This is an optimization exercise on Yosys and OpenROAD, whose aim is small area and a short achievable clock period, not a production implementation. At most, simulation tests tie the RTL to the original design; equivalence was not proved. Not every run is shown, and edits may drop behaviour that the tests do not exercise. Only the layout flow was run in runs 1 to 6 and 9; the RTL was not checked for function there. The clock port is modelled as an ideal driver; clocking choices that lean on that would not hold on a real chip.

--- flow/design.v: outline only ---
// module bxor: 3 lines
// module bmaj: 3 lines
// module bpp: 3 lines
// module bsel: 3 lines
// module bseln: 3 lines
// module bppn: 3 lines
// module baoi: 3 lines
// module boai: 3 lines
// module bnand: 3 lines
// module bnor: 3 lines
// module bxnor: 3 lines
// module pipelined_boothe_multiplier: 5868 lines
module pipelined_boothe_multiplier #(
    parameter WIDTH = 32
) (
    input clk,
    input reset,
    input en,
    input [WIDTH - 1: 0] md,
    input [WIDTH - 1: 0] mr,
    output [(2 * WIDTH) - 1: 0] s_result
);
  // ...
==> flow/run.sh <==
#!/bin/bash
# synth_recipe.tcl (not shown) runs the flow's synth.tcl, then flattens the netlist and writes it again
# the make line also repeats each setting of config.mk as NAME=value (left out here)
make -C /OpenROAD-flow-scripts/flow DESIGN_CONFIG=/design/flow/config.mk WORK_HOME=/design/flow/orfs CLKGATE_MAP_FILE= SYNTH_SCRIPT=/design/flow/synth_recipe.tcl finish
==> flow/config.mk <==
export PLATFORM = sky130hd
export DESIGN_NAME = pipelined_boothe_multiplier
export DESIGN_NICKNAME = pipelined_boothe_multiplier
export VERILOG_FILES = /design/flow/design.v
export SDC_FILE = /design/flow/constraint.sdc
export NUM_CORES = 4
export LEC_CHECK = 0
export CAP_MARGIN = 20
export CORE_MARGIN = 2
export CORE_UTILIZATION = 58
export CTS_CLUSTER_DIAMETER = 100
export CTS_CLUSTER_SIZE = 30
export PLACE_DENSITY = 0.7
export SETUP_SLACK_MARGIN = 2.87
export SLEW_MARGIN = 20
export SYNTH_HIERARCHICAL = 1
export SYNTH_MINIMUM_KEEP_SIZE = 0
export TNS_END_PERCENT = 60
==> flow/constraint.sdc <==
create_clock -name core_clock -period 5.0 [get_ports {clk}]
set_input_delay 1.0000 -clock core_clock [delete_from_list [all_inputs] [get_ports {clk}]]
set_output_delay 1.0000 -clock core_clock [all_outputs]
set_load 0.01 [all_outputs]
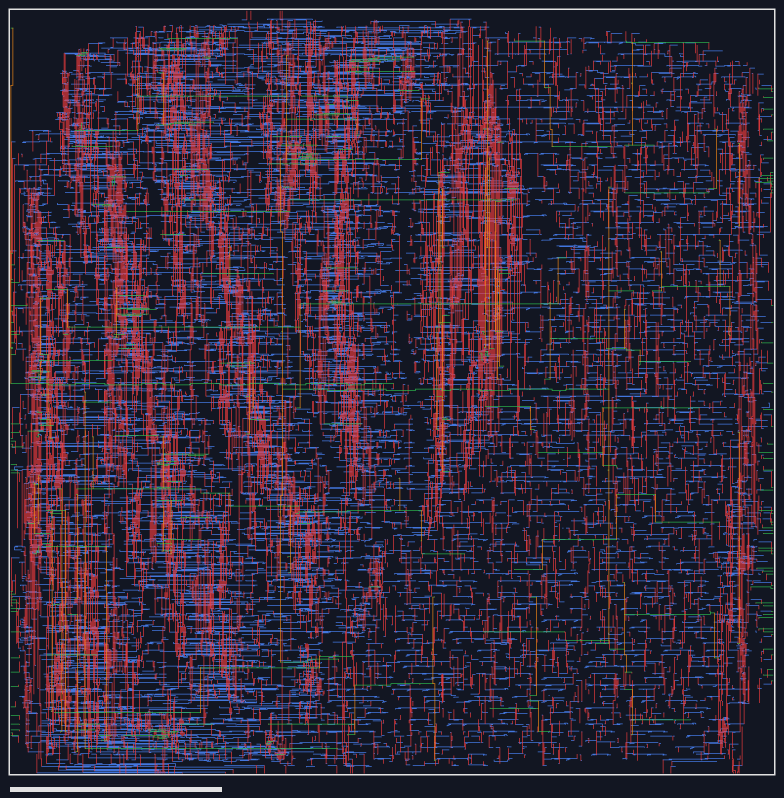
run_1/layers.png
The bar under the picture is 100 microns long.
Key: M2 = red [wire length 57.3 mm]; M4 = orange [wire length 3350 microns]; M3 = green [wire length 3760 microns]; M1 = blue [wire length 53.4 mm]
Post-Route WL: 117900 microns
average wire per standard cell: 15.69 microns
GRT Resource Usage Total: 17.84%
vias post-DR: 37420

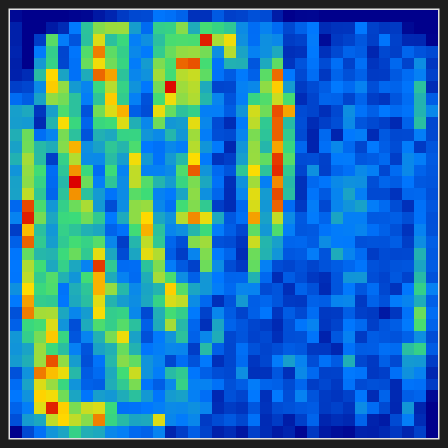
run_1/route_heat.png
The die is cut into 36 by 36 equal tiles; dark blue is low, red is high, scaled to the fullest tile. Values are wire area over tile area, all layers added.
The mean over all tiles is 0.14. The fullest tile reaches 0.46. 17% of the tiles are over half the peak. 2.7% of the tiles are nearly empty.

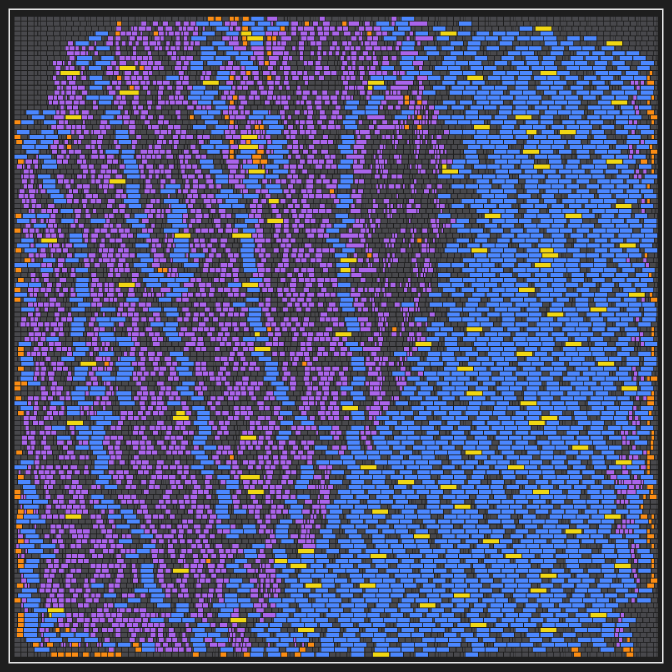
run_1/class_map.png
Fill, decap, tap and diode cells in grey.
Key: registers = blue [cells 2340]; remaining buffers and delay cells = orange [cells 186]; clock drivers and dummy loads = yellow [cells 107]; remaining logic cells = purple [cells 3231]
finished layout cell area: 80820 sq um
Util after Layout: 64.36%
cell row count: 130
fraction of area in registers: 58.58%

==> summary.md, run 1 <==
| Metric | Value |
|---|---|
| Outcome | `complete, no violations` |
| Die W | `around 360 microns` |
| Grt ovf | `0` |
| CTS root buf | `clkbuf_16` |
| Slew at the pin closest to its max-slew limit | `0.7508 ns` |
| Hold buffer count at CTS | `0` |
| Sink Count | `about 2300` |
| Syn Inst Count | `roughly 5600` |
| Post-layout minimum cycle time | `around 2.2 ns` |
| Count leader, synth | `dfxtp_1` |
| Setup TNS | `0 ns` |
| Worst clock skew | `between 0.03 and 0.04 ns` |
| Slew headroom | `just under 50%` |
| Register area share after synthesis | `63.81%` |
| Most frequent cells in the layout | `2125 x dfxtp_1, 1191 x xor2_1, 423 x maj3_2` |
| IO Pins | `131` |
| Post-synth ARST share | `0%` |
| Maxcap violations | `0` |
| Antenna diodes | `0` |
| #FFs+latches synth | `2340` |
| Core area | `between 100000 and 150000 sq um` |
| Crit-path slowest cell | `dfxtp_2` |
| Fin. Hold Viols | `0` |
| Metal-1 WL | `roughly 53000 microns` |
| DR WL met2 | `57330 microns` |
| First-pass GRT wire length | `189600 microns` |
| Hold slack | `between 0.3 and 0.4 ns` |
| DRT Pass-1 Iters | `5` |
| ANT nets after route | `0` |
| Mean post-synth cell area | `approximately 13 sq um` |
| Post-DR vias/cell | `between 4 and 5` |
| Clk slew on worst S/H paths | `~0.11 ns` |
| R2R depth | `8` |
| PortBufs | `about 130` |
| Post-synth cell types | `43` |
| Initial Utilization | `about 58%` |
| Yosys warnings | `7` |
| Initial antenna violation count | `1` |
| EDFF count, synth | `0` |
| Commonest non-fill, non-tap cell in the layout | `dfxtp_1` |
| Cell Area, Placed | `~77000 sq um` |
| PnR worst setup slack | `between 2 and 3 ns` |
| Worst path arrival time | `1.16 ns` |
| 1st-iter DRT viols | `about 1600` |
| Worst min-delay path class | `flop to flop` |
| Synth area leaders | `dfxtp_1 64%, xor2_1 15%, maj3_2 6.5%` |
| Crit-path max FO | `1` |
| Most used routing layer | `met2` |
| Post-route DRC | `0` |
| Top Layer Used | `met4` |
| Fmax achieved | `between 400 and 500 MHz` |
| DIE AREA | `approximately 130000 sq um` |
| Top post-synthesis cells by count | `2340 x dfxtp_1, 1240 x xor2_1, 423 x maj3_2, 305 x xnor2_1` |
| Largest net degree at the start of global routing | `33` |
| Met3 global-route usage | `under 10%` |
| Area delta synth->final | `10.09%` |
| H-tree levels | `3` |
| WHS Path Cells | `0` |
| Clock Latency Late Sink | `0.74 ns` |
| Max clock buf depth | `3` |
| Hpwl dp | `84540 microns` |
| Layout cells sized above 1 | `roughly 18%` |
| Final Slew Violations | `0` |
| Biggest area consumer among synthesized cells | `dfxtp_1` |
| Critical path depth | `1` |
| RSZ-0062 raised after global routing | `yes` |
| Mapped Area | `73410 sq um` |
| Final setup violation count | `0` |
| Met3 routed WL | `~3800 microns` |
| Num CTS Buffers | `90` |
| Setup crit end kind | `primary output` |
| Met1 Track Usage GR | `about 22%` |
| CP bufs+invs | `1` |
| Placer Congestion | `roughly 0.83` |
| # placed instances | `approximately 7400` |
| Yosys top cell area share | `roughly 64%` |
| CTS tree | `yes` |
| Final nets | `just under 6000` |
| Die span in y | `between 300 and 400 microns` |
| Number of global-route vias before repair | `36650` |
| Reg2reg setup slack | `2.85 ns` |
| Met2 usage | `between 30% and 40%` |
| Syn nets | `5673` |
-- run 1: final cells by class --
cell class	instances	area, sq um
Fill cell	9543	44750
Timing Repair Buffer	186	1536
Tap cell	1650	2064
Multi-Input combinational cell	3123	26890
Inverter	108	405.4
Sequential cell	2340	47340
Clock buffer	93	2295
Clock inverter	14	279.0
-- run 1: cells by family (layout without fill, tap and decap cells) --
kind of cell    Yosys count  count (layout)  share of synthesized area, %
buf+inv                 118             401                        0.6323
compound gates          728             728                         7.392
xor+xnor               1545            1545                         18.43
fa+ha+maj               449             449                         6.952
mux                       2               2                       0.02727
simple gates            398             399                         2.754
flops                  2340            2340                         63.81
-- run 1: what timing repair did --
| item | CTS | global route |
|---|---|---|
| cloned | 1 | 0 |
| pin swaps | 3 | 51 |
| setup buffers | 1 | 54 |
| endpoints found under the hold margin | 0 | 0 |
| resized for setup | 481 | 212 |
| endpoints found under the setup margin | 392 | 319 |
## Run 2: what changed since run 1
--- a/flow/config.mk
+++ b/flow/config.mk
@@ -8,9 +8,9 @@
 export CAP_MARGIN = 20
 export CORE_MARGIN = 2
-export CORE_UTILIZATION = 58
+export CORE_UTILIZATION = 62
 export CTS_CLUSTER_DIAMETER = 100
 export CTS_CLUSTER_SIZE = 30
-export PLACE_DENSITY = 0.7
-export SETUP_SLACK_MARGIN = 2.87
+export PLACE_DENSITY = 0.72
+export SETUP_SLACK_MARGIN = 2.85
 export SLEW_MARGIN = 20
 export SYNTH_HIERARCHICAL = 1
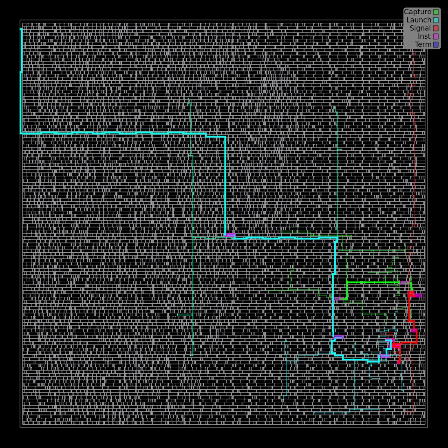
run_2/critical_path.png
PnR worst setup slack: 2.843 ns
post-layout minimum cycle time: 2.157 ns
Util after Layout: 68.49%
Cell Count, Final, Fillers Out: 7399
Setup TNS: 0 ns

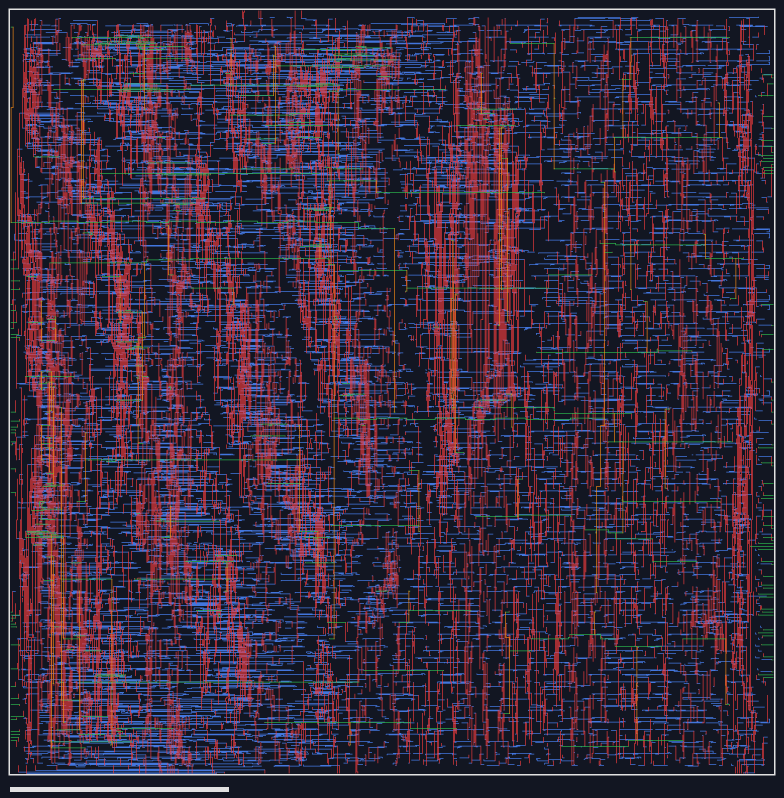
run_2/layers.png
The bar under the picture is 100 microns long.
Key: M4 = orange [wire length 2750 microns]; M1 = blue [wire length 55.2 mm]; M2 = red [wire length 62.1 mm]; M3 = green [wire length 4120 microns]
average wire per standard cell: 16.78 microns
vias post-DR: 37720
GRT Resource Usage Total: 20.34%
Post-Route WL: 124100 microns

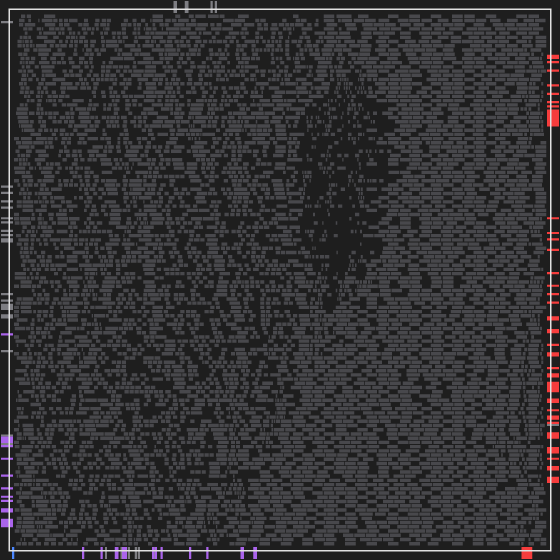
run_2/pinout.png
Pins as bars across the die edge, other pins in grey.
Key: `md` = purple [pins 32, direction input, edge 16 bottom, 16 left]; `s_result` = red [pins 64, direction output, edge 57 right, 7 bottom]; `en` = blue [pins 1, direction input, edge bottom]
All pins by edge: 58 right, 37 left, 30 bottom, 6 top.
PortBufs: 129
die span in y: 348.1 microns
Die W: 348.1 microns

==> summary.md, run 2 <==
| Metric | Value |
|---|---|
| CP delay by family, top | `simple AND/OR/NAND/NOR gates` |
| Initial antenna violation count | `0 (-1)` |
| Number of global-route vias before repair | `37540 (+2.5%)` |
| CP Class | `flop to flop` |
| Crit-path max cell delay | `roughly 0.63 ns` |
| Worst setup SP type | `flop` |
| #FFs+latches synth | `2340 (unchanged)` |
| Pre-CTS WS | `approximately 2.2 ns` |
| Area delta synth->final | `9.875%` |
| Register area share after synthesis | `63.81% (unchanged)` |
| H-tree levels | `3 (unchanged)` |
| Cell Area, Placed | `76610 sq um (-0.18%)` |
| 1st-iter DRT viols | `1630 (+3.8%)` |
| Most frequent cells in the layout | `2143 x dfxtp_1, 1182 x xor2_1, 423 x maj3_2` |
| Maxcap violations | `0 (unchanged)` |
| First-pass GRT wire length | `200300 microns (+5.7%)` |
| Num CTS Buffers | `91 (+1.1%)` |
| Final worst path period share | `43.14%` |
| CTS root buf | `clkbuf_16` |
| Critical path depth | `6 (+5)` |
| Worst min-delay path class | `flop to flop` |
| Crit-path slowest cell | `nor2b_4` |
| Setup crit end kind | `flop` |
| Biggest area consumer among synthesized cells | `dfxtp_1` |
| # placed instances | `7238 (-1.5%)` |
| Syn nets | `5673 (unchanged)` |
| Clock Latency Late Sink | `0.73 ns (about the same)` |
| Hpwl dp | `86140 microns (+1.9%)` |
| Top post-synthesis cells by count | `2340 x dfxtp_1, 1240 x xor2_1, 423 x maj3_2, 305 x xnor2_1` |
| Fin. Hold Viols | `0 (unchanged)` |
| DRT Pass-1 Iters | `5 (unchanged)` |
| Met1 Track Usage GR | `25.91% (+3.6 points)` |
| RSZ-0062 raised after global routing | `yes` |
| Clk slew on worst S/H paths | `0.11 ns (about the same)` |
| EDFF count, synth | `0 (unchanged)` |
| Met3 routed WL | `4117 microns (+9.4%)` |
| Final nets | `5935 (-0.12%)` |
| Layout cells sized above 1 | `18.15% (-0.34 points)` |
| Top Layer Used | `met4` |
| Worst clock skew | `0.05559 ns (+0.01570 ns)` |
| Final setup violation count | `0 (unchanged)` |
| IO Pins | `131 (unchanged)` |
| ANT nets after route | `0 (unchanged)` |
| Outcome | `complete, no violations` |
| Initial Utilization | `62.34% (+3.9 points)` |
| Worst path arrival time | `2.80 ns (+1.64 ns)` |
| Met3 global-route usage | `2.372% (+0.033 points)` |
| CP required | `approximately 5.7 ns` |
| Crit path cell chain | `ha_1 > and3_1 > ha_1 > nor2b_4 > and2_1 > nor2b_1` |
| Grt ovf | `0 (unchanged)` |
| Post-route DRC | `0 (unchanged)` |
| Hold slack | `0.2835 ns (-0.02843 ns)` |
| Placer Congestion | `0.8254 (-0.97%)` |
| Most used routing layer | `met2` |
| Cell row count | `126 (-3.1%)` |
| Yosys warnings | `7 (unchanged)` |
| Post-DR vias/cell | `5.098 (+2.4%)` |
| Slew headroom | `53.56% (+4.1 points)` |
| DR WL met2 | `62100 microns (+8.3%)` |
| CP bufs+invs | `0 (-1)` |
| Commonest non-fill, non-tap cell in the layout | `dfxtp_1` |
| Syn Inst Count | `5580 (unchanged)` |
| Mapped Area | `73410 sq um (unchanged)` |
| Max clock buf depth | `3 (unchanged)` |
| Synth Flop Type | `dfxtp_1` |
| Count leader, synth | `dfxtp_1` |
| Crit-path max FO | `32 (+31)` |
| Top cell by count, worst path | `ha_1` |
| Post-synth cell types | `43 (unchanged)` |
| Fmax achieved | `463.6 MHz (+0.11%)` |
| Core area | `117800 sq um (-6.2%)` |
| Post-synth ARST share | `0% (unchanged)` |
| Largest net degree at the start of global routing | `33 (unchanged)` |
| CTS tree | `yes` |
| Yosys top cell area share | `63.81% (unchanged)` |
| Metal-1 WL | `55170 microns (+3.3%)` |
| DIE AREA | `121200 sq um (-6.4%)` |
| Met2 usage | `36.30% (+4.9 points)` |
| Final Slew Violations | `0 (unchanged)` |
| R2R depth | `6 (-2)` |
| Mean post-synth cell area | `13.16 sq um (unchanged)` |
| Reg2reg setup slack | `2.84 ns (about the same)` |
| Slew at the pin closest to its max-slew limit | `0.6957 ns (-0.05510 ns)` |
| Sink Count | `2340 (unchanged)` |
| Antenna diodes | `0 (unchanged)` |
| Finished layout cell area | `80660 sq um (-0.19%)` |
| Synth area leaders | `dfxtp_1 64%, xor2_1 15%, maj3_2 6.5%` |
| WHS Path Cells | `0 (unchanged)` |
[run 2: cell counts after synthesis]
Identical to the previous run, type by type.
[run 2: repair_timing]
action / CTS / global route
buffers inserted: 2 / 44
gates cloned: 1 / 0
setup endpoints to repair: 394 / 321
hold buffers: 0 / 0
pin swaps: 2 / 46
resized for setup: 442 / 216
[run 2: cells by family after synthesis]
logic type / after synthesis / share of synthesized area [%]
DFF: 2340 / 63.81
xor gates and xnor gates: 1545 / 18.43
AOI/OAI and AO/OA: 728 / 7.392
adders and majority gates: 449 / 6.952
and+or+nand+nor: 398 / 2.754
buffers and inverters: 118 / 0.6323
muxes: 2 / 0.02727
[run 2: layout make-up]
cell class / count / area (sq um)
Sequential cell: 2340 / 47320
Fill cell: 8482 / 37100
Multi-Input combinational cell: 3123 / 26920
Clock buffer: 97 / 2351
Tap cell: 1536 / 1922
Timing Repair Buffer: 178 / 1444
Inverter: 108 / 405.4
Clock inverter: 17 / 297.8
==> run 3: too many edits to list; what changed since run 2 <==
flow/design.v: 5901 -> 4672 lines; modules unchanged: 4
  bao: new, 3 lines
  band: new, 3 lines
  pipelined_boothe_multiplier: edited, 5868 -> 4654 lines
  removed: bsel, bseln, baoi, boai, bnand, bnor, bxnor
==> module band as of run 3 <==
module band (input a, input b, output y);
  assign y = a & b;
endmodule
==> module bao as of run 3 <==
module bao (input a, input b, input c, output y);
  assign y = a | (b & c);
endmodule
--- a/flow/config.mk
+++ b/flow/config.mk
@@ -8,11 +8,8 @@
 export CAP_MARGIN = 20
 export CORE_MARGIN = 2
-export CORE_UTILIZATION = 62
-export CTS_CLUSTER_DIAMETER = 100
-export CTS_CLUSTER_SIZE = 30
-export PLACE_DENSITY = 0.72
-export SETUP_SLACK_MARGIN = 2.85
+export CORE_UTILIZATION = 60
+export PLACE_DENSITY = 0.7
+export SETUP_SLACK_MARGIN = 2.9
 export SLEW_MARGIN = 20
 export SYNTH_HIERARCHICAL = 1
 export SYNTH_MINIMUM_KEEP_SIZE = 0
-export TNS_END_PERCENT = 60
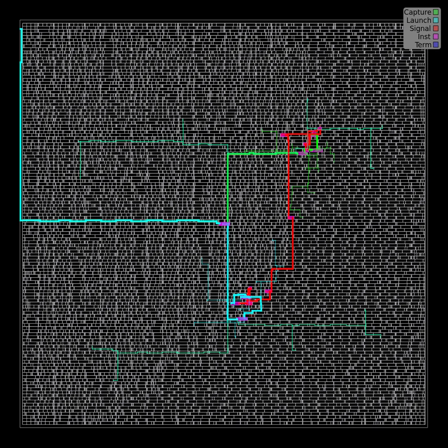
run_3/critical_path.png
Util after Layout: 70.40%
PnR worst setup slack: 2.634 ns
Cell Count, Final, Fillers Out: 7851

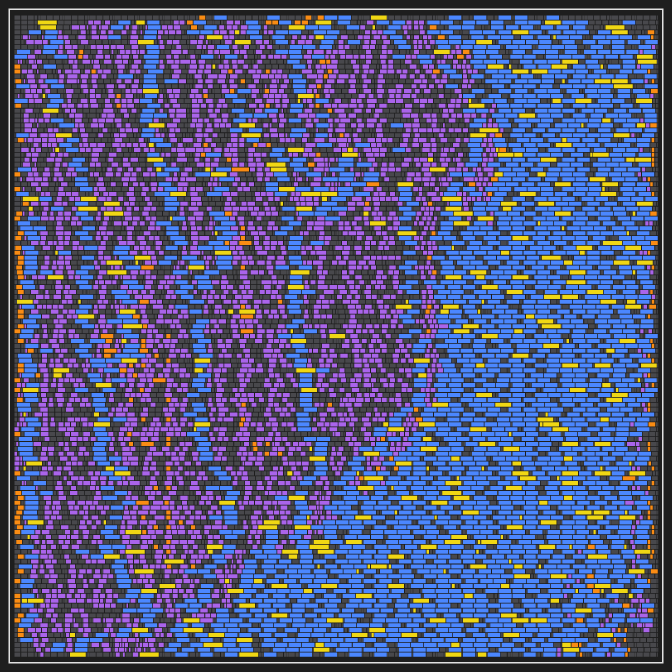
run_3/class_map.png
Fill, decap, tap and diode cells in grey.
Key: clock drivers and dummy loads = yellow [cells 382]; remaining buffers and delay cells = orange [cells 251]; remaining logic cells = purple [cells 3185]; registers = blue [cells 2371]
fraction of area in registers: 53.52%
core area: 127400 sq um

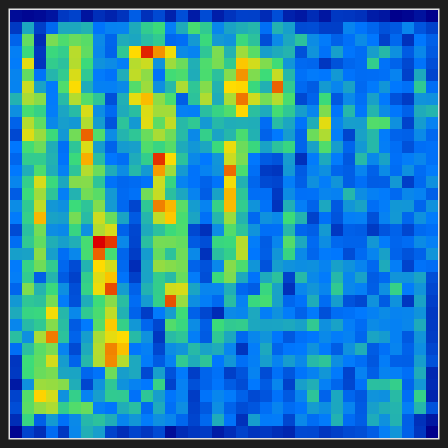
run_3/route_heat.png
The die is cut into 36 by 36 equal tiles; dark blue is low, red is high, scaled to the fullest tile. Values are wire area over tile area, all layers added.
17% of the tiles are over half the peak. The fullest tile reaches 0.42. The mean over all tiles is 0.14. 0.50% of the tiles are nearly empty.
vias post-DR: 38380
GRT Resource Usage Total: 18.59%
average wire per standard cell: 15.53 microns
Post-Route WL: 121900 microns

==> summary.md, run 3 <==
| Metric | Value |
|---|---|
| Area delta synth->final | `16.66%` |
| Mapped Area | `76850 sq um (+4.7%)` |
| Worst min-delay path class | `flop to flop` |
| Clk slew on worst S/H paths | `0.06 ns (-0.05 ns)` |
| Worst clock skew | `0.04788 ns (-0.007708 ns)` |
| Syn nets | `5656 (-0.30%)` |
| PortBufs | `129 (unchanged)` |
| Top cell by count, worst path | `a21o_1` |
| CP Class | `flop to flop` |
| Yosys top cell area share | `61.76% (-2.0 points)` |
| Final setup violation count | `0 (unchanged)` |
| Final Slew Violations | `0 (unchanged)` |
| Clock buffers | `293 (+200%)` |
| Initial antenna violation count | `0 (unchanged)` |
| CP bufs+invs | `0 (unchanged)` |
| Slew headroom | `50.31% (-3.3 points)` |
| 1st-iter DRT viols | `1270 (-22%)` |
| CTS root buf | `clkbuf_16` |
| EDFF count, synth | `0 (unchanged)` |
| Mean post-synth cell area | `13.82 sq um (+5.0%)` |
| Adder-cell share of the synthesized area | `6.791% (-0.16 points)` |
| CTS tree | `yes` |
| Slew at the pin closest to its max-slew limit | `0.7431 ns (+0.04738 ns)` |
| # placed instances | `7345 (+1.5%)` |
| Reg2reg setup slack | `2.63 ns (-0.21 ns)` |
| Syn Inst Count | `5561 (-0.34%)` |
| Clock Latency Late Sink | `0.81 ns (+0.08 ns)` |
| Grt ovf | `0 (unchanged)` |
| Clk cell area share | `8.227% (+4.9 points)` |
| Multi-In Gates | `3083 (-1.3%)` |
| Die span in y | `361.9 microns (+4.0%)` |
| Mux cell area share after synthesis | `0.02605% (-0.0012 points)` |
| Main combinational cell family by area after synthesis | `XOR/XNOR gates` |
| Largest cell class by area | `sequential cells` |
| Worst path arrival time | `3.02 ns (+0.22 ns)` |
| Fin. Hold Viols | `0 (unchanged)` |
| Commonest non-fill, non-tap cell in the layout | `dfxtp_1` |
| Synth Area in XOR/XNOR | `18.64% (+0.21 points)` |
| ANT nets after route | `0 (unchanged)` |
| Crit-path max cell delay | `0.33 ns (-0.30 ns)` |
| Worst setup SP type | `flop` |
| Pre-CTS WS | `2.196 ns (+0.01038 ns)` |
| Hold slack | `0.2936 ns (+0.01009 ns)` |
| Crit-path max FO | `3 (-91%)` |
| Crit path cell chain | `xor2_2 > and2_1 > a21o_1 > a21o_4 > a21o_4 > a21o_4 > a21o_1 > a21o_1 > a21o_1 > xor2_1` |
| Top post-synthesis cells by count | `2371 x dfxtp_1, 1096 x xor2_1, 540 x xnor2_1, 431 x maj3_2, 262 x and2_1` |
| Most frequent cells in the layout | `2146 x dfxtp_1, 1065 x xor2_1, 494 x xnor2_1` |
| Post-DR vias/cell | `4.889 (-4.1%)` |
| DRT Pass-1 Iters | `5 (unchanged)` |
| Post-layout minimum cycle time | `2.366 ns (+0.2086 ns)` |
| Crit-path slowest cell | `dfxtp_2` |
| Placer Congestion | `0.8016 (-2.9%)` |
| # fillers | `8677 (+2.3%)` |
| Buffering overhead | `2.467% (+0.68 points)` |
| Sequential cells | `2371 (+1.3%)` |
| Signal buffers | `251 (+41%)` |
| Cell Area, Placed | `80270 sq um (+4.8%)` |
| First-pass GRT wire length | `199700 microns (-0.29%)` |
| # Taps | `1662 (+8.2%)` |
| Post-synthesis compound-gate area fraction | `9.568% (+2.2 points)` |
| Inverter count | `102 (-5.6%)` |
| Hold buffer count at CTS | `0 (unchanged)` |
| H-tree levels | `4 (+1)` |
| Finished layout cell area | `89660 sq um (+11%)` |
| DIE AREA | `131000 sq um (+8.1%)` |
| Cell row count | `131 (+4.0%)` |
| Max clock buf depth | `3 (unchanged)` |
| Sink Count | `2371 (+1.3%)` |
| WHS Path Cells | `0 (unchanged)` |
| CP required | `5.66 ns (about the same)` |
| Count leader, synth | `dfxtp_1` |
| Final nets | `6115 (+3.0%)` |
| Final worst path period share | `47.31% (+4.2 points)` |
| Yosys warnings | `7 (unchanged)` |
| Antenna diodes | `0 (unchanged)` |
| Number of global-route vias before repair | `39100 (+4.1%)` |
| Setup crit end kind | `flop` |
| Hpwl dp | `76650 microns (-11%)` |
| Die W | `361.9 microns (+4.0%)` |
| Register area share after synthesis | `61.76% (-2.0 points)` |
| Sequential Area | `47990 sq um (+1.4%)` |
| Area of the multi-input gates | `29620 sq um (+10%)` |
| R2R depth | `10 (+4)` |
| Setup TNS | `0 ns (unchanged)` |
| Synth Flop Type | `dfxtp_1` |
| Num CTS Buffers | `211 (+130%)` |
| Initial Utilization | `60.34% (-2.0 points)` |
| Synth Area in Simple Gates | `2.650% (-0.10 points)` |
| Fmax achieved | `422.7 MHz (-8.8%)` |
| Layout cells sized above 1 | `29.02% (+11 points)` |
| CP delay by family, top | `compound AO/OA/AOI/OAI gates` |
| IO Pins | `131 (unchanged)` |
| Post-synth ARST share | `0% (unchanged)` |
| Multi-input combinational area share | `33.04% (-0.34 points)` |
| Outcome | `complete, no violations` |
| Post-synth cell types | `43 (unchanged)` |
| Synth area leaders | `dfxtp_1 62%, xor2_1 12%, maj3_2 6.3%` |
| Post-route DRC | `0 (unchanged)` |
| #FFs+latches synth | `2371 (+1.3%)` |
| Maxcap violations | `0 (unchanged)` |
| Largest net degree at the start of global routing | `33 (unchanged)` |
| Critical path depth | `10 (+4)` |
| Biggest area consumer among synthesized cells | `dfxtp_1` |
| RSZ-0062 raised after global routing | `yes` |
[run 3: repair_timing]
item	4_1_cts	5_1_grt
setup endpoints to repair	380	309
resized for setup	462	175
setup buffers	18	103
pin swaps	16	40
gates cloned	2	1
[run 3: cells by family (layout without fill, tap and decap cells)]
family	Yosys count	in the layout
simple gates	345	348
other cells	1	1
mux	2	2
flops	2371	2371
fa+ha+maj	459	459
xor+xnor	1636	1636
buf+inv	110	735
compound gates	637	637
[run 3: routing by layer]
metal	wire length [microns]	GRT usage, %	vias up
met5	0	0	-
met4	2557	5.694	0
met3	3735	3.227	207
met2	62020	33.01	482
met1	53590	22.99	18200
li1	-	-	19490
## Run 4: large edit since run 3, in outline
flow/design.v: 4672 -> 4788 lines; modules unchanged: 6
  pipelined_boothe_multiplier: edited, 4654 -> 4770 lines
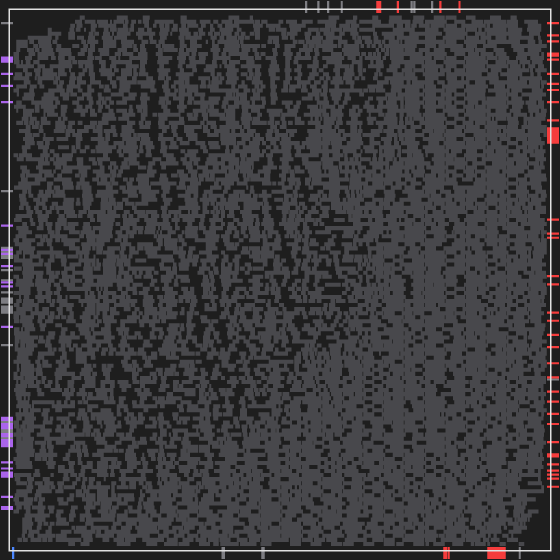
run_4/pinout.png
Pins as bars across the die edge, other pins in grey.
Key: `s_result` = red [pins 64, direction output, edge 42 right, 16 bottom, 6 top]; `en` = blue [pins 1, direction input, edge bottom]; `md` = purple [pins 32, direction input, edge left]
All pins by edge: 53 left, 43 right, 22 bottom, 13 top.
Die W: 362.8 microns
die span in y: 362.8 microns

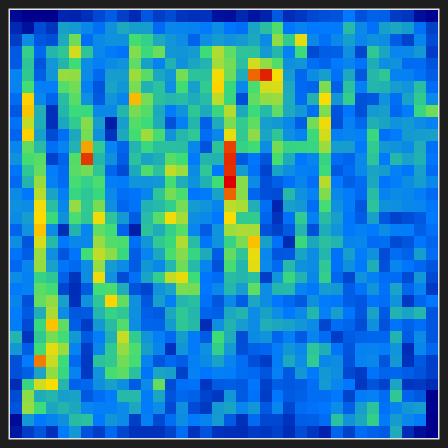
run_4/route_heat.png
The die is cut into 36 by 36 equal tiles; dark blue is low, red is high, scaled to the fullest tile. Values are wire area over tile area, all layers added.
average wire per standard cell: 16.44 microns
Post-Route WL: 130600 microns
vias post-DR: 39060
GRT Resource Usage Total: 19.66%

==> summary.md, run 4 <==
| Metric | Value |
|---|---|
| Post-synth cell types | `43 (unchanged)` |
| Crit-path slowest cell | `dfxtp_4` |
| Mapped Area | `77240 sq um (+0.50%)` |
| DR WL met2 | `66760 microns (+7.6%)` |
| Main combinational cell family by area after synthesis | `XOR/XNOR gates` |
| Top Layer Used | `met4` |
| Final nets | `6205 (+1.5%)` |
| Hpwl dp | `81650 microns (+6.5%)` |
| 1st-iter DRT viols | `1326 (+4.4%)` |
| DIE AREA | `131600 sq um (+0.50%)` |
| Pre-CTS WS | `2.400 ns (+0.2040 ns)` |
| Clock Latency Late Sink | `0.82 ns (about the same)` |
| Most frequent cells in the layout | `2130 x dfxtp_1, 1068 x xor2_1, 518 x xnor2_1` |
| Initial antenna violation count | `3 (+3)` |
| CP bufs+invs | `1 (+1)` |
| Fin. Hold Viols | `0 (unchanged)` |
| Met3 global-route usage | `2.977% (-0.25 points)` |
| Post-layout minimum cycle time | `2.300 ns (-0.06585 ns)` |
| Slew headroom | `57.55% (+7.2 points)` |
| Setup Fix Bufs, Post-CTS | `9 (-9)` |
| DRT Pass-1 Iters | `5 (unchanged)` |
| CTS tree | `yes` |
| Commonest non-fill, non-tap cell in the layout | `dfxtp_1` |
| Outcome | `complete, no violations` |
| Met2 usage | `35.04% (+2.0 points)` |
| Met3 routed WL | `3438 microns (-8.0%)` |
| IO Pins | `131 (unchanged)` |
| H-tree levels | `4 (unchanged)` |
| Setup TNS | `0 ns (unchanged)` |
| Yosys top cell area share | `61.45% (-0.31 points)` |
| Worst setup SP type | `flop` |
| Syn Inst Count | `5617 (+1.0%)` |
| Mux cell area share after synthesis | `0.02592% (-0.00013 points)` |
| Worst min-delay path class | `flop to flop` |
| WHS Path Cells | `0 (unchanged)` |
| Crit path cell chain | `buf_6` |
| Post-CTS sizing | `486 (+5.2%)` |
| Synth Flop Type | `dfxtp_1` |
| Crit-path max FO | `1 (-2)` |
| #FFs+latches synth | `2371 (unchanged)` |
| Largest net degree at the start of global routing | `42 (+27%)` |
| Placer Congestion | `0.7789 (-2.8%)` |
| Critical path depth | `1 (-9)` |
| First-pass GRT wire length | `210000 microns (+5.2%)` |
| Core area | `127700 sq um (+0.26%)` |
| Final Slew Violations | `0 (unchanged)` |
| Final setup violation count | `0 (unchanged)` |
| Max clock buf depth | `3 (unchanged)` |
| Met1 Track Usage GR | `24.35% (+1.4 points)` |
| Reg2reg setup slack | `2.84 ns (+0.21 ns)` |
| Finished layout cell area | `90370 sq um (+0.79%)` |
| RSZ-0062 raised after global routing | `yes` |
| CP Class | `flop to primary output` |
| Register area share after synthesis | `61.45% (-0.31 points)` |
| ANT nets after route | `0 (unchanged)` |
| Worst clock skew | `0.06885 ns (+0.02098 ns)` |
| Most used routing layer | `met2` |
| Syn nets | `5712 (+0.99%)` |
| Biggest area consumer among synthesized cells | `dfxtp_1` |
| Sink Count | `2371 (unchanged)` |
| Grt ovf | `0 (unchanged)` |
| CP required | `4.00 ns (-1.66 ns)` |
| Top post-synthesis cells by count | `2371 x dfxtp_1, 1096 x xor2_1, 540 x xnor2_1, 431 x maj3_2, 290 x and2_1` |
| Cell row count | `131 (unchanged)` |
| Setup crit end kind | `primary output` |
| CTS root buf | `clkbuf_16` |
| Final worst path period share | `46.00% (-1.3 points)` |
| Post-synthesis compound-gate area fraction | `9.792% (+0.22 points)` |
| Post-route DRC | `0 (unchanged)` |
| Post-DR vias/cell | `4.919 (+0.61%)` |
| Antenna diodes | `0 (unchanged)` |
| Adder-cell share of the synthesized area | `6.757% (-0.034 points)` |
| PnR worst setup slack | `2.700 ns (+0.06585 ns)` |
| Initial Utilization | `60.49% (+0.15 points)` |
| Post-synth ARST share | `0% (unchanged)` |
| EDFF count, synth | `0 (unchanged)` |
| Yosys warnings | `7 (unchanged)` |
| Maxcap violations | `0 (unchanged)` |
| PortBufs | `129 (unchanged)` |
| Synth Area in XOR/XNOR | `18.55% (-0.093 points)` |
| Num CTS Buffers | `206 (-2.4%)` |
| Crit-path max cell delay | `0.36 ns (+0.03 ns)` |
| Metal-1 WL | `57410 microns (+7.1%)` |
| Layout cells sized above 1 | `29.00% (about the same)` |
| Fmax achieved | `434.8 MHz (+2.9%)` |
| Number of global-route vias before repair | `39760 (+1.7%)` |
| Mean post-synth cell area | `13.75 sq um (-0.50%)` |
| Synth Area in Simple Gates | `2.864% (+0.21 points)` |
| Clk slew on worst S/H paths | `0.07 ns (about the same)` |
| Synth area leaders | `dfxtp_1 61%, xor2_1 12%, maj3_2 6.3%` |
| Area delta synth->final | `17.00%` |
| Count leader, synth | `dfxtp_1` |
| Worst path arrival time | `1.30 ns (-1.72 ns)` |
| Slew at the pin closest to its max-slew limit | `0.6367 ns (-0.1064 ns)` |
| Hold buffer count at CTS | `0 (unchanged)` |
| R2R depth | `8 (-2)` |
| Cell Area, Placed | `80690 sq um (+0.53%)` |
| CP delay by family, top | `flip-flops` |
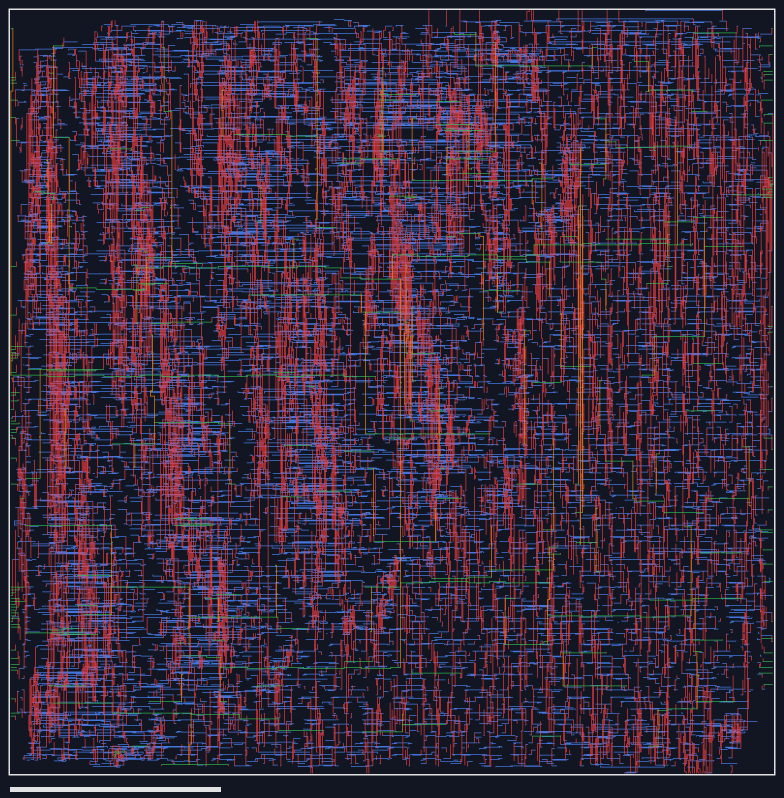
run_4/layers.png
The bar under the picture is 100 microns long.
Key: M2 = red [wire length 66.8 mm]; M4 = orange [wire length 2950 microns]; M3 = green [wire length 3440 microns]; M1 = blue [wire length 57.4 mm]

## run 4: changes by cell type in the layout (fill, tap and decap cells not counted), moves of 7 or more
cell     delta
xnor2_2    -24
dfxtp_4    +12
xnor2_1    +24
a21o_1     +27
buf_12     +18
buf_4      +28
and2_1     +23
inv_6       -7
buf_2      -14
dfxtp_1    -16
buf_6       +8
## run 4: stage by stage
step	util (%)	instances	hold WS, ns
floorplan	-	5617	0.3096
global placement	63.18	7402	0.3096
global route	70.77	7941	0.2818
CTS	69.11	7790	0.2821
detailed placement	63.20	7403	0.3121
finish	70.77	7941	0.2833
## run 4: final cells by class
cell class / count / area (sq um)
Clock inverter: 80 / 1277
Timing Repair Buffer: 291 / 2789
Tap cell: 1662 / 2079
Multi-Input combinational cell: 3138 / 29800
Sequential cell: 2371 / 48040
Clock buffer: 297 / 6000
Fill cell: 8653 / 37320
Inverter: 102 / 382.9
## Run 5: what changed since run 4
--- a/flow/config.mk
+++ b/flow/config.mk
@@ -9,6 +9,8 @@
 export CORE_MARGIN = 2
 export CORE_UTILIZATION = 60
+export CTS_CLUSTER_DIAMETER = 100
+export CTS_CLUSTER_SIZE = 30
 export PLACE_DENSITY = 0.7
-export SETUP_SLACK_MARGIN = 2.9
+export SETUP_SLACK_MARGIN = 2.8
 export SLEW_MARGIN = 20
 export SYNTH_HIERARCHICAL = 1
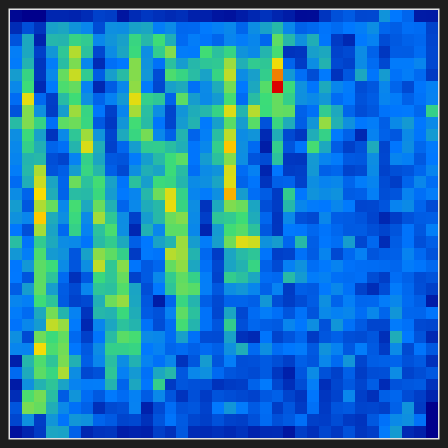
run_5/route_heat.png
The die is cut into 36 by 36 equal tiles; dark blue is low, red is high, scaled to the fullest tile. Values are wire area over tile area, all layers added.
0.50% of the tiles are nearly empty. The fullest tile reaches 0.48. The mean over all tiles is 0.14. 9.5% of the tiles are over half the peak.
Post-Route WL: 116400 microns
average wire per standard cell: 15.47 microns
vias post-DR: 37180

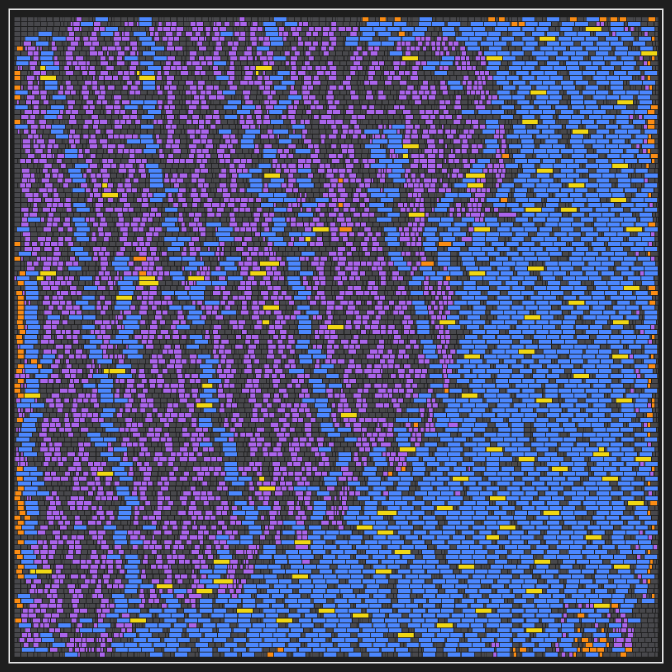
run_5/class_map.png
Fill, decap, tap and diode cells in grey.
Key: remaining buffers and delay cells = orange [cells 145]; clock drivers and dummy loads = yellow [cells 110]; remaining logic cells = purple [cells 3238]; registers = blue [cells 2371]
cell row count: 131
finished layout cell area: 83710 sq um
core area: 127700 sq um
Util after Layout: 65.56%
fraction of area in registers: 57.23%

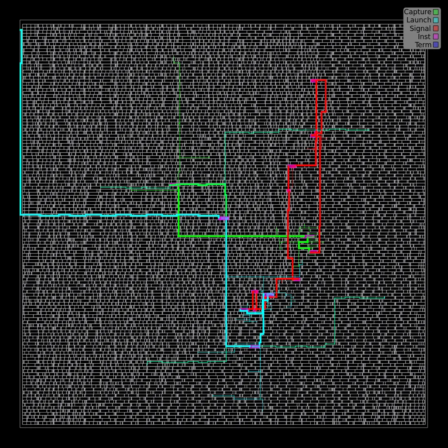
run_5/critical_path.png
Cell Count, Final, Fillers Out: 7526
PnR worst setup slack: 2.666 ns
post-layout minimum cycle time: 2.334 ns

==> summary.md, run 5 <==
| Metric | Value |
|---|---|
| Outcome | `complete, no violations` |
| First-pass GRT wire length | `190800 microns (-9.2%)` |
| Worst path arrival time | `2.94 ns (+1.64 ns)` |
| Initial antenna violation count | `0 (-3)` |
| Placer Congestion | `0.7941 (+2.0%)` |
| Num CTS Buffers | `91 (-56%)` |
| Syn Inst Count | `5617 (unchanged)` |
| Maxcap violations | `0 (unchanged)` |
| Number of global-route vias before repair | `36910 (-7.2%)` |
| CTS tree | `yes` |
| Post-route DRC | `0 (unchanged)` |
| CP required | `5.61 ns (+1.61 ns)` |
| Cell Area, Placed | `80620 sq um (about the same)` |
| Final Slew Violations | `0 (unchanged)` |
| Crit-path slowest cell | `dfxtp_2` |
| CP delay by family, top | `compound AO/OA/AOI/OAI gates` |
| # placed instances | `7403 (unchanged)` |
| Synth area leaders | `dfxtp_1 61%, xor2_1 12%, maj3_2 6.3%` |
| Crit path cell chain | `xor2_2 > a21o_1 > a21o_4 > a21o_4 > a21o_1 > buf_12 > a21o_4 > a21o_1 > xor2_2` |
| Commonest non-fill, non-tap cell in the layout | `dfxtp_1` |
| Layout cells sized above 1 | `23.40% (-5.6 points)` |
| Setup TNS | `0 ns (unchanged)` |
| DIE AREA | `131600 sq um (unchanged)` |
| Clk slew on worst S/H paths | `0.10 ns (+0.03 ns)` |
| Initial Utilization | `60.49% (unchanged)` |
| EDFF count, synth | `0 (unchanged)` |
| Final setup violation count | `0 (unchanged)` |
| CP bufs+invs | `1 (unchanged)` |
| Antenna diodes | `0 (unchanged)` |
| Area delta synth->final | `8.377%` |
| Count leader, synth | `dfxtp_1` |
| Hpwl dp | `81360 microns (-0.36%)` |
| Synth Area in Simple Gates | `2.864% (unchanged)` |
| Register area share after synthesis | `61.45% (unchanged)` |
| CTS root buf | `clkbuf_16` |
| Fin. Hold Viols | `0 (unchanged)` |
| Post-synth ARST share | `0% (unchanged)` |
| Critical path depth | `9 (+8)` |
| Yosys warnings | `7 (unchanged)` |
| Sink Count | `2371 (unchanged)` |
| Worst min-delay path class | `flop to flop` |
| Reg2reg setup slack | `2.67 ns (-0.17 ns)` |
| GRT Resource Usage Total | `17.73% (-1.9 points)` |
| Yosys top cell area share | `61.45% (unchanged)` |
| Crit-path max FO | `7 (+6)` |
| Fmax achieved | `428.4 MHz (-1.5%)` |
| Final worst path period share | `46.68% (+0.68 points)` |
| Clock Latency Late Sink | `0.74 ns (-0.08 ns)` |
| R2R depth | `9 (+1)` |
| WHS Path Cells | `0 (unchanged)` |
| Crit-path max cell delay | `0.35 ns (about the same)` |
| Setup crit end kind | `flop` |
| Main combinational cell family by area after synthesis | `XOR/XNOR gates` |
| H-tree levels | `3 (-1)` |
| DRT Pass-1 Iters | `4 (-1)` |
| Biggest area consumer among synthesized cells | `dfxtp_1` |
| Max clock buf depth | `3 (unchanged)` |
| Final nets | `5942 (-4.2%)` |
| RSZ-0062 raised after global routing | `yes` |
| Post-synthesis compound-gate area fraction | `9.792% (unchanged)` |
| Post-synth cell types | `43 (unchanged)` |
| Most frequent cells in the layout | `2160 x dfxtp_1, 1089 x xor2_1, 540 x xnor2_1` |
| Slew at the pin closest to its max-slew limit | `1.031 ns (+0.3939 ns)` |
| Die span in y | `362.8 microns (unchanged)` |
| Mapped Area | `77240 sq um (unchanged)` |
| IO Pins | `131 (unchanged)` |
| Die W | `362.8 microns (unchanged)` |
| ANT nets after route | `0 (unchanged)` |
| #FFs+latches synth | `2371 (unchanged)` |
| CP Class | `flop to flop` |
| Slew headroom | `31.20% (-26 points)` |
| Hold slack | `0.3088 ns (+0.02548 ns)` |
| Mux cell area share after synthesis | `0.02592% (unchanged)` |
| Synth Flop Type | `dfxtp_1` |
| Post-DR vias/cell | `4.940 (+0.44%)` |
| Adder-cell share of the synthesized area | `6.757% (unchanged)` |
| Top post-synthesis cells by count | `2371 x dfxtp_1, 1096 x xor2_1, 540 x xnor2_1, 431 x maj3_2, 290 x and2_1` |
| Synth Area in XOR/XNOR | `18.55% (unchanged)` |
| 1st-iter DRT viols | `1566 (+18%)` |
| Worst setup SP type | `flop` |
| # fillers | `9475 (+9.5%)` |
| Worst clock skew | `0.04746 ns (-0.02140 ns)` |
| Largest net degree at the start of global routing | `47 (+12%)` |
| PortBufs | `129 (unchanged)` |
| Grt ovf | `0 (unchanged)` |
| Mean post-synth cell area | `13.75 sq um (unchanged)` |
| Pre-CTS WS | `2.154 ns (-0.2464 ns)` |
| Syn nets | `5712 (unchanged)` |
[run 5: cell type report]
class | instances | area, sq um | share of cell area, %
clock buffer | 91 | 2277 | 2.720
timing repair buffer | 145 | 1319 | 1.575
tap | 1662 | 2079 | 2.484
multi-input combinational | 3136 | 29450 | 35.18
sequential | 2371 | 47910 | 57.23
clock inverter | 19 | 289.0 | 0.3453
inverter | 102 | 382.9 | 0.4574
[run 5: layer usage]
| metal | part of all wire (%) | up-vias | GRT usage, % | wire length (microns) |
|---|---|---|---|---|
| met1 | 47 | 17650 | 23.11 | 54860 |
| met2 | 49 | 325 | 31.20 | 56660 |
| met3 | 2.3 | 130 | 2.392 | 2646 |
| met4 | 1.9 | 0 | 4.125 | 2244 |
| li1 | - | 19070 | - | - |
| met5 | 0 | - | 0 | 0 |
[run 5: timing repair]
item / in CTS / in global routing
resized for setup: 456 / 119
pin swaps: 6 / 4
hold buffers: 0 / 0
setup buffers: 6 / 7
endpoints found under the setup margin: 316 / 358
## Run 6: what changed since run 5
--- a/flow/config.mk
+++ b/flow/config.mk
@@ -9,6 +9,6 @@
 export CORE_MARGIN = 2
 export CORE_UTILIZATION = 60
-export CTS_CLUSTER_DIAMETER = 100
-export CTS_CLUSTER_SIZE = 30
+export CTS_CLUSTER_DIAMETER = 50
+export CTS_CLUSTER_SIZE = 40
 export PLACE_DENSITY = 0.7
 export SETUP_SLACK_MARGIN = 2.8
==> summary.md, run 6 <==
| Metric | Value |
|---|---|
| Outcome | `complete, no violations` |
| CP Class | `flop to primary output` |
| Top post-synthesis cells by count | `2371 x dfxtp_1, 1096 x xor2_1, 540 x xnor2_1, 431 x maj3_2, 290 x and2_1` |
| Main combinational cell family by area after synthesis | `XOR/XNOR gates` |
| Num CTS Buffers | `142 (+56%)` |
| Post-synthesis compound-gate area fraction | `9.792% (unchanged)` |
| Post-route DRC | `0 (unchanged)` |
| DRT Pass-1 Iters | `4 (unchanged)` |
| Setup TNS | `0 ns (unchanged)` |
| Mapped Area | `77240 sq um (unchanged)` |
| Reg2reg setup slack | `2.73 ns (+0.06 ns)` |
| Register area share after synthesis | `61.45% (unchanged)` |
| # placed instances | `7403 (unchanged)` |
| Initial Utilization | `60.49% (unchanged)` |
| Post-layout minimum cycle time | `2.311 ns (-0.02286 ns)` |
| DIE AREA | `131600 sq um (unchanged)` |
| EDFF count, synth | `0 (unchanged)` |
| CP bufs+invs | `1 (unchanged)` |
| Most frequent cells in the layout | `2160 x dfxtp_1, 1082 x xor2_1, 539 x xnor2_1` |
| Commonest non-fill, non-tap cell in the layout | `dfxtp_1` |
| Hpwl dp | `81360 microns (unchanged)` |
| H-tree levels | `4 (+1)` |
| # fillers | `9134 (-3.6%)` |
| Hold buffer count at CTS | `0 (unchanged)` |
| Met2 usage | `32.18% (+0.98 points)` |
| Die span in y | `362.8 microns (unchanged)` |
| Sink Count | `2371 (unchanged)` |
| Antenna diodes | `0 (unchanged)` |
| Metal-1 WL | `55540 microns (+1.2%)` |
| Worst setup SP type | `flop` |
| Worst path arrival time | `1.31 ns (-1.63 ns)` |
| Worst min-delay path class | `flop to flop` |
| Yosys top cell area share | `61.45% (unchanged)` |
| Die W | `362.8 microns (unchanged)` |
| Yosys warnings | `7 (unchanged)` |
| Final nets | `5990 (+0.81%)` |
| Count leader, synth | `dfxtp_1` |
| ANT nets after route | `0 (unchanged)` |
| RSZ-0062 raised after global routing | `yes` |
| Syn nets | `5712 (unchanged)` |
| 1st-iter DRT viols | `1566 (unchanged)` |
| Fmax achieved | `432.7 MHz (+0.99%)` |
| Number of global-route vias before repair | `37540 (+1.7%)` |
| Post-synth ARST share | `0% (unchanged)` |
| Post-DR vias/cell | `4.911 (-0.59%)` |
| Cell row count | `131 (unchanged)` |
| CP required | `4.00 ns (-1.61 ns)` |
| Worst clock skew | `0.05538 ns (+0.007925 ns)` |
| Final Slew Violations | `0 (unchanged)` |
| Final setup violation count | `0 (unchanged)` |
| Met3 routed WL | `3208 microns (+21%)` |
| PortBufs | `129 (unchanged)` |
| First-pass GRT wire length | `196000 microns (+2.7%)` |
| Slew at the pin closest to its max-slew limit | `1.066 ns (+0.03547 ns)` |
| WHS Path Cells | `0 (unchanged)` |
| Largest net degree at the start of global routing | `47 (unchanged)` |
| CP delay by family, top | `flip-flops` |
| Syn Inst Count | `5617 (unchanged)` |
| Maxcap violations | `0 (unchanged)` |
| Initial antenna violation count | `0 (unchanged)` |
| Synth area leaders | `dfxtp_1 61%, xor2_1 12%, maj3_2 6.3%` |
| Top Layer Used | `met4` |
| Grt ovf | `0 (unchanged)` |
| DR WL met2 | `58670 microns (+3.5%)` |
| Clock Latency Late Sink | `0.79 ns (+0.05 ns)` |
| Area delta synth->final | `12.08%` |
| Clk slew on worst S/H paths | `0.12 ns (+0.02 ns)` |
| Synth Area in XOR/XNOR | `18.55% (unchanged)` |
| CTS root buf | `clkbuf_16` |
| Crit-path max FO | `1 (-6)` |
| #FFs+latches synth | `2371 (unchanged)` |
| R2R depth | `10 (+1)` |
| Crit-path max cell delay | `0.38 ns (+0.03 ns)` |
| Met3 global-route usage | `2.844% (+0.45 points)` |
| Slew headroom | `28.83% (-2.4 points)` |
| Crit-path slowest cell | `dfxtp_4` |
| Setup crit end kind | `primary output` |
| Post-synth cell types | `43 (unchanged)` |
| Biggest area consumer among synthesized cells | `dfxtp_1` |
| Layout cells sized above 1 | `25.37% (+2.0 points)` |
| CTS tree | `yes` |
| Final worst path period share | `46.22% (-0.46 points)` |
| Synth Flop Type | `dfxtp_1` |
| Mux cell area share after synthesis | `0.02592% (unchanged)` |
| Fin. Hold Viols | `0 (unchanged)` |
| Critical path depth | `1 (-8)` |
| Cell Count, Final, Fillers Out | `7678 (+2.0%)` |
| IO Pins | `131 (unchanged)` |
| Adder-cell share of the synthesized area | `6.757% (unchanged)` |
| Met1 Track Usage GR | `23.42% (+0.32 points)` |
| Core area | `127700 sq um (unchanged)` |
| Mean post-synth cell area | `13.75 sq um (unchanged)` |
| Crit path cell chain | `buf_6` |
| Synth Area in Simple Gates | `2.864% (unchanged)` |
| Most used routing layer | `met2` |
| Placer Congestion | `0.7941 (unchanged)` |
| Max clock buf depth | `3 (unchanged)` |
-- run 6: cell count changes in the layout (fill, tap and decap cells not counted), sizes merged --
cell      delta
a21o         +1
inv         +39
clkinvlp     +8
clkbuf      +65
buf          -4
clkinv      +39
bufinv       +4
-- run 6: timing repair --
item                                    4_1_cts  5_1_grt
buffers inserted                              8        1
pin swaps                                     9       10
cloned                                        1        0
endpoints found under the setup margin      326      353
gates resized for setup                     452      131
-- run 6: final cells by class --
cell class | count | area, sq um | area share, %
repair buffers | 141 | 1276 | 1.474
flip-flops and latches | 2371 | 47900 | 55.33
multi-input cells | 3137 | 29520 | 34.09
well taps | 1662 | 2079 | 2.402
clock inverters | 109 | 1694 | 1.957
inverters | 102 | 382.9 | 0.4423
clock buffers | 156 | 3720 | 4.297
-- run 6: stage by stage --
| step | hold slack (ns) | area, sq um | setup WS, ns |
|---|---|---|---|
| finish | 0.2708 | 86570 | 2.689 |
| global placement | 0.3095 | 80610 | 2.199 |
| detailed placement | 0.3121 | 80620 | 2.154 |
| CTS | 0.2698 | 86230 | 2.618 |
| global route | 0.2816 | 86570 | 2.627 |
| floorplan | 0.3096 | 77260 | 2.816 |
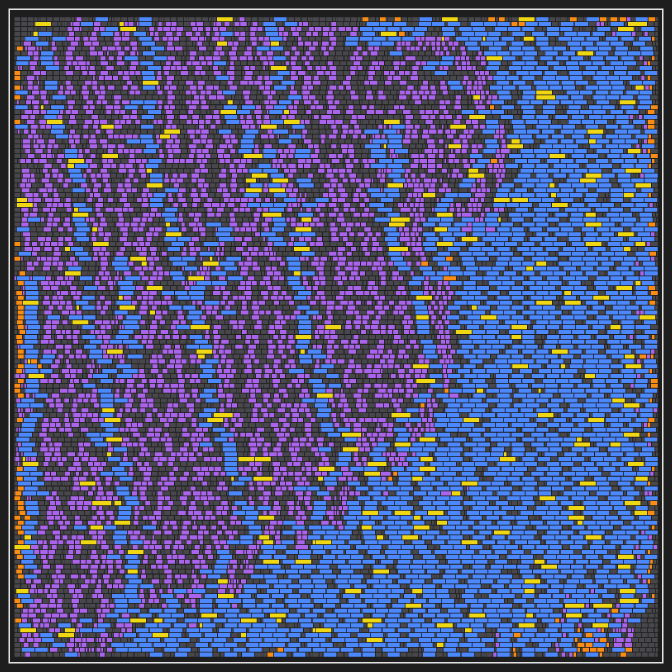
run_6/class_map.png
Fill, decap, tap and diode cells in grey.
Key: remaining logic cells = purple [cells 3239]; clock drivers and dummy loads = yellow [cells 265]; registers = blue [cells 2371]; remaining buffers and delay cells = orange [cells 141]
fraction of area in registers: 55.33%
Util after Layout: 67.80%
finished layout cell area: 86570 sq um

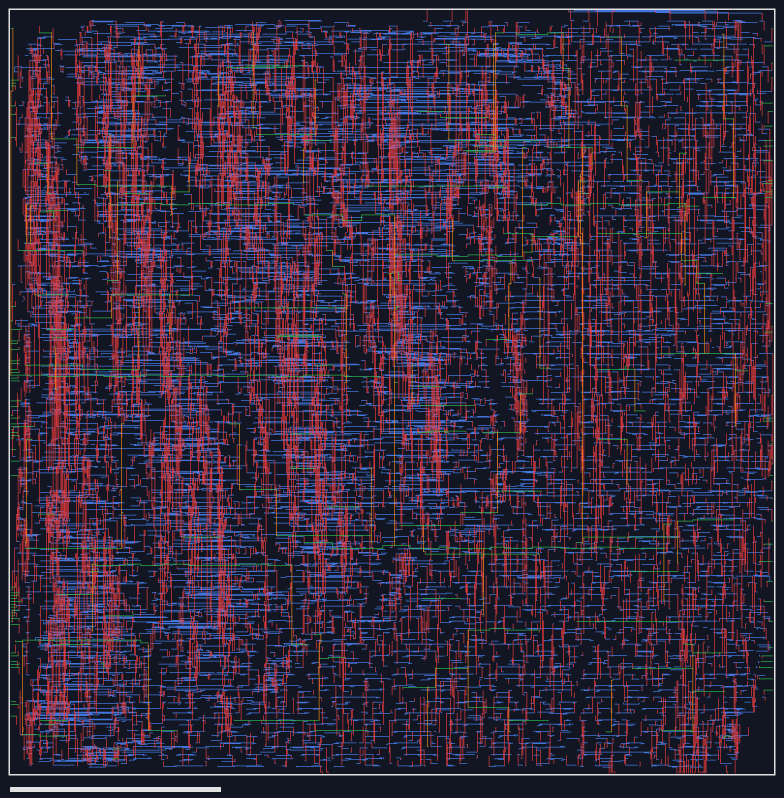
run_6/layers.png
The bar under the picture is 100 microns long.
GRT Resource Usage Total: 18.38%
average wire per standard cell: 15.62 microns
Post-Route WL: 119900 microns
vias post-DR: 37710

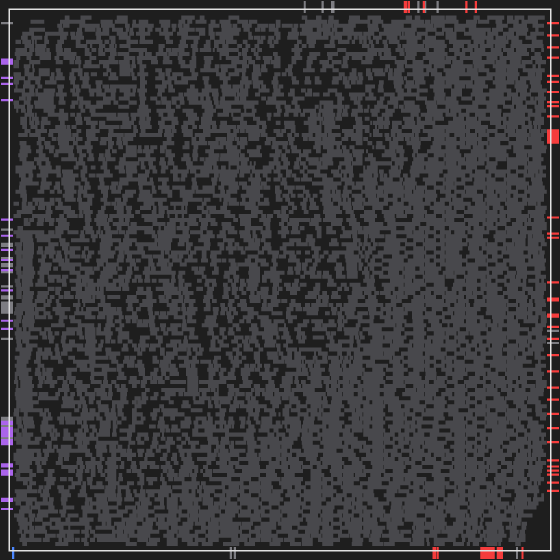
run_6/pinout.png
Pins as bars across the die edge, other pins in grey.
Key: `en` = blue [pins 1, direction input, edge bottom]; `s_result` = red [pins 64, direction output, edge 40 right, 18 bottom, 6 top]; `md` = purple [pins 32, direction input, edge left]
All pins by edge: 54 left, 42 right, 22 bottom, 13 top.

==> run 7: too many edits to list; what changed since run 6 <==
flow/design.v: 4788 -> 5135 lines; modules unchanged: 4
  baoi: new, 3 lines
  boai: new, 3 lines
  bnand: new, 3 lines
  bnor: new, 3 lines
  bxnor: new, 3 lines
  pipelined_boothe_multiplier: edited, 4770 -> 5108 lines
  removed: bao, band
==> module bnand as of run 7 <==
module bnand (input a, input b, output y);
  assign y = ~(a & b);
endmodule
==> module baoi as of run 7 <==
module baoi (input a, input b, input c, output y);
  assign y = ~(a | (b & c));
endmodule
==> module bnor as of run 7 <==
module bnor (input a, input b, output y);
  assign y = ~(a | b);
endmodule
==> module boai as of run 7 <==
module boai (input a, input b, input c, output y);
  assign y = ~(a & (b | c));
endmodule
==> module bxnor as of run 7 <==
module bxnor (input a, input b, output y);
  assign y = ~(a ^ b);
endmodule
--- a/flow/config.mk
+++ b/flow/config.mk
@@ -9,8 +9,8 @@
 export CORE_MARGIN = 2
 export CORE_UTILIZATION = 60
-export CTS_CLUSTER_DIAMETER = 50
-export CTS_CLUSTER_SIZE = 40
+export CTS_CLUSTER_DIAMETER = 160
+export CTS_CLUSTER_SIZE = 32
 export PLACE_DENSITY = 0.7
-export SETUP_SLACK_MARGIN = 2.8
+export SETUP_SLACK_MARGIN = 2.85
 export SLEW_MARGIN = 20
 export SYNTH_HIERARCHICAL = 1
==> summary.md, run 7 <==
| Metric | Value |
|---|---|
| First-pass GRT wire length | `199500 microns (+1.8%)` |
| Slew headroom | `53.49% (+25 points)` |
| Most frequent cells in the layout | `2149 x dfxtp_1, 1028 x xor2_1, 555 x xnor2_1` |
| Initial antenna violation count | `0 (unchanged)` |
| # placed instances | `7648 (+3.3%)` |
| Antenna diodes | `0 (unchanged)` |
| Met2 usage | `33.02% (+0.85 points)` |
| Max clock buf depth | `3 (unchanged)` |
| Slew at the pin closest to its max-slew limit | `0.6962 ns (-0.3699 ns)` |
| EDFF count, synth | `0 (unchanged)` |
| WHS Path Cells | `0 (unchanged)` |
| Setup TNS | `0 ns (unchanged)` |
| Top post-synthesis cells by count | `2371 x dfxtp_1, 1074 x xor2_1, 561 x xnor2_1, 431 x maj3_2` |
| Area of the multi-input gates | `30830 sq um (+4.5%)` |
| Synth Area in Simple Gates | `3.042% (+0.18 points)` |
| CP Class | `flop to primary output` |
| Crit-path max FO | `1 (unchanged)` |
| Setup crit end kind | `primary output` |
| Layout cells sized above 1 | `26.28% (+0.91 points)` |
| Commonest non-fill, non-tap cell in the layout | `dfxtp_1` |
| Syn nets | `5879 (+2.9%)` |
| Hold slack | `0.3136 ns (+0.04282 ns)` |
| GRT Resource Usage Total | `18.40% (+0.019 points)` |
| Outcome | `complete, no violations` |
| CTS tree | `yes` |
| Worst setup SP type | `flop` |
| Crit-path max cell delay | `0.33 ns (-0.05 ns)` |
| Mapped Area | `77910 sq um (+0.87%)` |
| ANT nets after route | `0 (unchanged)` |
| Worst min-delay path class | `flop to flop` |
| CP required | `4.00 ns (about the same)` |
| Post-synthesis compound-gate area fraction | `10.38% (+0.59 points)` |
| Post-CTS sizing | `527 (+17%)` |
| Final setup violation count | `0 (unchanged)` |
| Count leader, synth | `dfxtp_1` |
| CTS root buf | `clkbuf_16` |
| IO Pins | `131 (unchanged)` |
| Yosys top cell area share | `60.92% (-0.53 points)` |
| H-tree levels | `3 (-1)` |
| PortBufs | `129 (unchanged)` |
| Grt ovf | `0 (unchanged)` |
| Met3 global-route usage | `2.191% (-0.65 points)` |
| 1st-iter DRT viols | `1355 (-13%)` |
| Post-synth ARST share | `0% (unchanged)` |
| Clk slew on worst S/H paths | `0.11 ns (about the same)` |
| # fillers | `9632 (+5.5%)` |
| Post-synth cell types | `39 (-9.3%)` |
| Worst clock skew | `0.05421 ns (-0.001169 ns)` |
| Clock Latency Late Sink | `0.75 ns (-0.04 ns)` |
| Mean post-synth cell area | `13.47 sq um (-2.0%)` |
| Fin. Hold Viols | `0 (unchanged)` |
| Main combinational cell family by area after synthesis | `XOR/XNOR gates` |
| Num CTS Buffers | `84 (-41%)` |
| Post-Route WL | `122100 microns (+1.8%)` |
| Initial Utilization | `60.33% (-0.17 points)` |
| Pre-CTS WS | `2.153 ns (-0.0008900 ns)` |
| DRT Pass-1 Iters | `4 (unchanged)` |
| Met1 Track Usage GR | `23.25% (-0.18 points)` |
| #FFs+latches synth | `2371 (unchanged)` |
| Setup Fix Bufs, Post-CTS | `2 (-6)` |
| Reg2reg setup slack | `2.90 ns (+0.17 ns)` |
| Maxcap violations | `0 (unchanged)` |
-- run 7: cell count changes in the layout (fill, tap and decap cells not counted), sizes merged, moves of 41 or more --
cell,change
nand2,+73
clkinv,-41
a21oi,+101
a21o,-94
inv,-45
nor2,+63
o21ai,+80
clkbuf,-72
and2,-61
buf,+64
-- run 7: cell type report --
cell class,count,share of cell area (%)
Clock buffer,84,2.461
Clock inverter,8,0.2242
Inverter,105,0.4615
Multi-Input combinational cell,3301,36.10
Sequential cell,2371,56.18
Tap cell,1742,2.552
Timing Repair Buffer,205,2.017
-- run 7: routing by layer --
metal  part of all wire, %  wire length [microns]
met3                   2.5                   3040
met1                    45                  55430
met2                    50                  61090
met4                   2.1                   2511
met5                     0                      0
-- run 7: worst reg2reg max path, delay by kind of cell, from the launching register on --
kind                      cells  cell delay (ns)
AOI/OAI and AO/OA             3             0.73
DFF                           1             0.38
and+or+nand+nor               1             0.21
xor gates and xnor gates      2             0.54
buffers and inverters         1             0.12
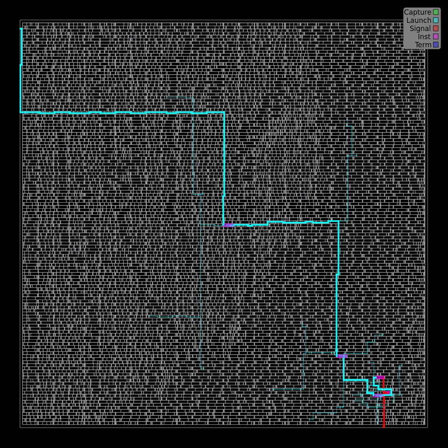
run_7/critical_path.png
Util after Layout: 66.13%
PnR worst setup slack: 2.841 ns
Cell Count, Final, Fillers Out: 7816
post-layout minimum cycle time: 2.159 ns

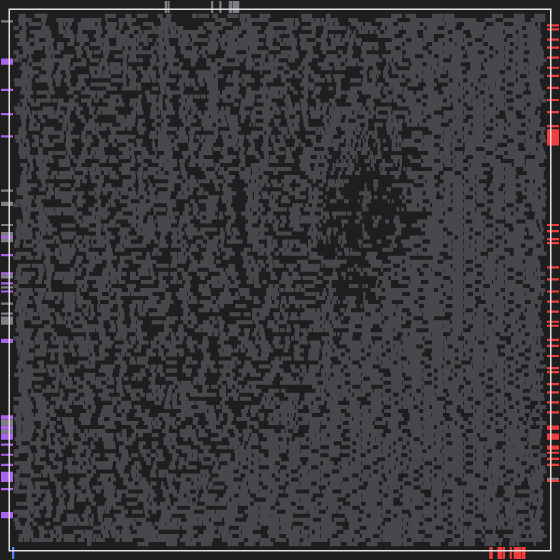
run_7/pinout.png
Pins as bars across the die edge, other pins in grey.
Key: `md` = purple [pins 32, direction input, edge left]; `s_result` = red [pins 64, direction output, edge 50 right, 14 bottom]; `en` = blue [pins 1, direction input, edge bottom]
All pins by edge: 55 left, 51 right, 15 bottom, 10 top.
Die W: 364.4 microns
die span in y: 364.4 microns

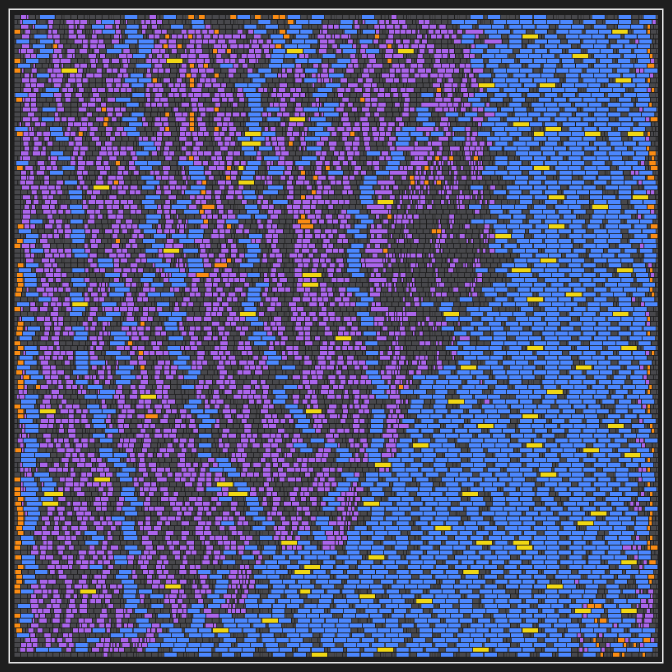
run_7/class_map.png
Fill, decap, tap and diode cells in grey.
core area: 129200 sq um
cell row count: 132
fraction of area in registers: 56.18%
finished layout cell area: 85400 sq um

## Run 8: what changed since run 7
--- a/flow/config.mk
+++ b/flow/config.mk
@@ -9,8 +9,8 @@
 export CORE_MARGIN = 2
 export CORE_UTILIZATION = 60
-export CTS_CLUSTER_DIAMETER = 160
-export CTS_CLUSTER_SIZE = 32
+export CTS_CLUSTER_DIAMETER = 100
+export CTS_CLUSTER_SIZE = 30
 export PLACE_DENSITY = 0.7
-export SETUP_SLACK_MARGIN = 2.85
+export SETUP_SLACK_MARGIN = 2.8
 export SLEW_MARGIN = 20
 export SYNTH_HIERARCHICAL = 1
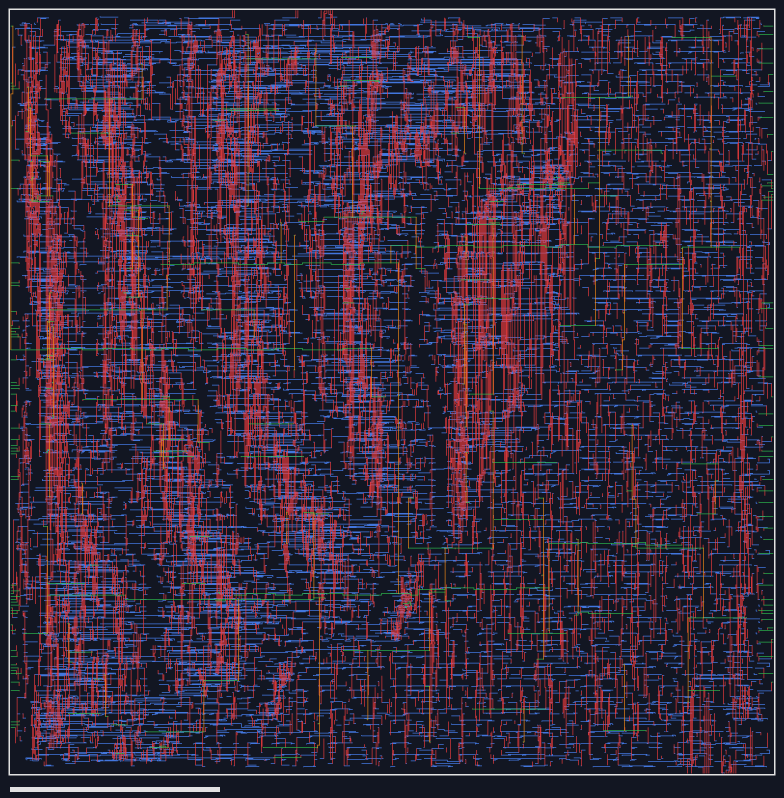
run_8/layers.png
The bar under the picture is 100 microns long.
Key: M2 = red [wire length 61.3 mm]; M4 = orange [wire length 2710 microns]; M1 = blue [wire length 55.5 mm]; M3 = green [wire length 2880 microns]
vias post-DR: 38600
average wire per standard cell: 15.74 microns
GRT Resource Usage Total: 18.51%
Post-Route WL: 122400 microns

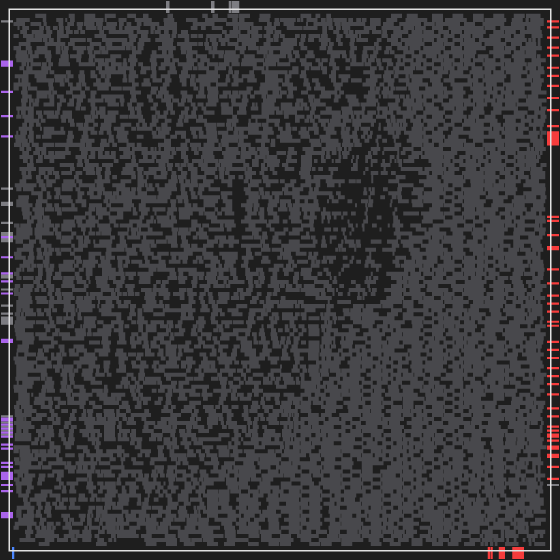
run_8/pinout.png
Pins as bars across the die edge, other pins in grey.
Key: `s_result` = red [pins 64, direction output, edge 50 right, 14 bottom]; `md` = purple [pins 32, direction input, edge left]; `en` = blue [pins 1, direction input, edge bottom]
All pins by edge: 55 left, 51 right, 15 bottom, 10 top.

==> summary.md, run 8 <==
| Metric | Value |
|---|---|
| Worst clock skew | `0.05577 ns (+0.001562 ns)` |
| Grt ovf | `0 (unchanged)` |
| H-tree levels | `3 (unchanged)` |
| Clk cell area share | `3.200% (+0.51 points)` |
| CP Class | `flop to primary output` |
| PortBufs | `129 (unchanged)` |
| Post-synth cell types | `39 (unchanged)` |
| Area of the multi-input gates | `30570 sq um (-0.83%)` |
| Post-layout minimum cycle time | `2.168 ns (+0.008870 ns)` |
| Outcome | `complete, no violations` |
| Pre-CTS WS | `2.170 ns (+0.01724 ns)` |
| 1st-iter DRT viols | `1557 (+15%)` |
| DRT Pass-1 Iters | `5 (+1)` |
| Multi-input combinational area share | `35.99% (-0.11 points)` |
| Main combinational cell family by area after synthesis | `XOR/XNOR gates` |
| Clock Latency Late Sink | `0.73 ns (-0.02 ns)` |
| Core area | `129200 sq um (unchanged)` |
| # Taps | `1742 (unchanged)` |
| WHS Path Cells | `0 (unchanged)` |
| Most frequent cells in the layout | `2169 x dfxtp_1, 1033 x xor2_1, 560 x xnor2_1` |
| Mean post-synth cell area | `13.47 sq um (unchanged)` |
| Final setup violation count | `0 (unchanged)` |
| Maxcap violations | `0 (unchanged)` |
| CTS tree | `yes` |
| Post-synthesis compound-gate area fraction | `10.38% (unchanged)` |
| Setup crit end kind | `primary output` |
| Syn nets | `5879 (unchanged)` |
| Post-synth ARST share | `0% (unchanged)` |
| Count leader, synth | `dfxtp_1` |
| Die span in y | `364.4 microns (unchanged)` |
| Largest cell class by area | `sequential cells` |
| Buffering overhead | `1.404% (-0.61 points)` |
| Yosys top cell area share | `60.92% (unchanged)` |
| Setup TNS | `0 ns (unchanged)` |
| ANT nets after route | `0 (unchanged)` |
| Fin. Hold Viols | `0 (unchanged)` |
| IO Pins | `131 (unchanged)` |
| Commonest non-fill, non-tap cell in the layout | `dfxtp_1` |
| Inverter count | `105 (unchanged)` |
| RSZ-0062 raised after global routing | `yes` |
| EDFF count, synth | `0 (unchanged)` |
| Synth Area in Simple Gates | `3.042% (unchanged)` |
| Clk slew on worst S/H paths | `0.11 ns (about the same)` |
| Antenna diodes | `0 (unchanged)` |
| CTS root buf | `clkbuf_16` |
| Worst min-delay path class | `flop to flop` |
| Worst setup SP type | `flop` |
| # fillers | `9603 (-0.30%)` |
| Slew at the pin closest to its max-slew limit | `0.7014 ns (+0.005162 ns)` |
| Sequential cells | `2371 (unchanged)` |
| PnR worst setup slack | `2.832 ns (-0.008870 ns)` |
| #FFs+latches synth | `2371 (unchanged)` |
| Initial Utilization | `60.33% (unchanged)` |
| Cell row count | `132 (unchanged)` |
| Slew headroom | `53.14% (-0.34 points)` |
| Mapped Area | `77910 sq um (unchanged)` |
| Initial antenna violation count | `1 (+1)` |
| Signal buffers | `140 (-32%)` |
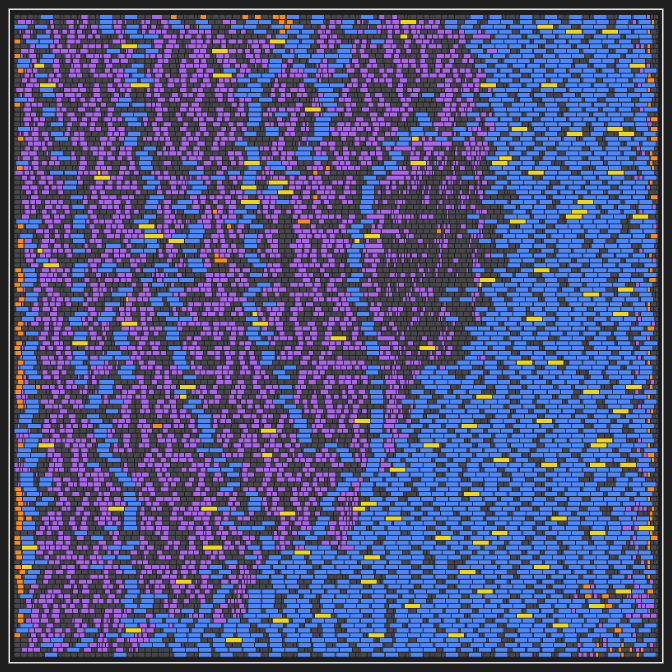
run_8/class_map.png
Fill, decap, tap and diode cells in grey.
Key: registers = blue [cells 2371]; clock drivers and dummy loads = yellow [cells 115]; remaining logic cells = purple [cells 3407]; remaining buffers and delay cells = orange [cells 140]
Util after Layout: 65.78%
finished layout cell area: 84960 sq um
fraction of area in registers: 56.38%

==> run 8: cell types whose count changed in the layout (fill, tap and decap cells not counted), sizes merged <==
cell,delta
clkinv,+1
clkbuf,+13
bufinv,+1
inv,+8
nor2b,+1
buf,-65
==> run 8: per-stage QoR <==
step	std cells	instance area, sq um	hold WS, ns	utilization (%)
detailed placement	7649	81400	0.3121	63.03
floorplan	5784	77930	0.3096	-
global placement	7648	81380	0.3095	63.01
CTS	7765	84430	0.3180	65.37
global route	7775	84960	0.3119	65.78
finish	7775	84960	0.3083	65.78
==> run 8: per-layer routing <==
metal	part of all wire, %	global-route usage, %	vias up
met5	0	0	-
met4	2.2	5.064	0
met3	2.4	2.333	173
met2	50	33.38	386
met1	45	23.25	18380
li1	-	-	19660
==> run 8: timing repair <==
| action | 4_1_cts | 5_1_grt |
|---|---|---|
| resized for setup | 481 | 132 |
| endpoints found under the setup margin | 388 | 258 |
| gates cloned | 1 | 1 |
| buffers inserted | 0 | 9 |
| pin swaps | 0 | 2 |
| hold endpoints to repair | 0 | 0 |
==> run 8: cells by family after synthesis <==
group	after synthesis
fa+ha+maj	459
mux	2
buf+inv	113
flops	2371
simple gates	452
compound gates	751
other cells	1
xor+xnor	1635
## Run 9: large edit since run 8, in outline
flow/design.v: 5135 -> 6165 lines; modules unchanged: 9
  bsel: new, 3 lines
  bseln: new, 3 lines
  pipelined_boothe_multiplier: edited, 5108 -> 6132 lines
==> module bsel as of run 9 <==
module bsel (input o, input t, input x, input z, output y);
  assign y = (o & x) | (t & z);
endmodule
==> module bseln as of run 9 <==
module bseln (input o, input t, input x, input z, output y);
  assign y = ~((o | x) & (t | z));
endmodule
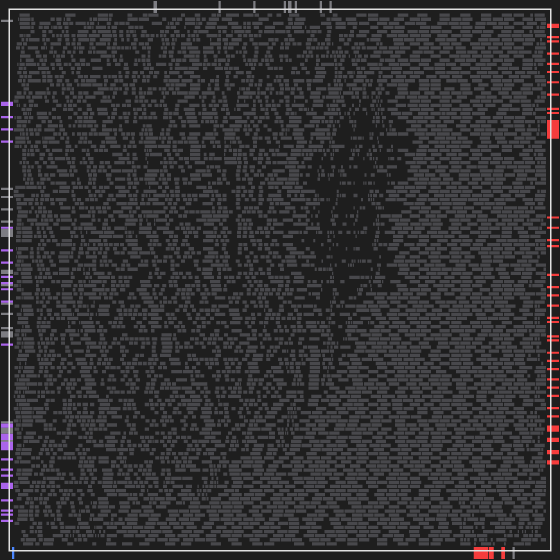
run_9/pinout.png
Pins as bars across the die edge, other pins in grey.
die span in y: 358.4 microns
Die W: 358.4 microns

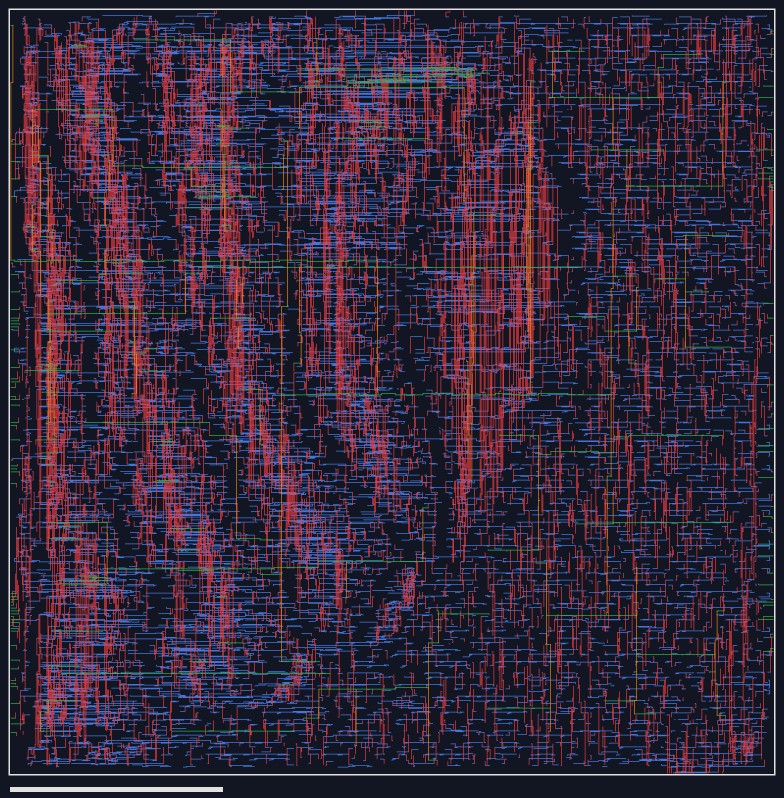
run_9/layers.png
The bar under the picture is 100 microns long.
average wire per standard cell: 15.38 microns
GRT Resource Usage Total: 18.24%
Post-Route WL: 118000 microns
vias post-DR: 38240

==> summary.md, run 9 <==
| Metric | Value |
|---|---|
| Outcome | `complete, no violations` |
| CTS root buf | `clkbuf_16` |
| Crit-path slowest cell | `dfxtp_2` |
| Post-layout minimum cycle time | `2.160 ns (-0.007750 ns)` |
| Crit-path max cell delay | `0.34 ns` |
| Area delta synth->final | `8.968%` |
| Register area share after synthesis | `a little over three fifths` |
| DR WL met2 | `58400 microns (-4.7%)` |
| Synth area leaders | `dfxtp_1 63%, xor2_1 15%, maj3_2 6.4%` |
| Yosys top cell area share | `62.99% (+2.1 points)` |
| Cell Count, Final, Fillers Out | `7672 (-1.3%)` |
| Top post-synthesis cells by count | `2371 x dfxtp_1, 1330 x xor2_1, 431 x maj3_2, 305 x xnor2_1, 257 x o22ai_1` |
| IO Pins | `131 (unchanged)` |
| PortBufs | `129 (unchanged)` |
| Placer Congestion | `0.8379` |
| Met2 usage | `32.58% (-0.80 points)` |
| Grt ovf | `0 (unchanged)` |
| Biggest area consumer among synthesized cells | `dfxtp_1` |
| Final nets | `a little over 6000` |
| WHS Path Cells | `0 (unchanged)` |
| DRT Pass-1 Iters | `5 (unchanged)` |
| Mapped Area | `75350 sq um (-3.3%)` |
| Worst setup SP type | `flop` |
| First-pass GRT wire length | `a little under 200000 microns` |
| Clock Latency Late Sink | `0.73 ns (about the same)` |
| Initial antenna violation count | `0 (-1)` |
| Met1 Track Usage GR | `22.83% (-0.42 points)` |
| Hold buffer count at CTS | `0` |
| CP Class | `flop to primary output` |
| Mean post-synth cell area | `13.03 sq um (-3.3%)` |
| Hpwl dp | `roughly 84000 microns` |
| Setup crit end kind | `primary output` |
| Most used routing layer | `met2` |
| RSZ-0062 raised after global routing | `yes` |
| DIE AREA | `128400 sq um` |
| Post-synth cell types | `38 (-2.6%)` |
| H-tree levels | `3 (unchanged)` |
| Syn nets | `5879 (unchanged)` |
| 1st-iter DRT viols | `1491 (-4.2%)` |
| Setup TNS | `0 ns (unchanged)` |
| Setup Fix Bufs, Post-CTS | `0 (unchanged)` |
| Synth Flop Type | `dfxtp_1` |
| Slew headroom | `47.70% (-5.4 points)` |
| Final Slew Violations | `0` |
| Post-synth ARST share | `0% (unchanged)` |
| Slew at the pin closest to its max-slew limit | `0.7835 ns (+0.08211 ns)` |
| #FFs+latches synth | `2371 (unchanged)` |
| Top Layer Used | `met4` |
| Layout cells sized above 1 | `16.16%` |
| CP delay by family, top | `flip-flops` |
| Post-route DRC | `0` |
| Worst min-delay path class | `flop to flop` |
| CTS tree | `yes` |
| Fin. Hold Viols | `0 (unchanged)` |
| Crit-path max FO | `1` |
| Reg2reg setup slack | `2.86 ns` |
| Metal-1 WL | `53330 microns (-3.8%)` |
| Fmax achieved | `about 460 MHz` |
| Commonest non-fill, non-tap cell in the layout | `dfxtp_1` |
| # placed instances | `7555 (-1.2%)` |
| Yosys warnings | `7` |
| EDFF count, synth | `0 (unchanged)` |
| Worst clock skew | `0.05163 ns (-0.004146 ns)` |
| R2R depth | `8` |
| Sink Count | `around 2400` |
| Cell row count | `130 (-1.5%)` |
| Initial Utilization | `60.24% (-0.085 points)` |
| ANT nets after route | `0 (unchanged)` |
| Maxcap violations | `0 (unchanged)` |
| Clk slew on worst S/H paths | `0.11 ns (about the same)` |
| Num CTS Buffers | `between 90 and 100` |
| Cell Area, Placed | `78690 sq um (-3.3%)` |
| Post-CTS sizing | `408 (-15%)` |
| Critical path depth | `1` |
| Post-DR vias/cell | `4.984` |
| Hold slack | `0.3192 ns (+0.01087 ns)` |
| Count leader, synth | `dfxtp_1` |
| Syn Inst Count | `5784` |
| Met3 global-route usage | `2.340% (+0.0074 points)` |
| Max clock buf depth | `3` |
| Crit path cell chain | `buf_6` |
| Met3 routed WL | `3556 microns (+24%)` |
| Final worst path period share | `43.20%` |
| Final setup violation count | `0 (unchanged)` |
| Most frequent cells in the layout | `2184 x dfxtp_1, 1294 x xor2_1, 431 x maj3_2` |
| Worst path arrival time | `between 1 and 1.5 ns` |
| Largest net degree at the start of global routing | `33` |
| CP required | `approximately 4.0 ns` |
| Number of global-route vias before repair | `~38000` |
| CP bufs+invs | `1` |
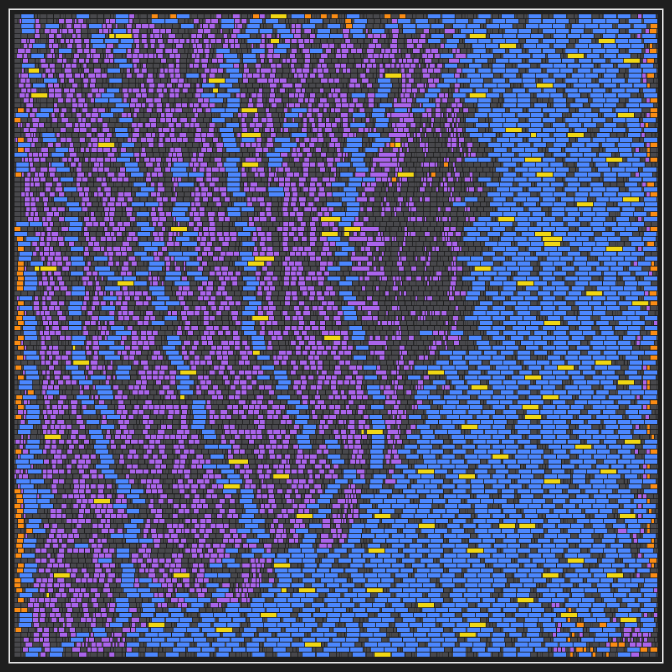
run_9/class_map.png
Fill, decap, tap and diode cells in grey.
Key: clock drivers and dummy loads = yellow [cells 111]; remaining buffers and delay cells = orange [cells 133]; registers = blue [cells 2371]; remaining logic cells = purple [cells 3406]
fraction of area in registers: 58.23%
finished layout cell area: 82110 sq um
core area: 125100 sq um

[run 9: changes by cell type after synthesis, sizes merged]
cell,before,now
a22oi,256,0
xnor2,561,305
a22o,0,256
xor2,1074,1330
[run 9: through the flow]
step | utilization [%] | setup slack, ns
floorplan | - | 2.850
global placement | 62.91 | 2.219
detailed placement | 62.91 | 2.193
CTS | 65.14 | 2.755
global route | 65.64 | 2.734
finish | 65.64 | 2.840
[run 9: logic make-up (layout without fill, tap and decap cells)]
logic type | count (synthesis) | in the layout | synth area share (%)
flip-flops | 2371 | 2371 | 62.99
XOR/XNOR | 1635 | 1635 | 19.00
AO/OA/AOI/OAI | 751 | 751 | 7.334
other | 1 | 2 | 0.004977
multiplexers | 2 | 2 | 0.02657
AND/OR/NAND/NOR | 452 | 453 | 3.145
buffers and inverters | 113 | 349 | 0.5662
adder cells (fa/ha/maj) | 459 | 459 | 6.926
[run 9: cell type report]
type | count | area, sq um
antenna | 1 | 2.502
tap | 1650 | 2064
inverter | 105 | 394.1
sequential | 2371 | 47810
clock inverter | 16 | 250.2
timing repair buffer | 133 | 1207
multi-input combinational | 3301 | 28060
clock buffer | 95 | 2323
fill | 9420 | 42970
## Run 10: large edit since run 9, in outline
flow/design.v: 6165 -> 6166 lines; modules unchanged: 11
  pipelined_boothe_multiplier: edited, 6132 -> 6133 lines
--- a/flow/config.mk
+++ b/flow/config.mk
@@ -12,5 +12,5 @@
 export CTS_CLUSTER_SIZE = 30
 export PLACE_DENSITY = 0.7
-export SETUP_SLACK_MARGIN = 2.8
+export SETUP_SLACK_MARGIN = 2.88
 export SLEW_MARGIN = 20
 export SYNTH_HIERARCHICAL = 1
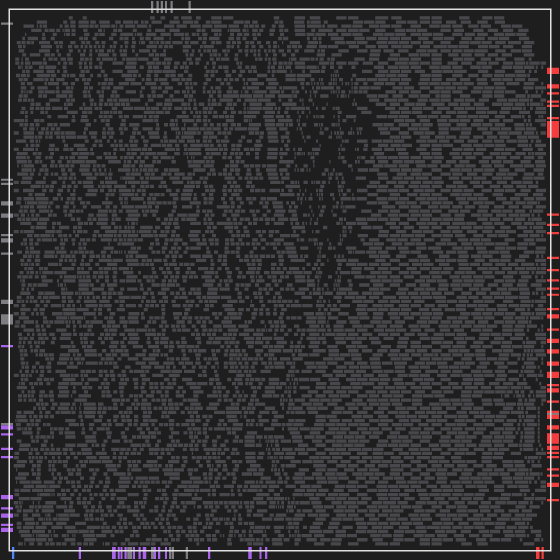
run_10/pinout.png
Pins as bars across the die edge, other pins in grey.
Key: `md` = purple [pins 32, direction input, edge 18 bottom, 14 left]; `s_result` = red [pins 64, direction output, edge 61 right, 3 bottom]; `en` = blue [pins 1, direction input, edge bottom]
All pins by edge: 62 right, 33 left, 30 bottom, 6 top.
Die W: 357.5 microns
die span in y: 357.5 microns

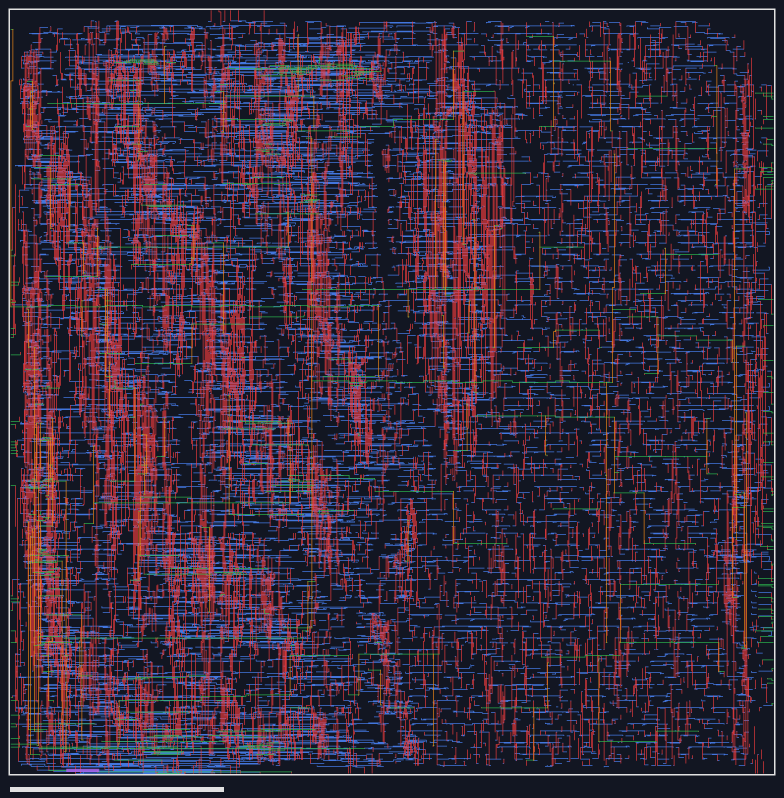
run_10/layers.png
The bar under the picture is 100 microns long.
GRT Resource Usage Total: 18.78%
Post-Route WL: 124500 microns

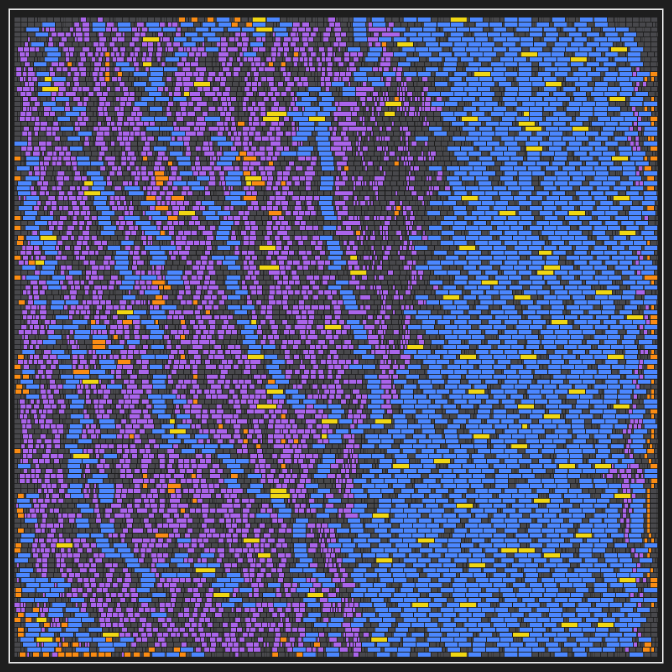
run_10/class_map.png
Fill, decap, tap and diode cells in grey.
Key: registers = blue [cells 2345]; remaining logic cells = purple [cells 3425]; remaining buffers and delay cells = orange [cells 206]; clock drivers and dummy loads = yellow [cells 113]
fraction of area in registers: 56.85%
cell row count: 129
Util after Layout: 67.36%
finished layout cell area: 83390 sq um

==> summary.md, run 10 <==
| Metric | Value |
|---|---|
| 1st-iter DRT viols | `1809 (+21%)` |
| Final nets | `6164 (+1.1%)` |
| Core area | `123800 sq um (-1.0%)` |
| Outcome | `complete, no violations` |
| Post-route DRC | `0 (unchanged)` |
| Maxcap violations | `0 (unchanged)` |
| CP Class | `flop to flop` |
| Post-DR vias/cell | `5.078 (+1.9%)` |
| Synth Area in XOR/XNOR | `19.07% (+0.070 points)` |
| R2R depth | `7 (-1)` |
| Hpwl dp | `88540 microns (+5.1%)` |
| Slew at the pin closest to its max-slew limit | `0.7236 ns (-0.05990 ns)` |
| Hold buffer count at CTS | `0 (unchanged)` |
| Largest net degree at the start of global routing | `33 (unchanged)` |
| Final setup violation count | `0 (unchanged)` |
| Met2 usage | `32.67% (+0.091 points)` |
| # placed instances | `7535 (-0.26%)` |
| Syn nets | `5871 (-0.14%)` |
| IO Pins | `131 (unchanged)` |
| Yosys warnings | `7 (unchanged)` |
| Cell Area, Placed | `78300 sq um (-0.49%)` |
| CP required | `5.58 ns (+1.58 ns)` |
| Main combinational cell family by area after synthesis | `XOR/XNOR gates` |
| Initial Utilization | `60.57% (+0.33 points)` |
| #FFs+latches synth | `2345 (-1.1%)` |
| ANT nets after route | `0 (unchanged)` |
| CTS root buf | `clkbuf_16` |
| Met1 Track Usage GR | `23.46% (+0.63 points)` |
| Crit-path max FO | `8 (+7)` |
| Register area share after synthesis | `62.61% (-0.38 points)` |
| Syn Inst Count | `5776 (-0.14%)` |
| Final worst path period share | `43.51% (+0.30 points)` |
| Reg2reg setup slack | `2.82 ns (-0.04 ns)` |
| Top post-synthesis cells by count | `2345 x dfxtp_1, 1328 x xor2_1, 431 x maj3_2, 305 x xnor2_1` |
| Number of global-route vias before repair | `38330 (+1.4%)` |
| # fillers | `9110 (-3.3%)` |
| Worst clock skew | `0.05321 ns (+0.001584 ns)` |
| Vias post-DR | `39240 (+2.6%)` |
| Slew headroom | `51.32% (+3.6 points)` |
| Met3 global-route usage | `2.738% (+0.40 points)` |
| Worst min-delay path class | `flop to flop` |
| Crit-path max cell delay | `0.42 ns (+0.08 ns)` |
| Max clock buf depth | `3 (unchanged)` |
| Crit path cell chain | `buf_6 > a22o_1 > xor2_2 > maj3_2 > maj3_2 > xor2_1 > xor2_1` |
| DRT Pass-1 Iters | `7 (+2)` |
| Clock Latency Late Sink | `0.75 ns (+0.02 ns)` |
| Synth Flop Type | `dfxtp_1` |
| Post-synthesis compound-gate area fraction | `7.414% (+0.079 points)` |
| CTS tree | `yes` |
| WHS Path Cells | `0 (unchanged)` |
| PnR worst setup slack | `2.825 ns (-0.01510 ns)` |
| First-pass GRT wire length | `195800 microns (+1.9%)` |
| Fin. Hold Viols | `0 (unchanged)` |
| Layout cells sized above 1 | `19.26% (+3.1 points)` |
| Setup TNS | `0 ns (unchanged)` |
| Fmax achieved | `459.7 MHz (-0.69%)` |
| Initial antenna violation count | `1 (+1)` |
| Area delta synth->final | `11.21%` |
| Crit-path slowest cell | `dfxtp_4` |
| Hold slack | `0.2938 ns (-0.02537 ns)` |
| Average wire per standard cell | `16.11 microns (+4.8%)` |
| Biggest area consumer among synthesized cells | `dfxtp_1` |
| Pre-CTS WS | `2.166 ns (-0.02657 ns)` |
| Most used routing layer | `met2` |
| Grt ovf | `0 (unchanged)` |
| Cell Count, Final, Fillers Out | `7727 (+0.72%)` |
| Yosys top cell area share | `62.61% (-0.38 points)` |
| DIE AREA | `127800 sq um (-0.49%)` |
| Setup crit end kind | `flop` |
| Sink Count | `2345 (-1.1%)` |
| Placer Congestion | `0.8444 (+0.78%)` |
| EDFF count, synth | `0 (unchanged)` |
| Mean post-synth cell area | `12.98 sq um (-0.35%)` |
| Post-synth ARST share | `0% (unchanged)` |
| Adder-cell share of the synthesized area | `6.960% (+0.034 points)` |
[run 10: worst max-delay path: cells and delay by family (launching register included)]
| kind | cells | cell delay, ns |
|---|---|---|
| AOI/OAI and AO/OA | 1 | 0.26 |
| adders and majority gates | 2 | 0.69 |
| buffers and inverters | 1 | 0.14 |
| xor gates and xnor gates | 3 | 0.49 |
| DFF | 1 | 0.42 |
[run 10: layout make-up]
type                    count  area (sq um)  share of cell area (%)
repair buffers            206          1934                   2.320
clock buffers              94          2318                   2.780
multi-input cells        3320         28960                   34.73
clock inverters            19         326.6                  0.3916
diodes                      1         2.502                0.003001
inverters                 105         394.1                  0.4726
well taps                1637          2048                   2.456
flip-flops and latches   2345         47410                   56.85
[run 10: repair_timing]
| item | 4_1_cts | 5_1_grt |
|---|---|---|
| setup buffers | 2 | 74 |
| cloned | 1 | 1 |
| endpoints found under the hold margin | 0 | 0 |
| endpoints found under the setup margin | 400 | 369 |
| gates resized for setup | 441 | 319 |
| pin swaps | 2 | 163 |
[run 10: layer usage]
metal,part of all wire (%),wire length [microns],vias up
met5,0.010,13,-
met4,3.3,4067,2
met3,3.8,4697,227
met2,49,61250,685
met1,44,54460,18550
li1,-,-,19770
## Run 11: what changed since run 10
--- a/flow/config.mk
+++ b/flow/config.mk
@@ -12,5 +12,5 @@
 export CTS_CLUSTER_SIZE = 30
 export PLACE_DENSITY = 0.7
-export SETUP_SLACK_MARGIN = 2.88
+export SETUP_SLACK_MARGIN = 2.8
 export SLEW_MARGIN = 20
 export SYNTH_HIERARCHICAL = 1
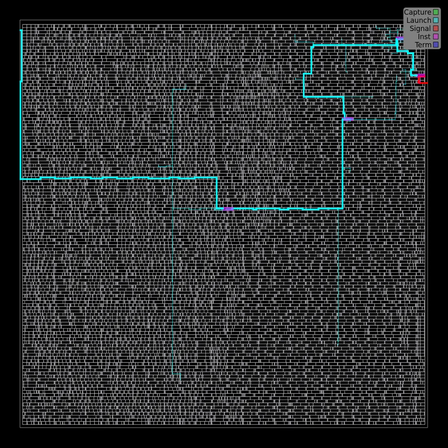
run_11/critical_path.png
post-layout minimum cycle time: 2.149 ns
PnR worst setup slack: 2.851 ns
Cell Count, Final, Fillers Out: 7653
Util after Layout: 65.73%

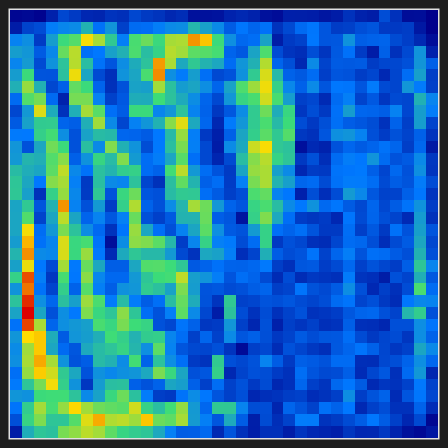
run_11/route_heat.png
The die is cut into 36 by 36 equal tiles; dark blue is low, red is high, scaled to the fullest tile. Values are wire area over tile area, all layers added.
The fullest tile reaches 0.52. The mean over all tiles is 0.15. 13% of the tiles are over half the peak.
GRT Resource Usage Total: 18.80%
vias post-DR: 38680
average wire per standard cell: 15.70 microns

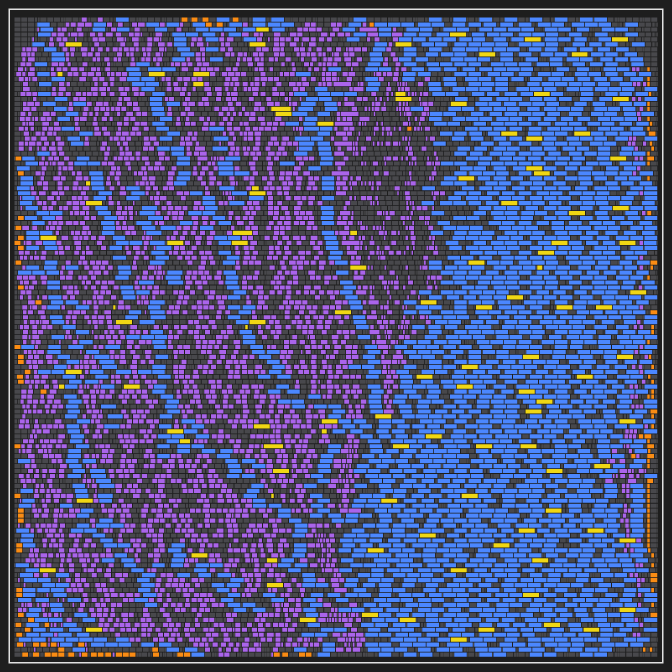
run_11/class_map.png
Fill, decap, tap and diode cells in grey.
core area: 123800 sq um
fraction of area in registers: 58.10%

==> summary.md, run 11 <==
| Metric | Value |
|---|---|
| Number of global-route vias before repair | `38140 (-0.49%)` |
| Fmax achieved | `465.4 MHz (+1.2%)` |
| Final nets | `6091 (-1.2%)` |
| Crit-path max FO | `1 (-7)` |
| # placed instances | `7536 (+0.013%)` |
| First-pass GRT wire length | `195800 microns (about the same)` |
| Top post-synthesis cells by count | `2345 x dfxtp_1, 1328 x xor2_1, 431 x maj3_2, 305 x xnor2_1` |
| WHS Path Cells | `0 (unchanged)` |
| ANT nets after route | `0 (unchanged)` |
| Crit path cell chain | `buf_2` |
| EDFF count, synth | `0 (unchanged)` |
| Critical path depth | `1 (-6)` |
| Slew at the pin closest to its max-slew limit | `0.7225 ns (-0.001079 ns)` |
| Post-route DRC | `0 (unchanged)` |
| Biggest area consumer among synthesized cells | `dfxtp_1` |
| Grt ovf | `0 (unchanged)` |
| Post-CTS sizing | `368 (-17%)` |
| Setup TNS | `0 ns (unchanged)` |
| CP delay by family, top | `flip-flops` |
| Multi-input combinational area share | `34.39% (-0.34 points)` |
| Clock buffers | `94 (unchanged)` |
| Clk cell area share | `3.172% (about the same)` |
| Outcome | `complete, no violations` |
| Clock Latency Late Sink | `0.71 ns (-0.04 ns)` |
| Post-synth ARST share | `0% (unchanged)` |
| Layout cells sized above 1 | `15.50% (-3.8 points)` |
| Sink Count | `2345 (unchanged)` |
| IO Pins | `131 (unchanged)` |
| Register area share after synthesis | `62.61% (unchanged)` |
| Cell row count | `129 (unchanged)` |
| Slew headroom | `51.77% (+0.45 points)` |
| Multi-In Gates | `3319 (-0.030%)` |
| Die span in y | `357.5 microns (unchanged)` |
| Syn Inst Count | `5776 (unchanged)` |
| # Taps | `1637 (unchanged)` |
| Hold slack | `0.3164 ns (+0.02259 ns)` |
| CP Class | `flop to primary output` |
| Placer Congestion | `0.8459 (+0.18%)` |
| Synth Flop Type | `dfxtp_1` |
| Final setup violation count | `0 (unchanged)` |
| Die W | `357.5 microns (unchanged)` |
| CP bufs+invs | `1 (unchanged)` |
| CTS tree | `yes` |
| Worst clock skew | `0.03900 ns (-0.01421 ns)` |
| 1st-iter DRT viols | `1749 (-3.3%)` |
| DIE AREA | `127800 sq um (unchanged)` |
| Final worst path period share | `42.97% (-0.53 points)` |
| DRT Pass-1 Iters | `5 (-2)` |
| PortBufs | `129` |
| Worst min-delay path class | `flop to flop` |
| Antenna diodes | `2 (+1)` |
| Hold buffer count at CTS | `0 (unchanged)` |
| Hpwl dp | `88380 microns (-0.18%)` |
| R2R depth | `6 (-1)` |
| Crit-path max cell delay | `0.32 ns (-0.10 ns)` |
| Inverter count | `105 (unchanged)` |
| Initial Utilization | `60.57% (unchanged)` |
| #FFs+latches synth | `2345 (unchanged)` |
| Commonest non-fill, non-tap cell in the layout | `dfxtp_1` |
| Yosys warnings | `7 (unchanged)` |
| Mean post-synth cell area | `12.98 sq um (unchanged)` |
| # fillers | `9287 (+1.9%)` |
| Maxcap violations | `0 (unchanged)` |
| Setup crit end kind | `primary output` |
| Crit-path slowest cell | `dfxtp_1` |
| Fin. Hold Viols | `0 (unchanged)` |
| Area delta synth->final | `8.529%` |
| Area of the multi-input gates | `27990 sq um (-3.4%)` |
| Yosys top cell area share | `62.61% (unchanged)` |
| Sequential Area | `47280 sq um (-0.26%)` |
| Largest net degree at the start of global routing | `38 (+15%)` |
| Buffering overhead | `1.327% (-0.99 points)` |
| CTS root buf | `clkbuf_16` |
| Reg2reg setup slack | `2.86 ns (+0.04 ns)` |
| Syn nets | `5871 (unchanged)` |
| CP required | `4.00 ns (-1.58 ns)` |
| Initial antenna violation count | `2 (+1)` |
| Post-Route WL | `120100 microns (-3.5%)` |
| Signal buffers | `134 (-35%)` |
| Max clock buf depth | `3 (unchanged)` |
| Setup Fix Bufs, Post-CTS | `1 (-1)` |
| Final Slew Violations | `0` |
| Post-DR vias/cell | `5.054 (-0.47%)` |
| Largest cell class by area | `sequential cells` |
| Sequential cells | `2345 (unchanged)` |
-- run 11: kinds of logic after synthesis --
family	after synthesis	share of synthesized area [%]
AND/OR/NAND/NOR	472	3.321
flip-flops	2345	62.61
AO/OA/AOI/OAI	751	7.414
adder cells (fa/ha/maj)	459	6.960
XOR/XNOR	1633	19.07
buffers and inverters	113	0.5824
multiplexers	3	0.04005
-- run 11: worst register-to-register path, delay by kind of cell, from the launching register on --
family,cells,cell delay [ns]
AOI/OAI and AO/OA,1,0.22
adders and majority gates,1,0.33
and+or+nand+nor,1,0.21
DFF,1,0.73
xor gates and xnor gates,3,0.51
-- run 11: metrics by stage --
step	area [sq um]	setup slack [ns]
detailed placement	78300	2.051
CTS	80830	2.682
global placement	78300	2.127
finish	81380	2.851
global route	81370	2.776
floorplan	74980	2.850
-- run 11: layer usage --
metal,wire [microns],GRT usage (%),vias to the layer above
li1,-,-,19710
met5,7,0,-
met4,3243,6.420,2
met1,53620,23.73,18170
met2,58890,33.21,612
met3,4354,2.397,188
## Run 12: what changed since run 11
--- a/flow/config.mk
+++ b/flow/config.mk
@@ -10,7 +10,7 @@
 export CORE_UTILIZATION = 60
 export CTS_CLUSTER_DIAMETER = 100
-export CTS_CLUSTER_SIZE = 30
+export CTS_CLUSTER_SIZE = 34
 export PLACE_DENSITY = 0.7
-export SETUP_SLACK_MARGIN = 2.8
+export SETUP_SLACK_MARGIN = 2.82
 export SLEW_MARGIN = 20
 export SYNTH_HIERARCHICAL = 1
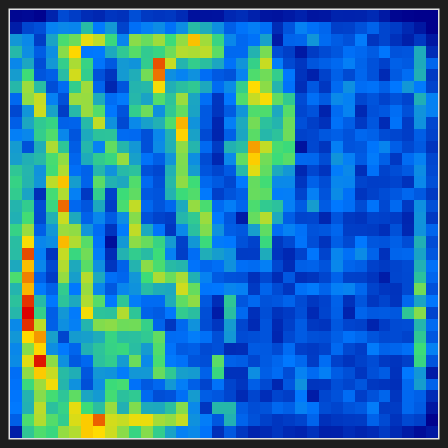
run_12/route_heat.png
The die is cut into 36 by 36 equal tiles; dark blue is low, red is high, scaled to the fullest tile. Values are wire area over tile area, all layers added.
The fullest tile reaches 0.49. The densest ninth of the die: bottom left. 0.70% of the tiles are nearly empty.
vias post-DR: 38650
average wire per standard cell: 15.68 microns

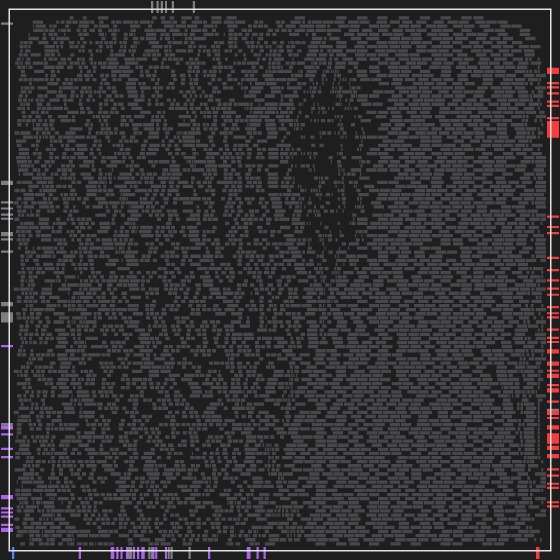
run_12/pinout.png
Pins as bars across the die edge, other pins in grey.
Key: `md` = purple [pins 32, direction input, edge 18 bottom, 14 left]; `en` = blue [pins 1, direction input, edge bottom]; `s_result` = red [pins 64, direction output, edge 62 right, 2 bottom]
All pins by edge: 63 right, 33 left, 29 bottom, 6 top.

==> summary.md, run 12 <==
| Metric | Value |
|---|---|
| CP bufs+invs | `1 (unchanged)` |
| Sink Count | `2345 (unchanged)` |
| Yosys warnings | `7 (unchanged)` |
| Synth Flop Type | `dfxtp_1` |
| Crit-path max cell delay | `0.35 ns (+0.03 ns)` |
| Critical path depth | `1 (unchanged)` |
| 1st-iter DRT viols | `1633 (-6.6%)` |
| Final worst path period share | `42.77% (-0.20 points)` |
| Cell row count | `129 (unchanged)` |
| Hold slack | `0.2991 ns (-0.01726 ns)` |
| Mean post-synth cell area | `12.98 sq um (unchanged)` |
| Crit path cell chain | `buf_6` |
| Max clock buf depth | `3 (unchanged)` |
| R2R depth | `6 (unchanged)` |
| IO Pins | `131 (unchanged)` |
| CTS tree | `yes` |
| Slew at the pin closest to its max-slew limit | `0.7267 ns (+0.004133 ns)` |
| Hpwl dp | `88380 microns (unchanged)` |
| GRT Resource Usage Total | `18.66% (-0.14 points)` |
| Met3 global-route usage | `2.412% (+0.015 points)` |
| DIE AREA | `127800 sq um (unchanged)` |
| CP required | `4.00 ns (about the same)` |
| Post-CTS sizing | `374 (+1.6%)` |
| CTS root buf | `clkbuf_16` |
| Number of global-route vias before repair | `37900 (-0.64%)` |
| Cell Area, Placed | `78300 sq um (unchanged)` |
| Clock Latency Late Sink | `0.71 ns (about the same)` |
| Met3 routed WL | `4260 microns (-2.2%)` |
| Worst clock skew | `0.04587 ns (+0.006866 ns)` |
| Placer Congestion | `0.8459 (unchanged)` |
| Syn nets | `5871 (unchanged)` |
| Syn Inst Count | `5776 (unchanged)` |
| ANT nets after route | `0 (unchanged)` |
| Layout cells sized above 1 | `15.64% (+0.15 points)` |
| Grt ovf | `0 (unchanged)` |
| # fillers | `9339 (+0.56%)` |
| Metal-1 WL | `53860 microns (+0.44%)` |
| Reg2reg setup slack | `2.87 ns (about the same)` |
| Crit-path slowest cell | `dfxtp_2` |
| CP delay by family, top | `flip-flops` |
| Final nets | `6081 (-0.16%)` |
| Setup TNS | `0 ns (unchanged)` |
| Hold buffer count at CTS | `0 (unchanged)` |
| Post-DR vias/cell | `5.059 (about the same)` |
| Area delta synth->final | `8.216%` |
| Core area | `123800 sq um (unchanged)` |
| Count leader, synth | `dfxtp_1` |
| WHS Path Cells | `0 (unchanged)` |
| Pre-CTS WS | `2.051 ns (unchanged)` |
| EDFF count, synth | `0 (unchanged)` |
| CP Class | `flop to primary output` |
| Outcome | `complete, no violations` |
| Top post-synthesis cells by count | `2345 x dfxtp_1, 1328 x xor2_1, 431 x maj3_2, 305 x xnor2_1` |
| Setup crit end kind | `primary output` |
| #FFs+latches synth | `2345 (unchanged)` |
| Fmax achieved | `467.6 MHz (+0.47%)` |
| Met2 usage | `32.96% (-0.26 points)` |
| Maxcap violations | `0 (unchanged)` |
| DR WL met2 | `58500 microns (-0.67%)` |
| Largest net degree at the start of global routing | `38 (unchanged)` |
| Met1 Track Usage GR | `23.56% (-0.18 points)` |
| Post-route DRC | `0 (unchanged)` |
| Most used routing layer | `met2` |
| Top Layer Used | `met5` |
| Yosys top cell area share | `62.61% (unchanged)` |
| Register area share after synthesis | `62.61% (unchanged)` |
| Initial Utilization | `60.57% (unchanged)` |
| Worst min-delay path class | `flop to flop` |
| Slew headroom | `51.49% (-0.28 points)` |
| Commonest non-fill, non-tap cell in the layout | `dfxtp_1` |
| Die span in y | `357.5 microns (unchanged)` |
| First-pass GRT wire length | `194600 microns (-0.64%)` |
| Post-synth ARST share | `0% (unchanged)` |
| Biggest area consumer among synthesized cells | `dfxtp_1` |
| DRT Pass-1 Iters | `7 (+2)` |
| Crit-path max FO | `1 (unchanged)` |
| PortBufs | `129 (unchanged)` |
| Final Slew Violations | `0 (unchanged)` |
| Finished layout cell area | `81140 sq um (-0.29%)` |
| Die W | `357.5 microns (unchanged)` |
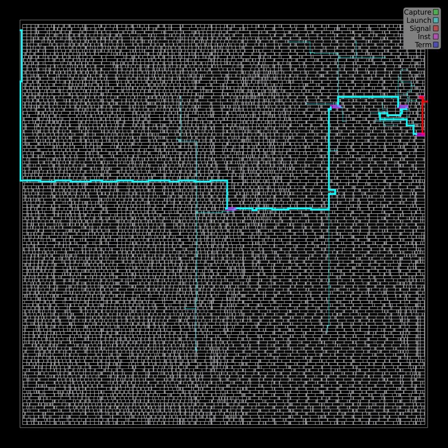
run_12/critical_path.png
Util after Layout: 65.54%
Cell Count, Final, Fillers Out: 7641
post-layout minimum cycle time: 2.139 ns
PnR worst setup slack: 2.861 ns

## run 12: final cells by class
class | instances | area share (%)
Clock buffer | 86 | 2.533
Clock inverter | 14 | 0.2513
Sequential cell | 2345 | 58.29
Antenna cell | 1 | 0.003084
Tap cell | 1637 | 2.524
Multi-Input combinational cell | 3319 | 34.56
Inverter | 105 | 0.4857
Timing Repair Buffer | 134 | 1.348
## run 12: cells by family (layout without fill, tap and decap cells)
family | count (synthesis) | count (layout) | share of synthesized area (%)
other cells | 0 | 1 | 0
simple gates | 472 | 473 | 3.321
flops | 2345 | 2345 | 62.61
fa+ha+maj | 459 | 459 | 6.960
mux | 3 | 3 | 0.04005
compound gates | 751 | 751 | 7.414
xor+xnor | 1633 | 1633 | 19.07
buf+inv | 113 | 339 | 0.5824

==> layout pictures side by side <==
Cells coloured by class.
Fill, decap, tap and diode cells in grey.
image #1
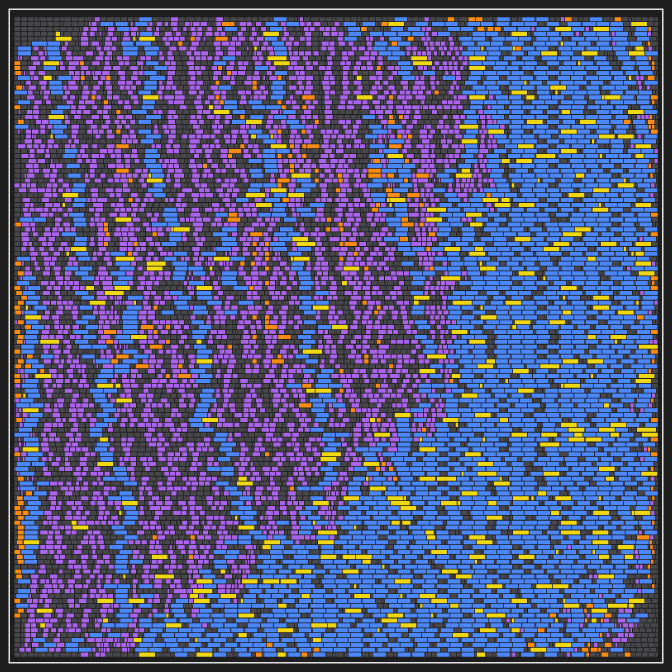
image #2
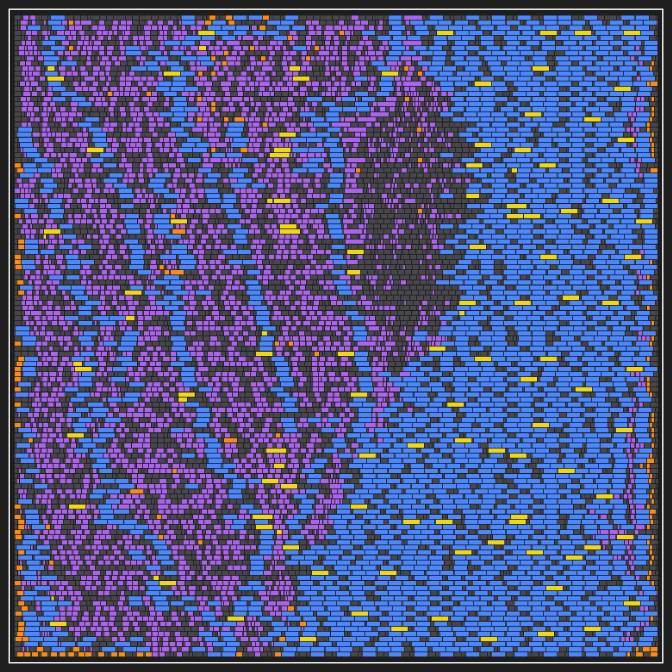
Image #2 comes from run 2.
Image #1 comes from run 4.


==> layout pictures side by side <==
Pin map.
Pins as bars across the die edge, other pins in grey.
(a)
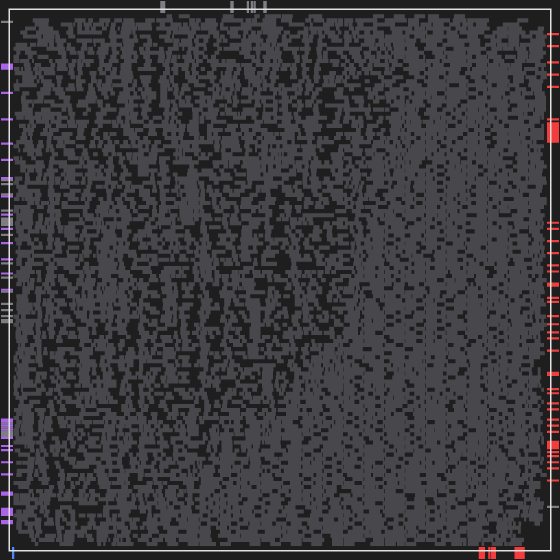
(b)
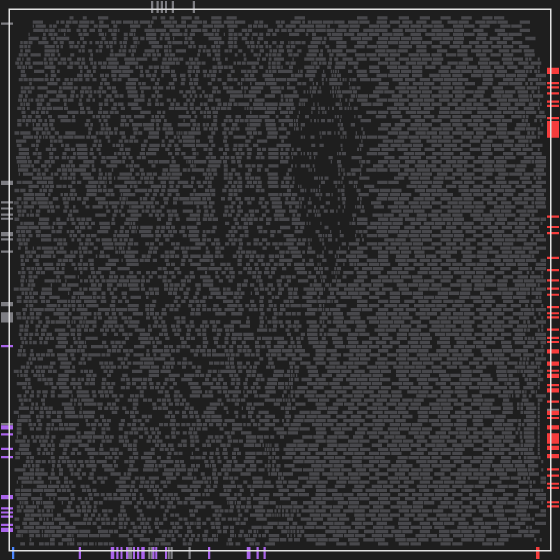
run 11: (b)
run 3: (a)

Key to (a):
Key: `s_result` = red [pins 64, direction output, edge 49 right, 15 bottom]; `en` = blue [pins 1, direction input, edge bottom]; `md` = purple [pins 32, direction input, edge left]
All pins by edge: 55 left, 50 right, 16 bottom, 10 top.

==> afterwards: timing with drivers on the ports <==
In the flow no input, the clock included, has a driving cell. The finished layouts below were timed again as built, in two steps. Step 1 sets driving cells, clkbuf_16 on the clock port and buf_2 on the other inputs (assumed; they add their load-dependent delay and slew). Step 2 moves the port delays by t, midway between the first and last clock arrival at a register: inputs arrive t later, outputs are due t later. That takes back most of the time a late clock gives input paths. a / b / c = ideal ports / drivers / drivers and shift; a / b = the first two.
run | t, ns | slack for setup (ns) | latest minus earliest clock arrival (ns) | pins driven straight from the clock port
run 1 | 0.790 | 2.840 / 2.765 / 2.381 | 0.046 / 0.046 | 1
run 2 | 0.774 | 2.843 / 2.783 / 2.342 | 0.066 / 0.065 | 1
run 3 | 0.864 | 2.634 / 2.634 / 2.321 | 0.064 / 0.064 | 1
run 4 | 0.853 | 2.700 / 2.630 / 2.534 | 0.074 / 0.073 | 1
run 5 | 0.792 | 2.666 / 2.666 / 2.514 | 0.056 / 0.056 | 1
run 6 | 0.849 | 2.689 / 2.620 / 2.578 | 0.084 / 0.084 | 1
run 7 | 0.791 | 2.841 / 2.765 / 2.397 | 0.063 / 0.063 | 1
run 8 | 0.783 | 2.832 / 2.760 / 2.395 | 0.078 / 0.078 | 1
run 9 | 0.780 | 2.840 / 2.768 / 2.453 | 0.053 / 0.053 | 1
run 10 | 0.793 | 2.825 / 2.772 / 2.355 | 0.063 / 0.063 | 1
run 11 | 0.766 | 2.851 / 2.780 / 2.504 | 0.039 / 0.039 | 1
run 12 | 0.756 | 2.861 / 2.791 / 2.408 | 0.051 / 0.050 | 1
After both steps setup and hold are still met in every run listed. For run 2, which loses most, drivers alone change the setup slack by -0.060 ns; drivers and shift together by -0.501 ns.
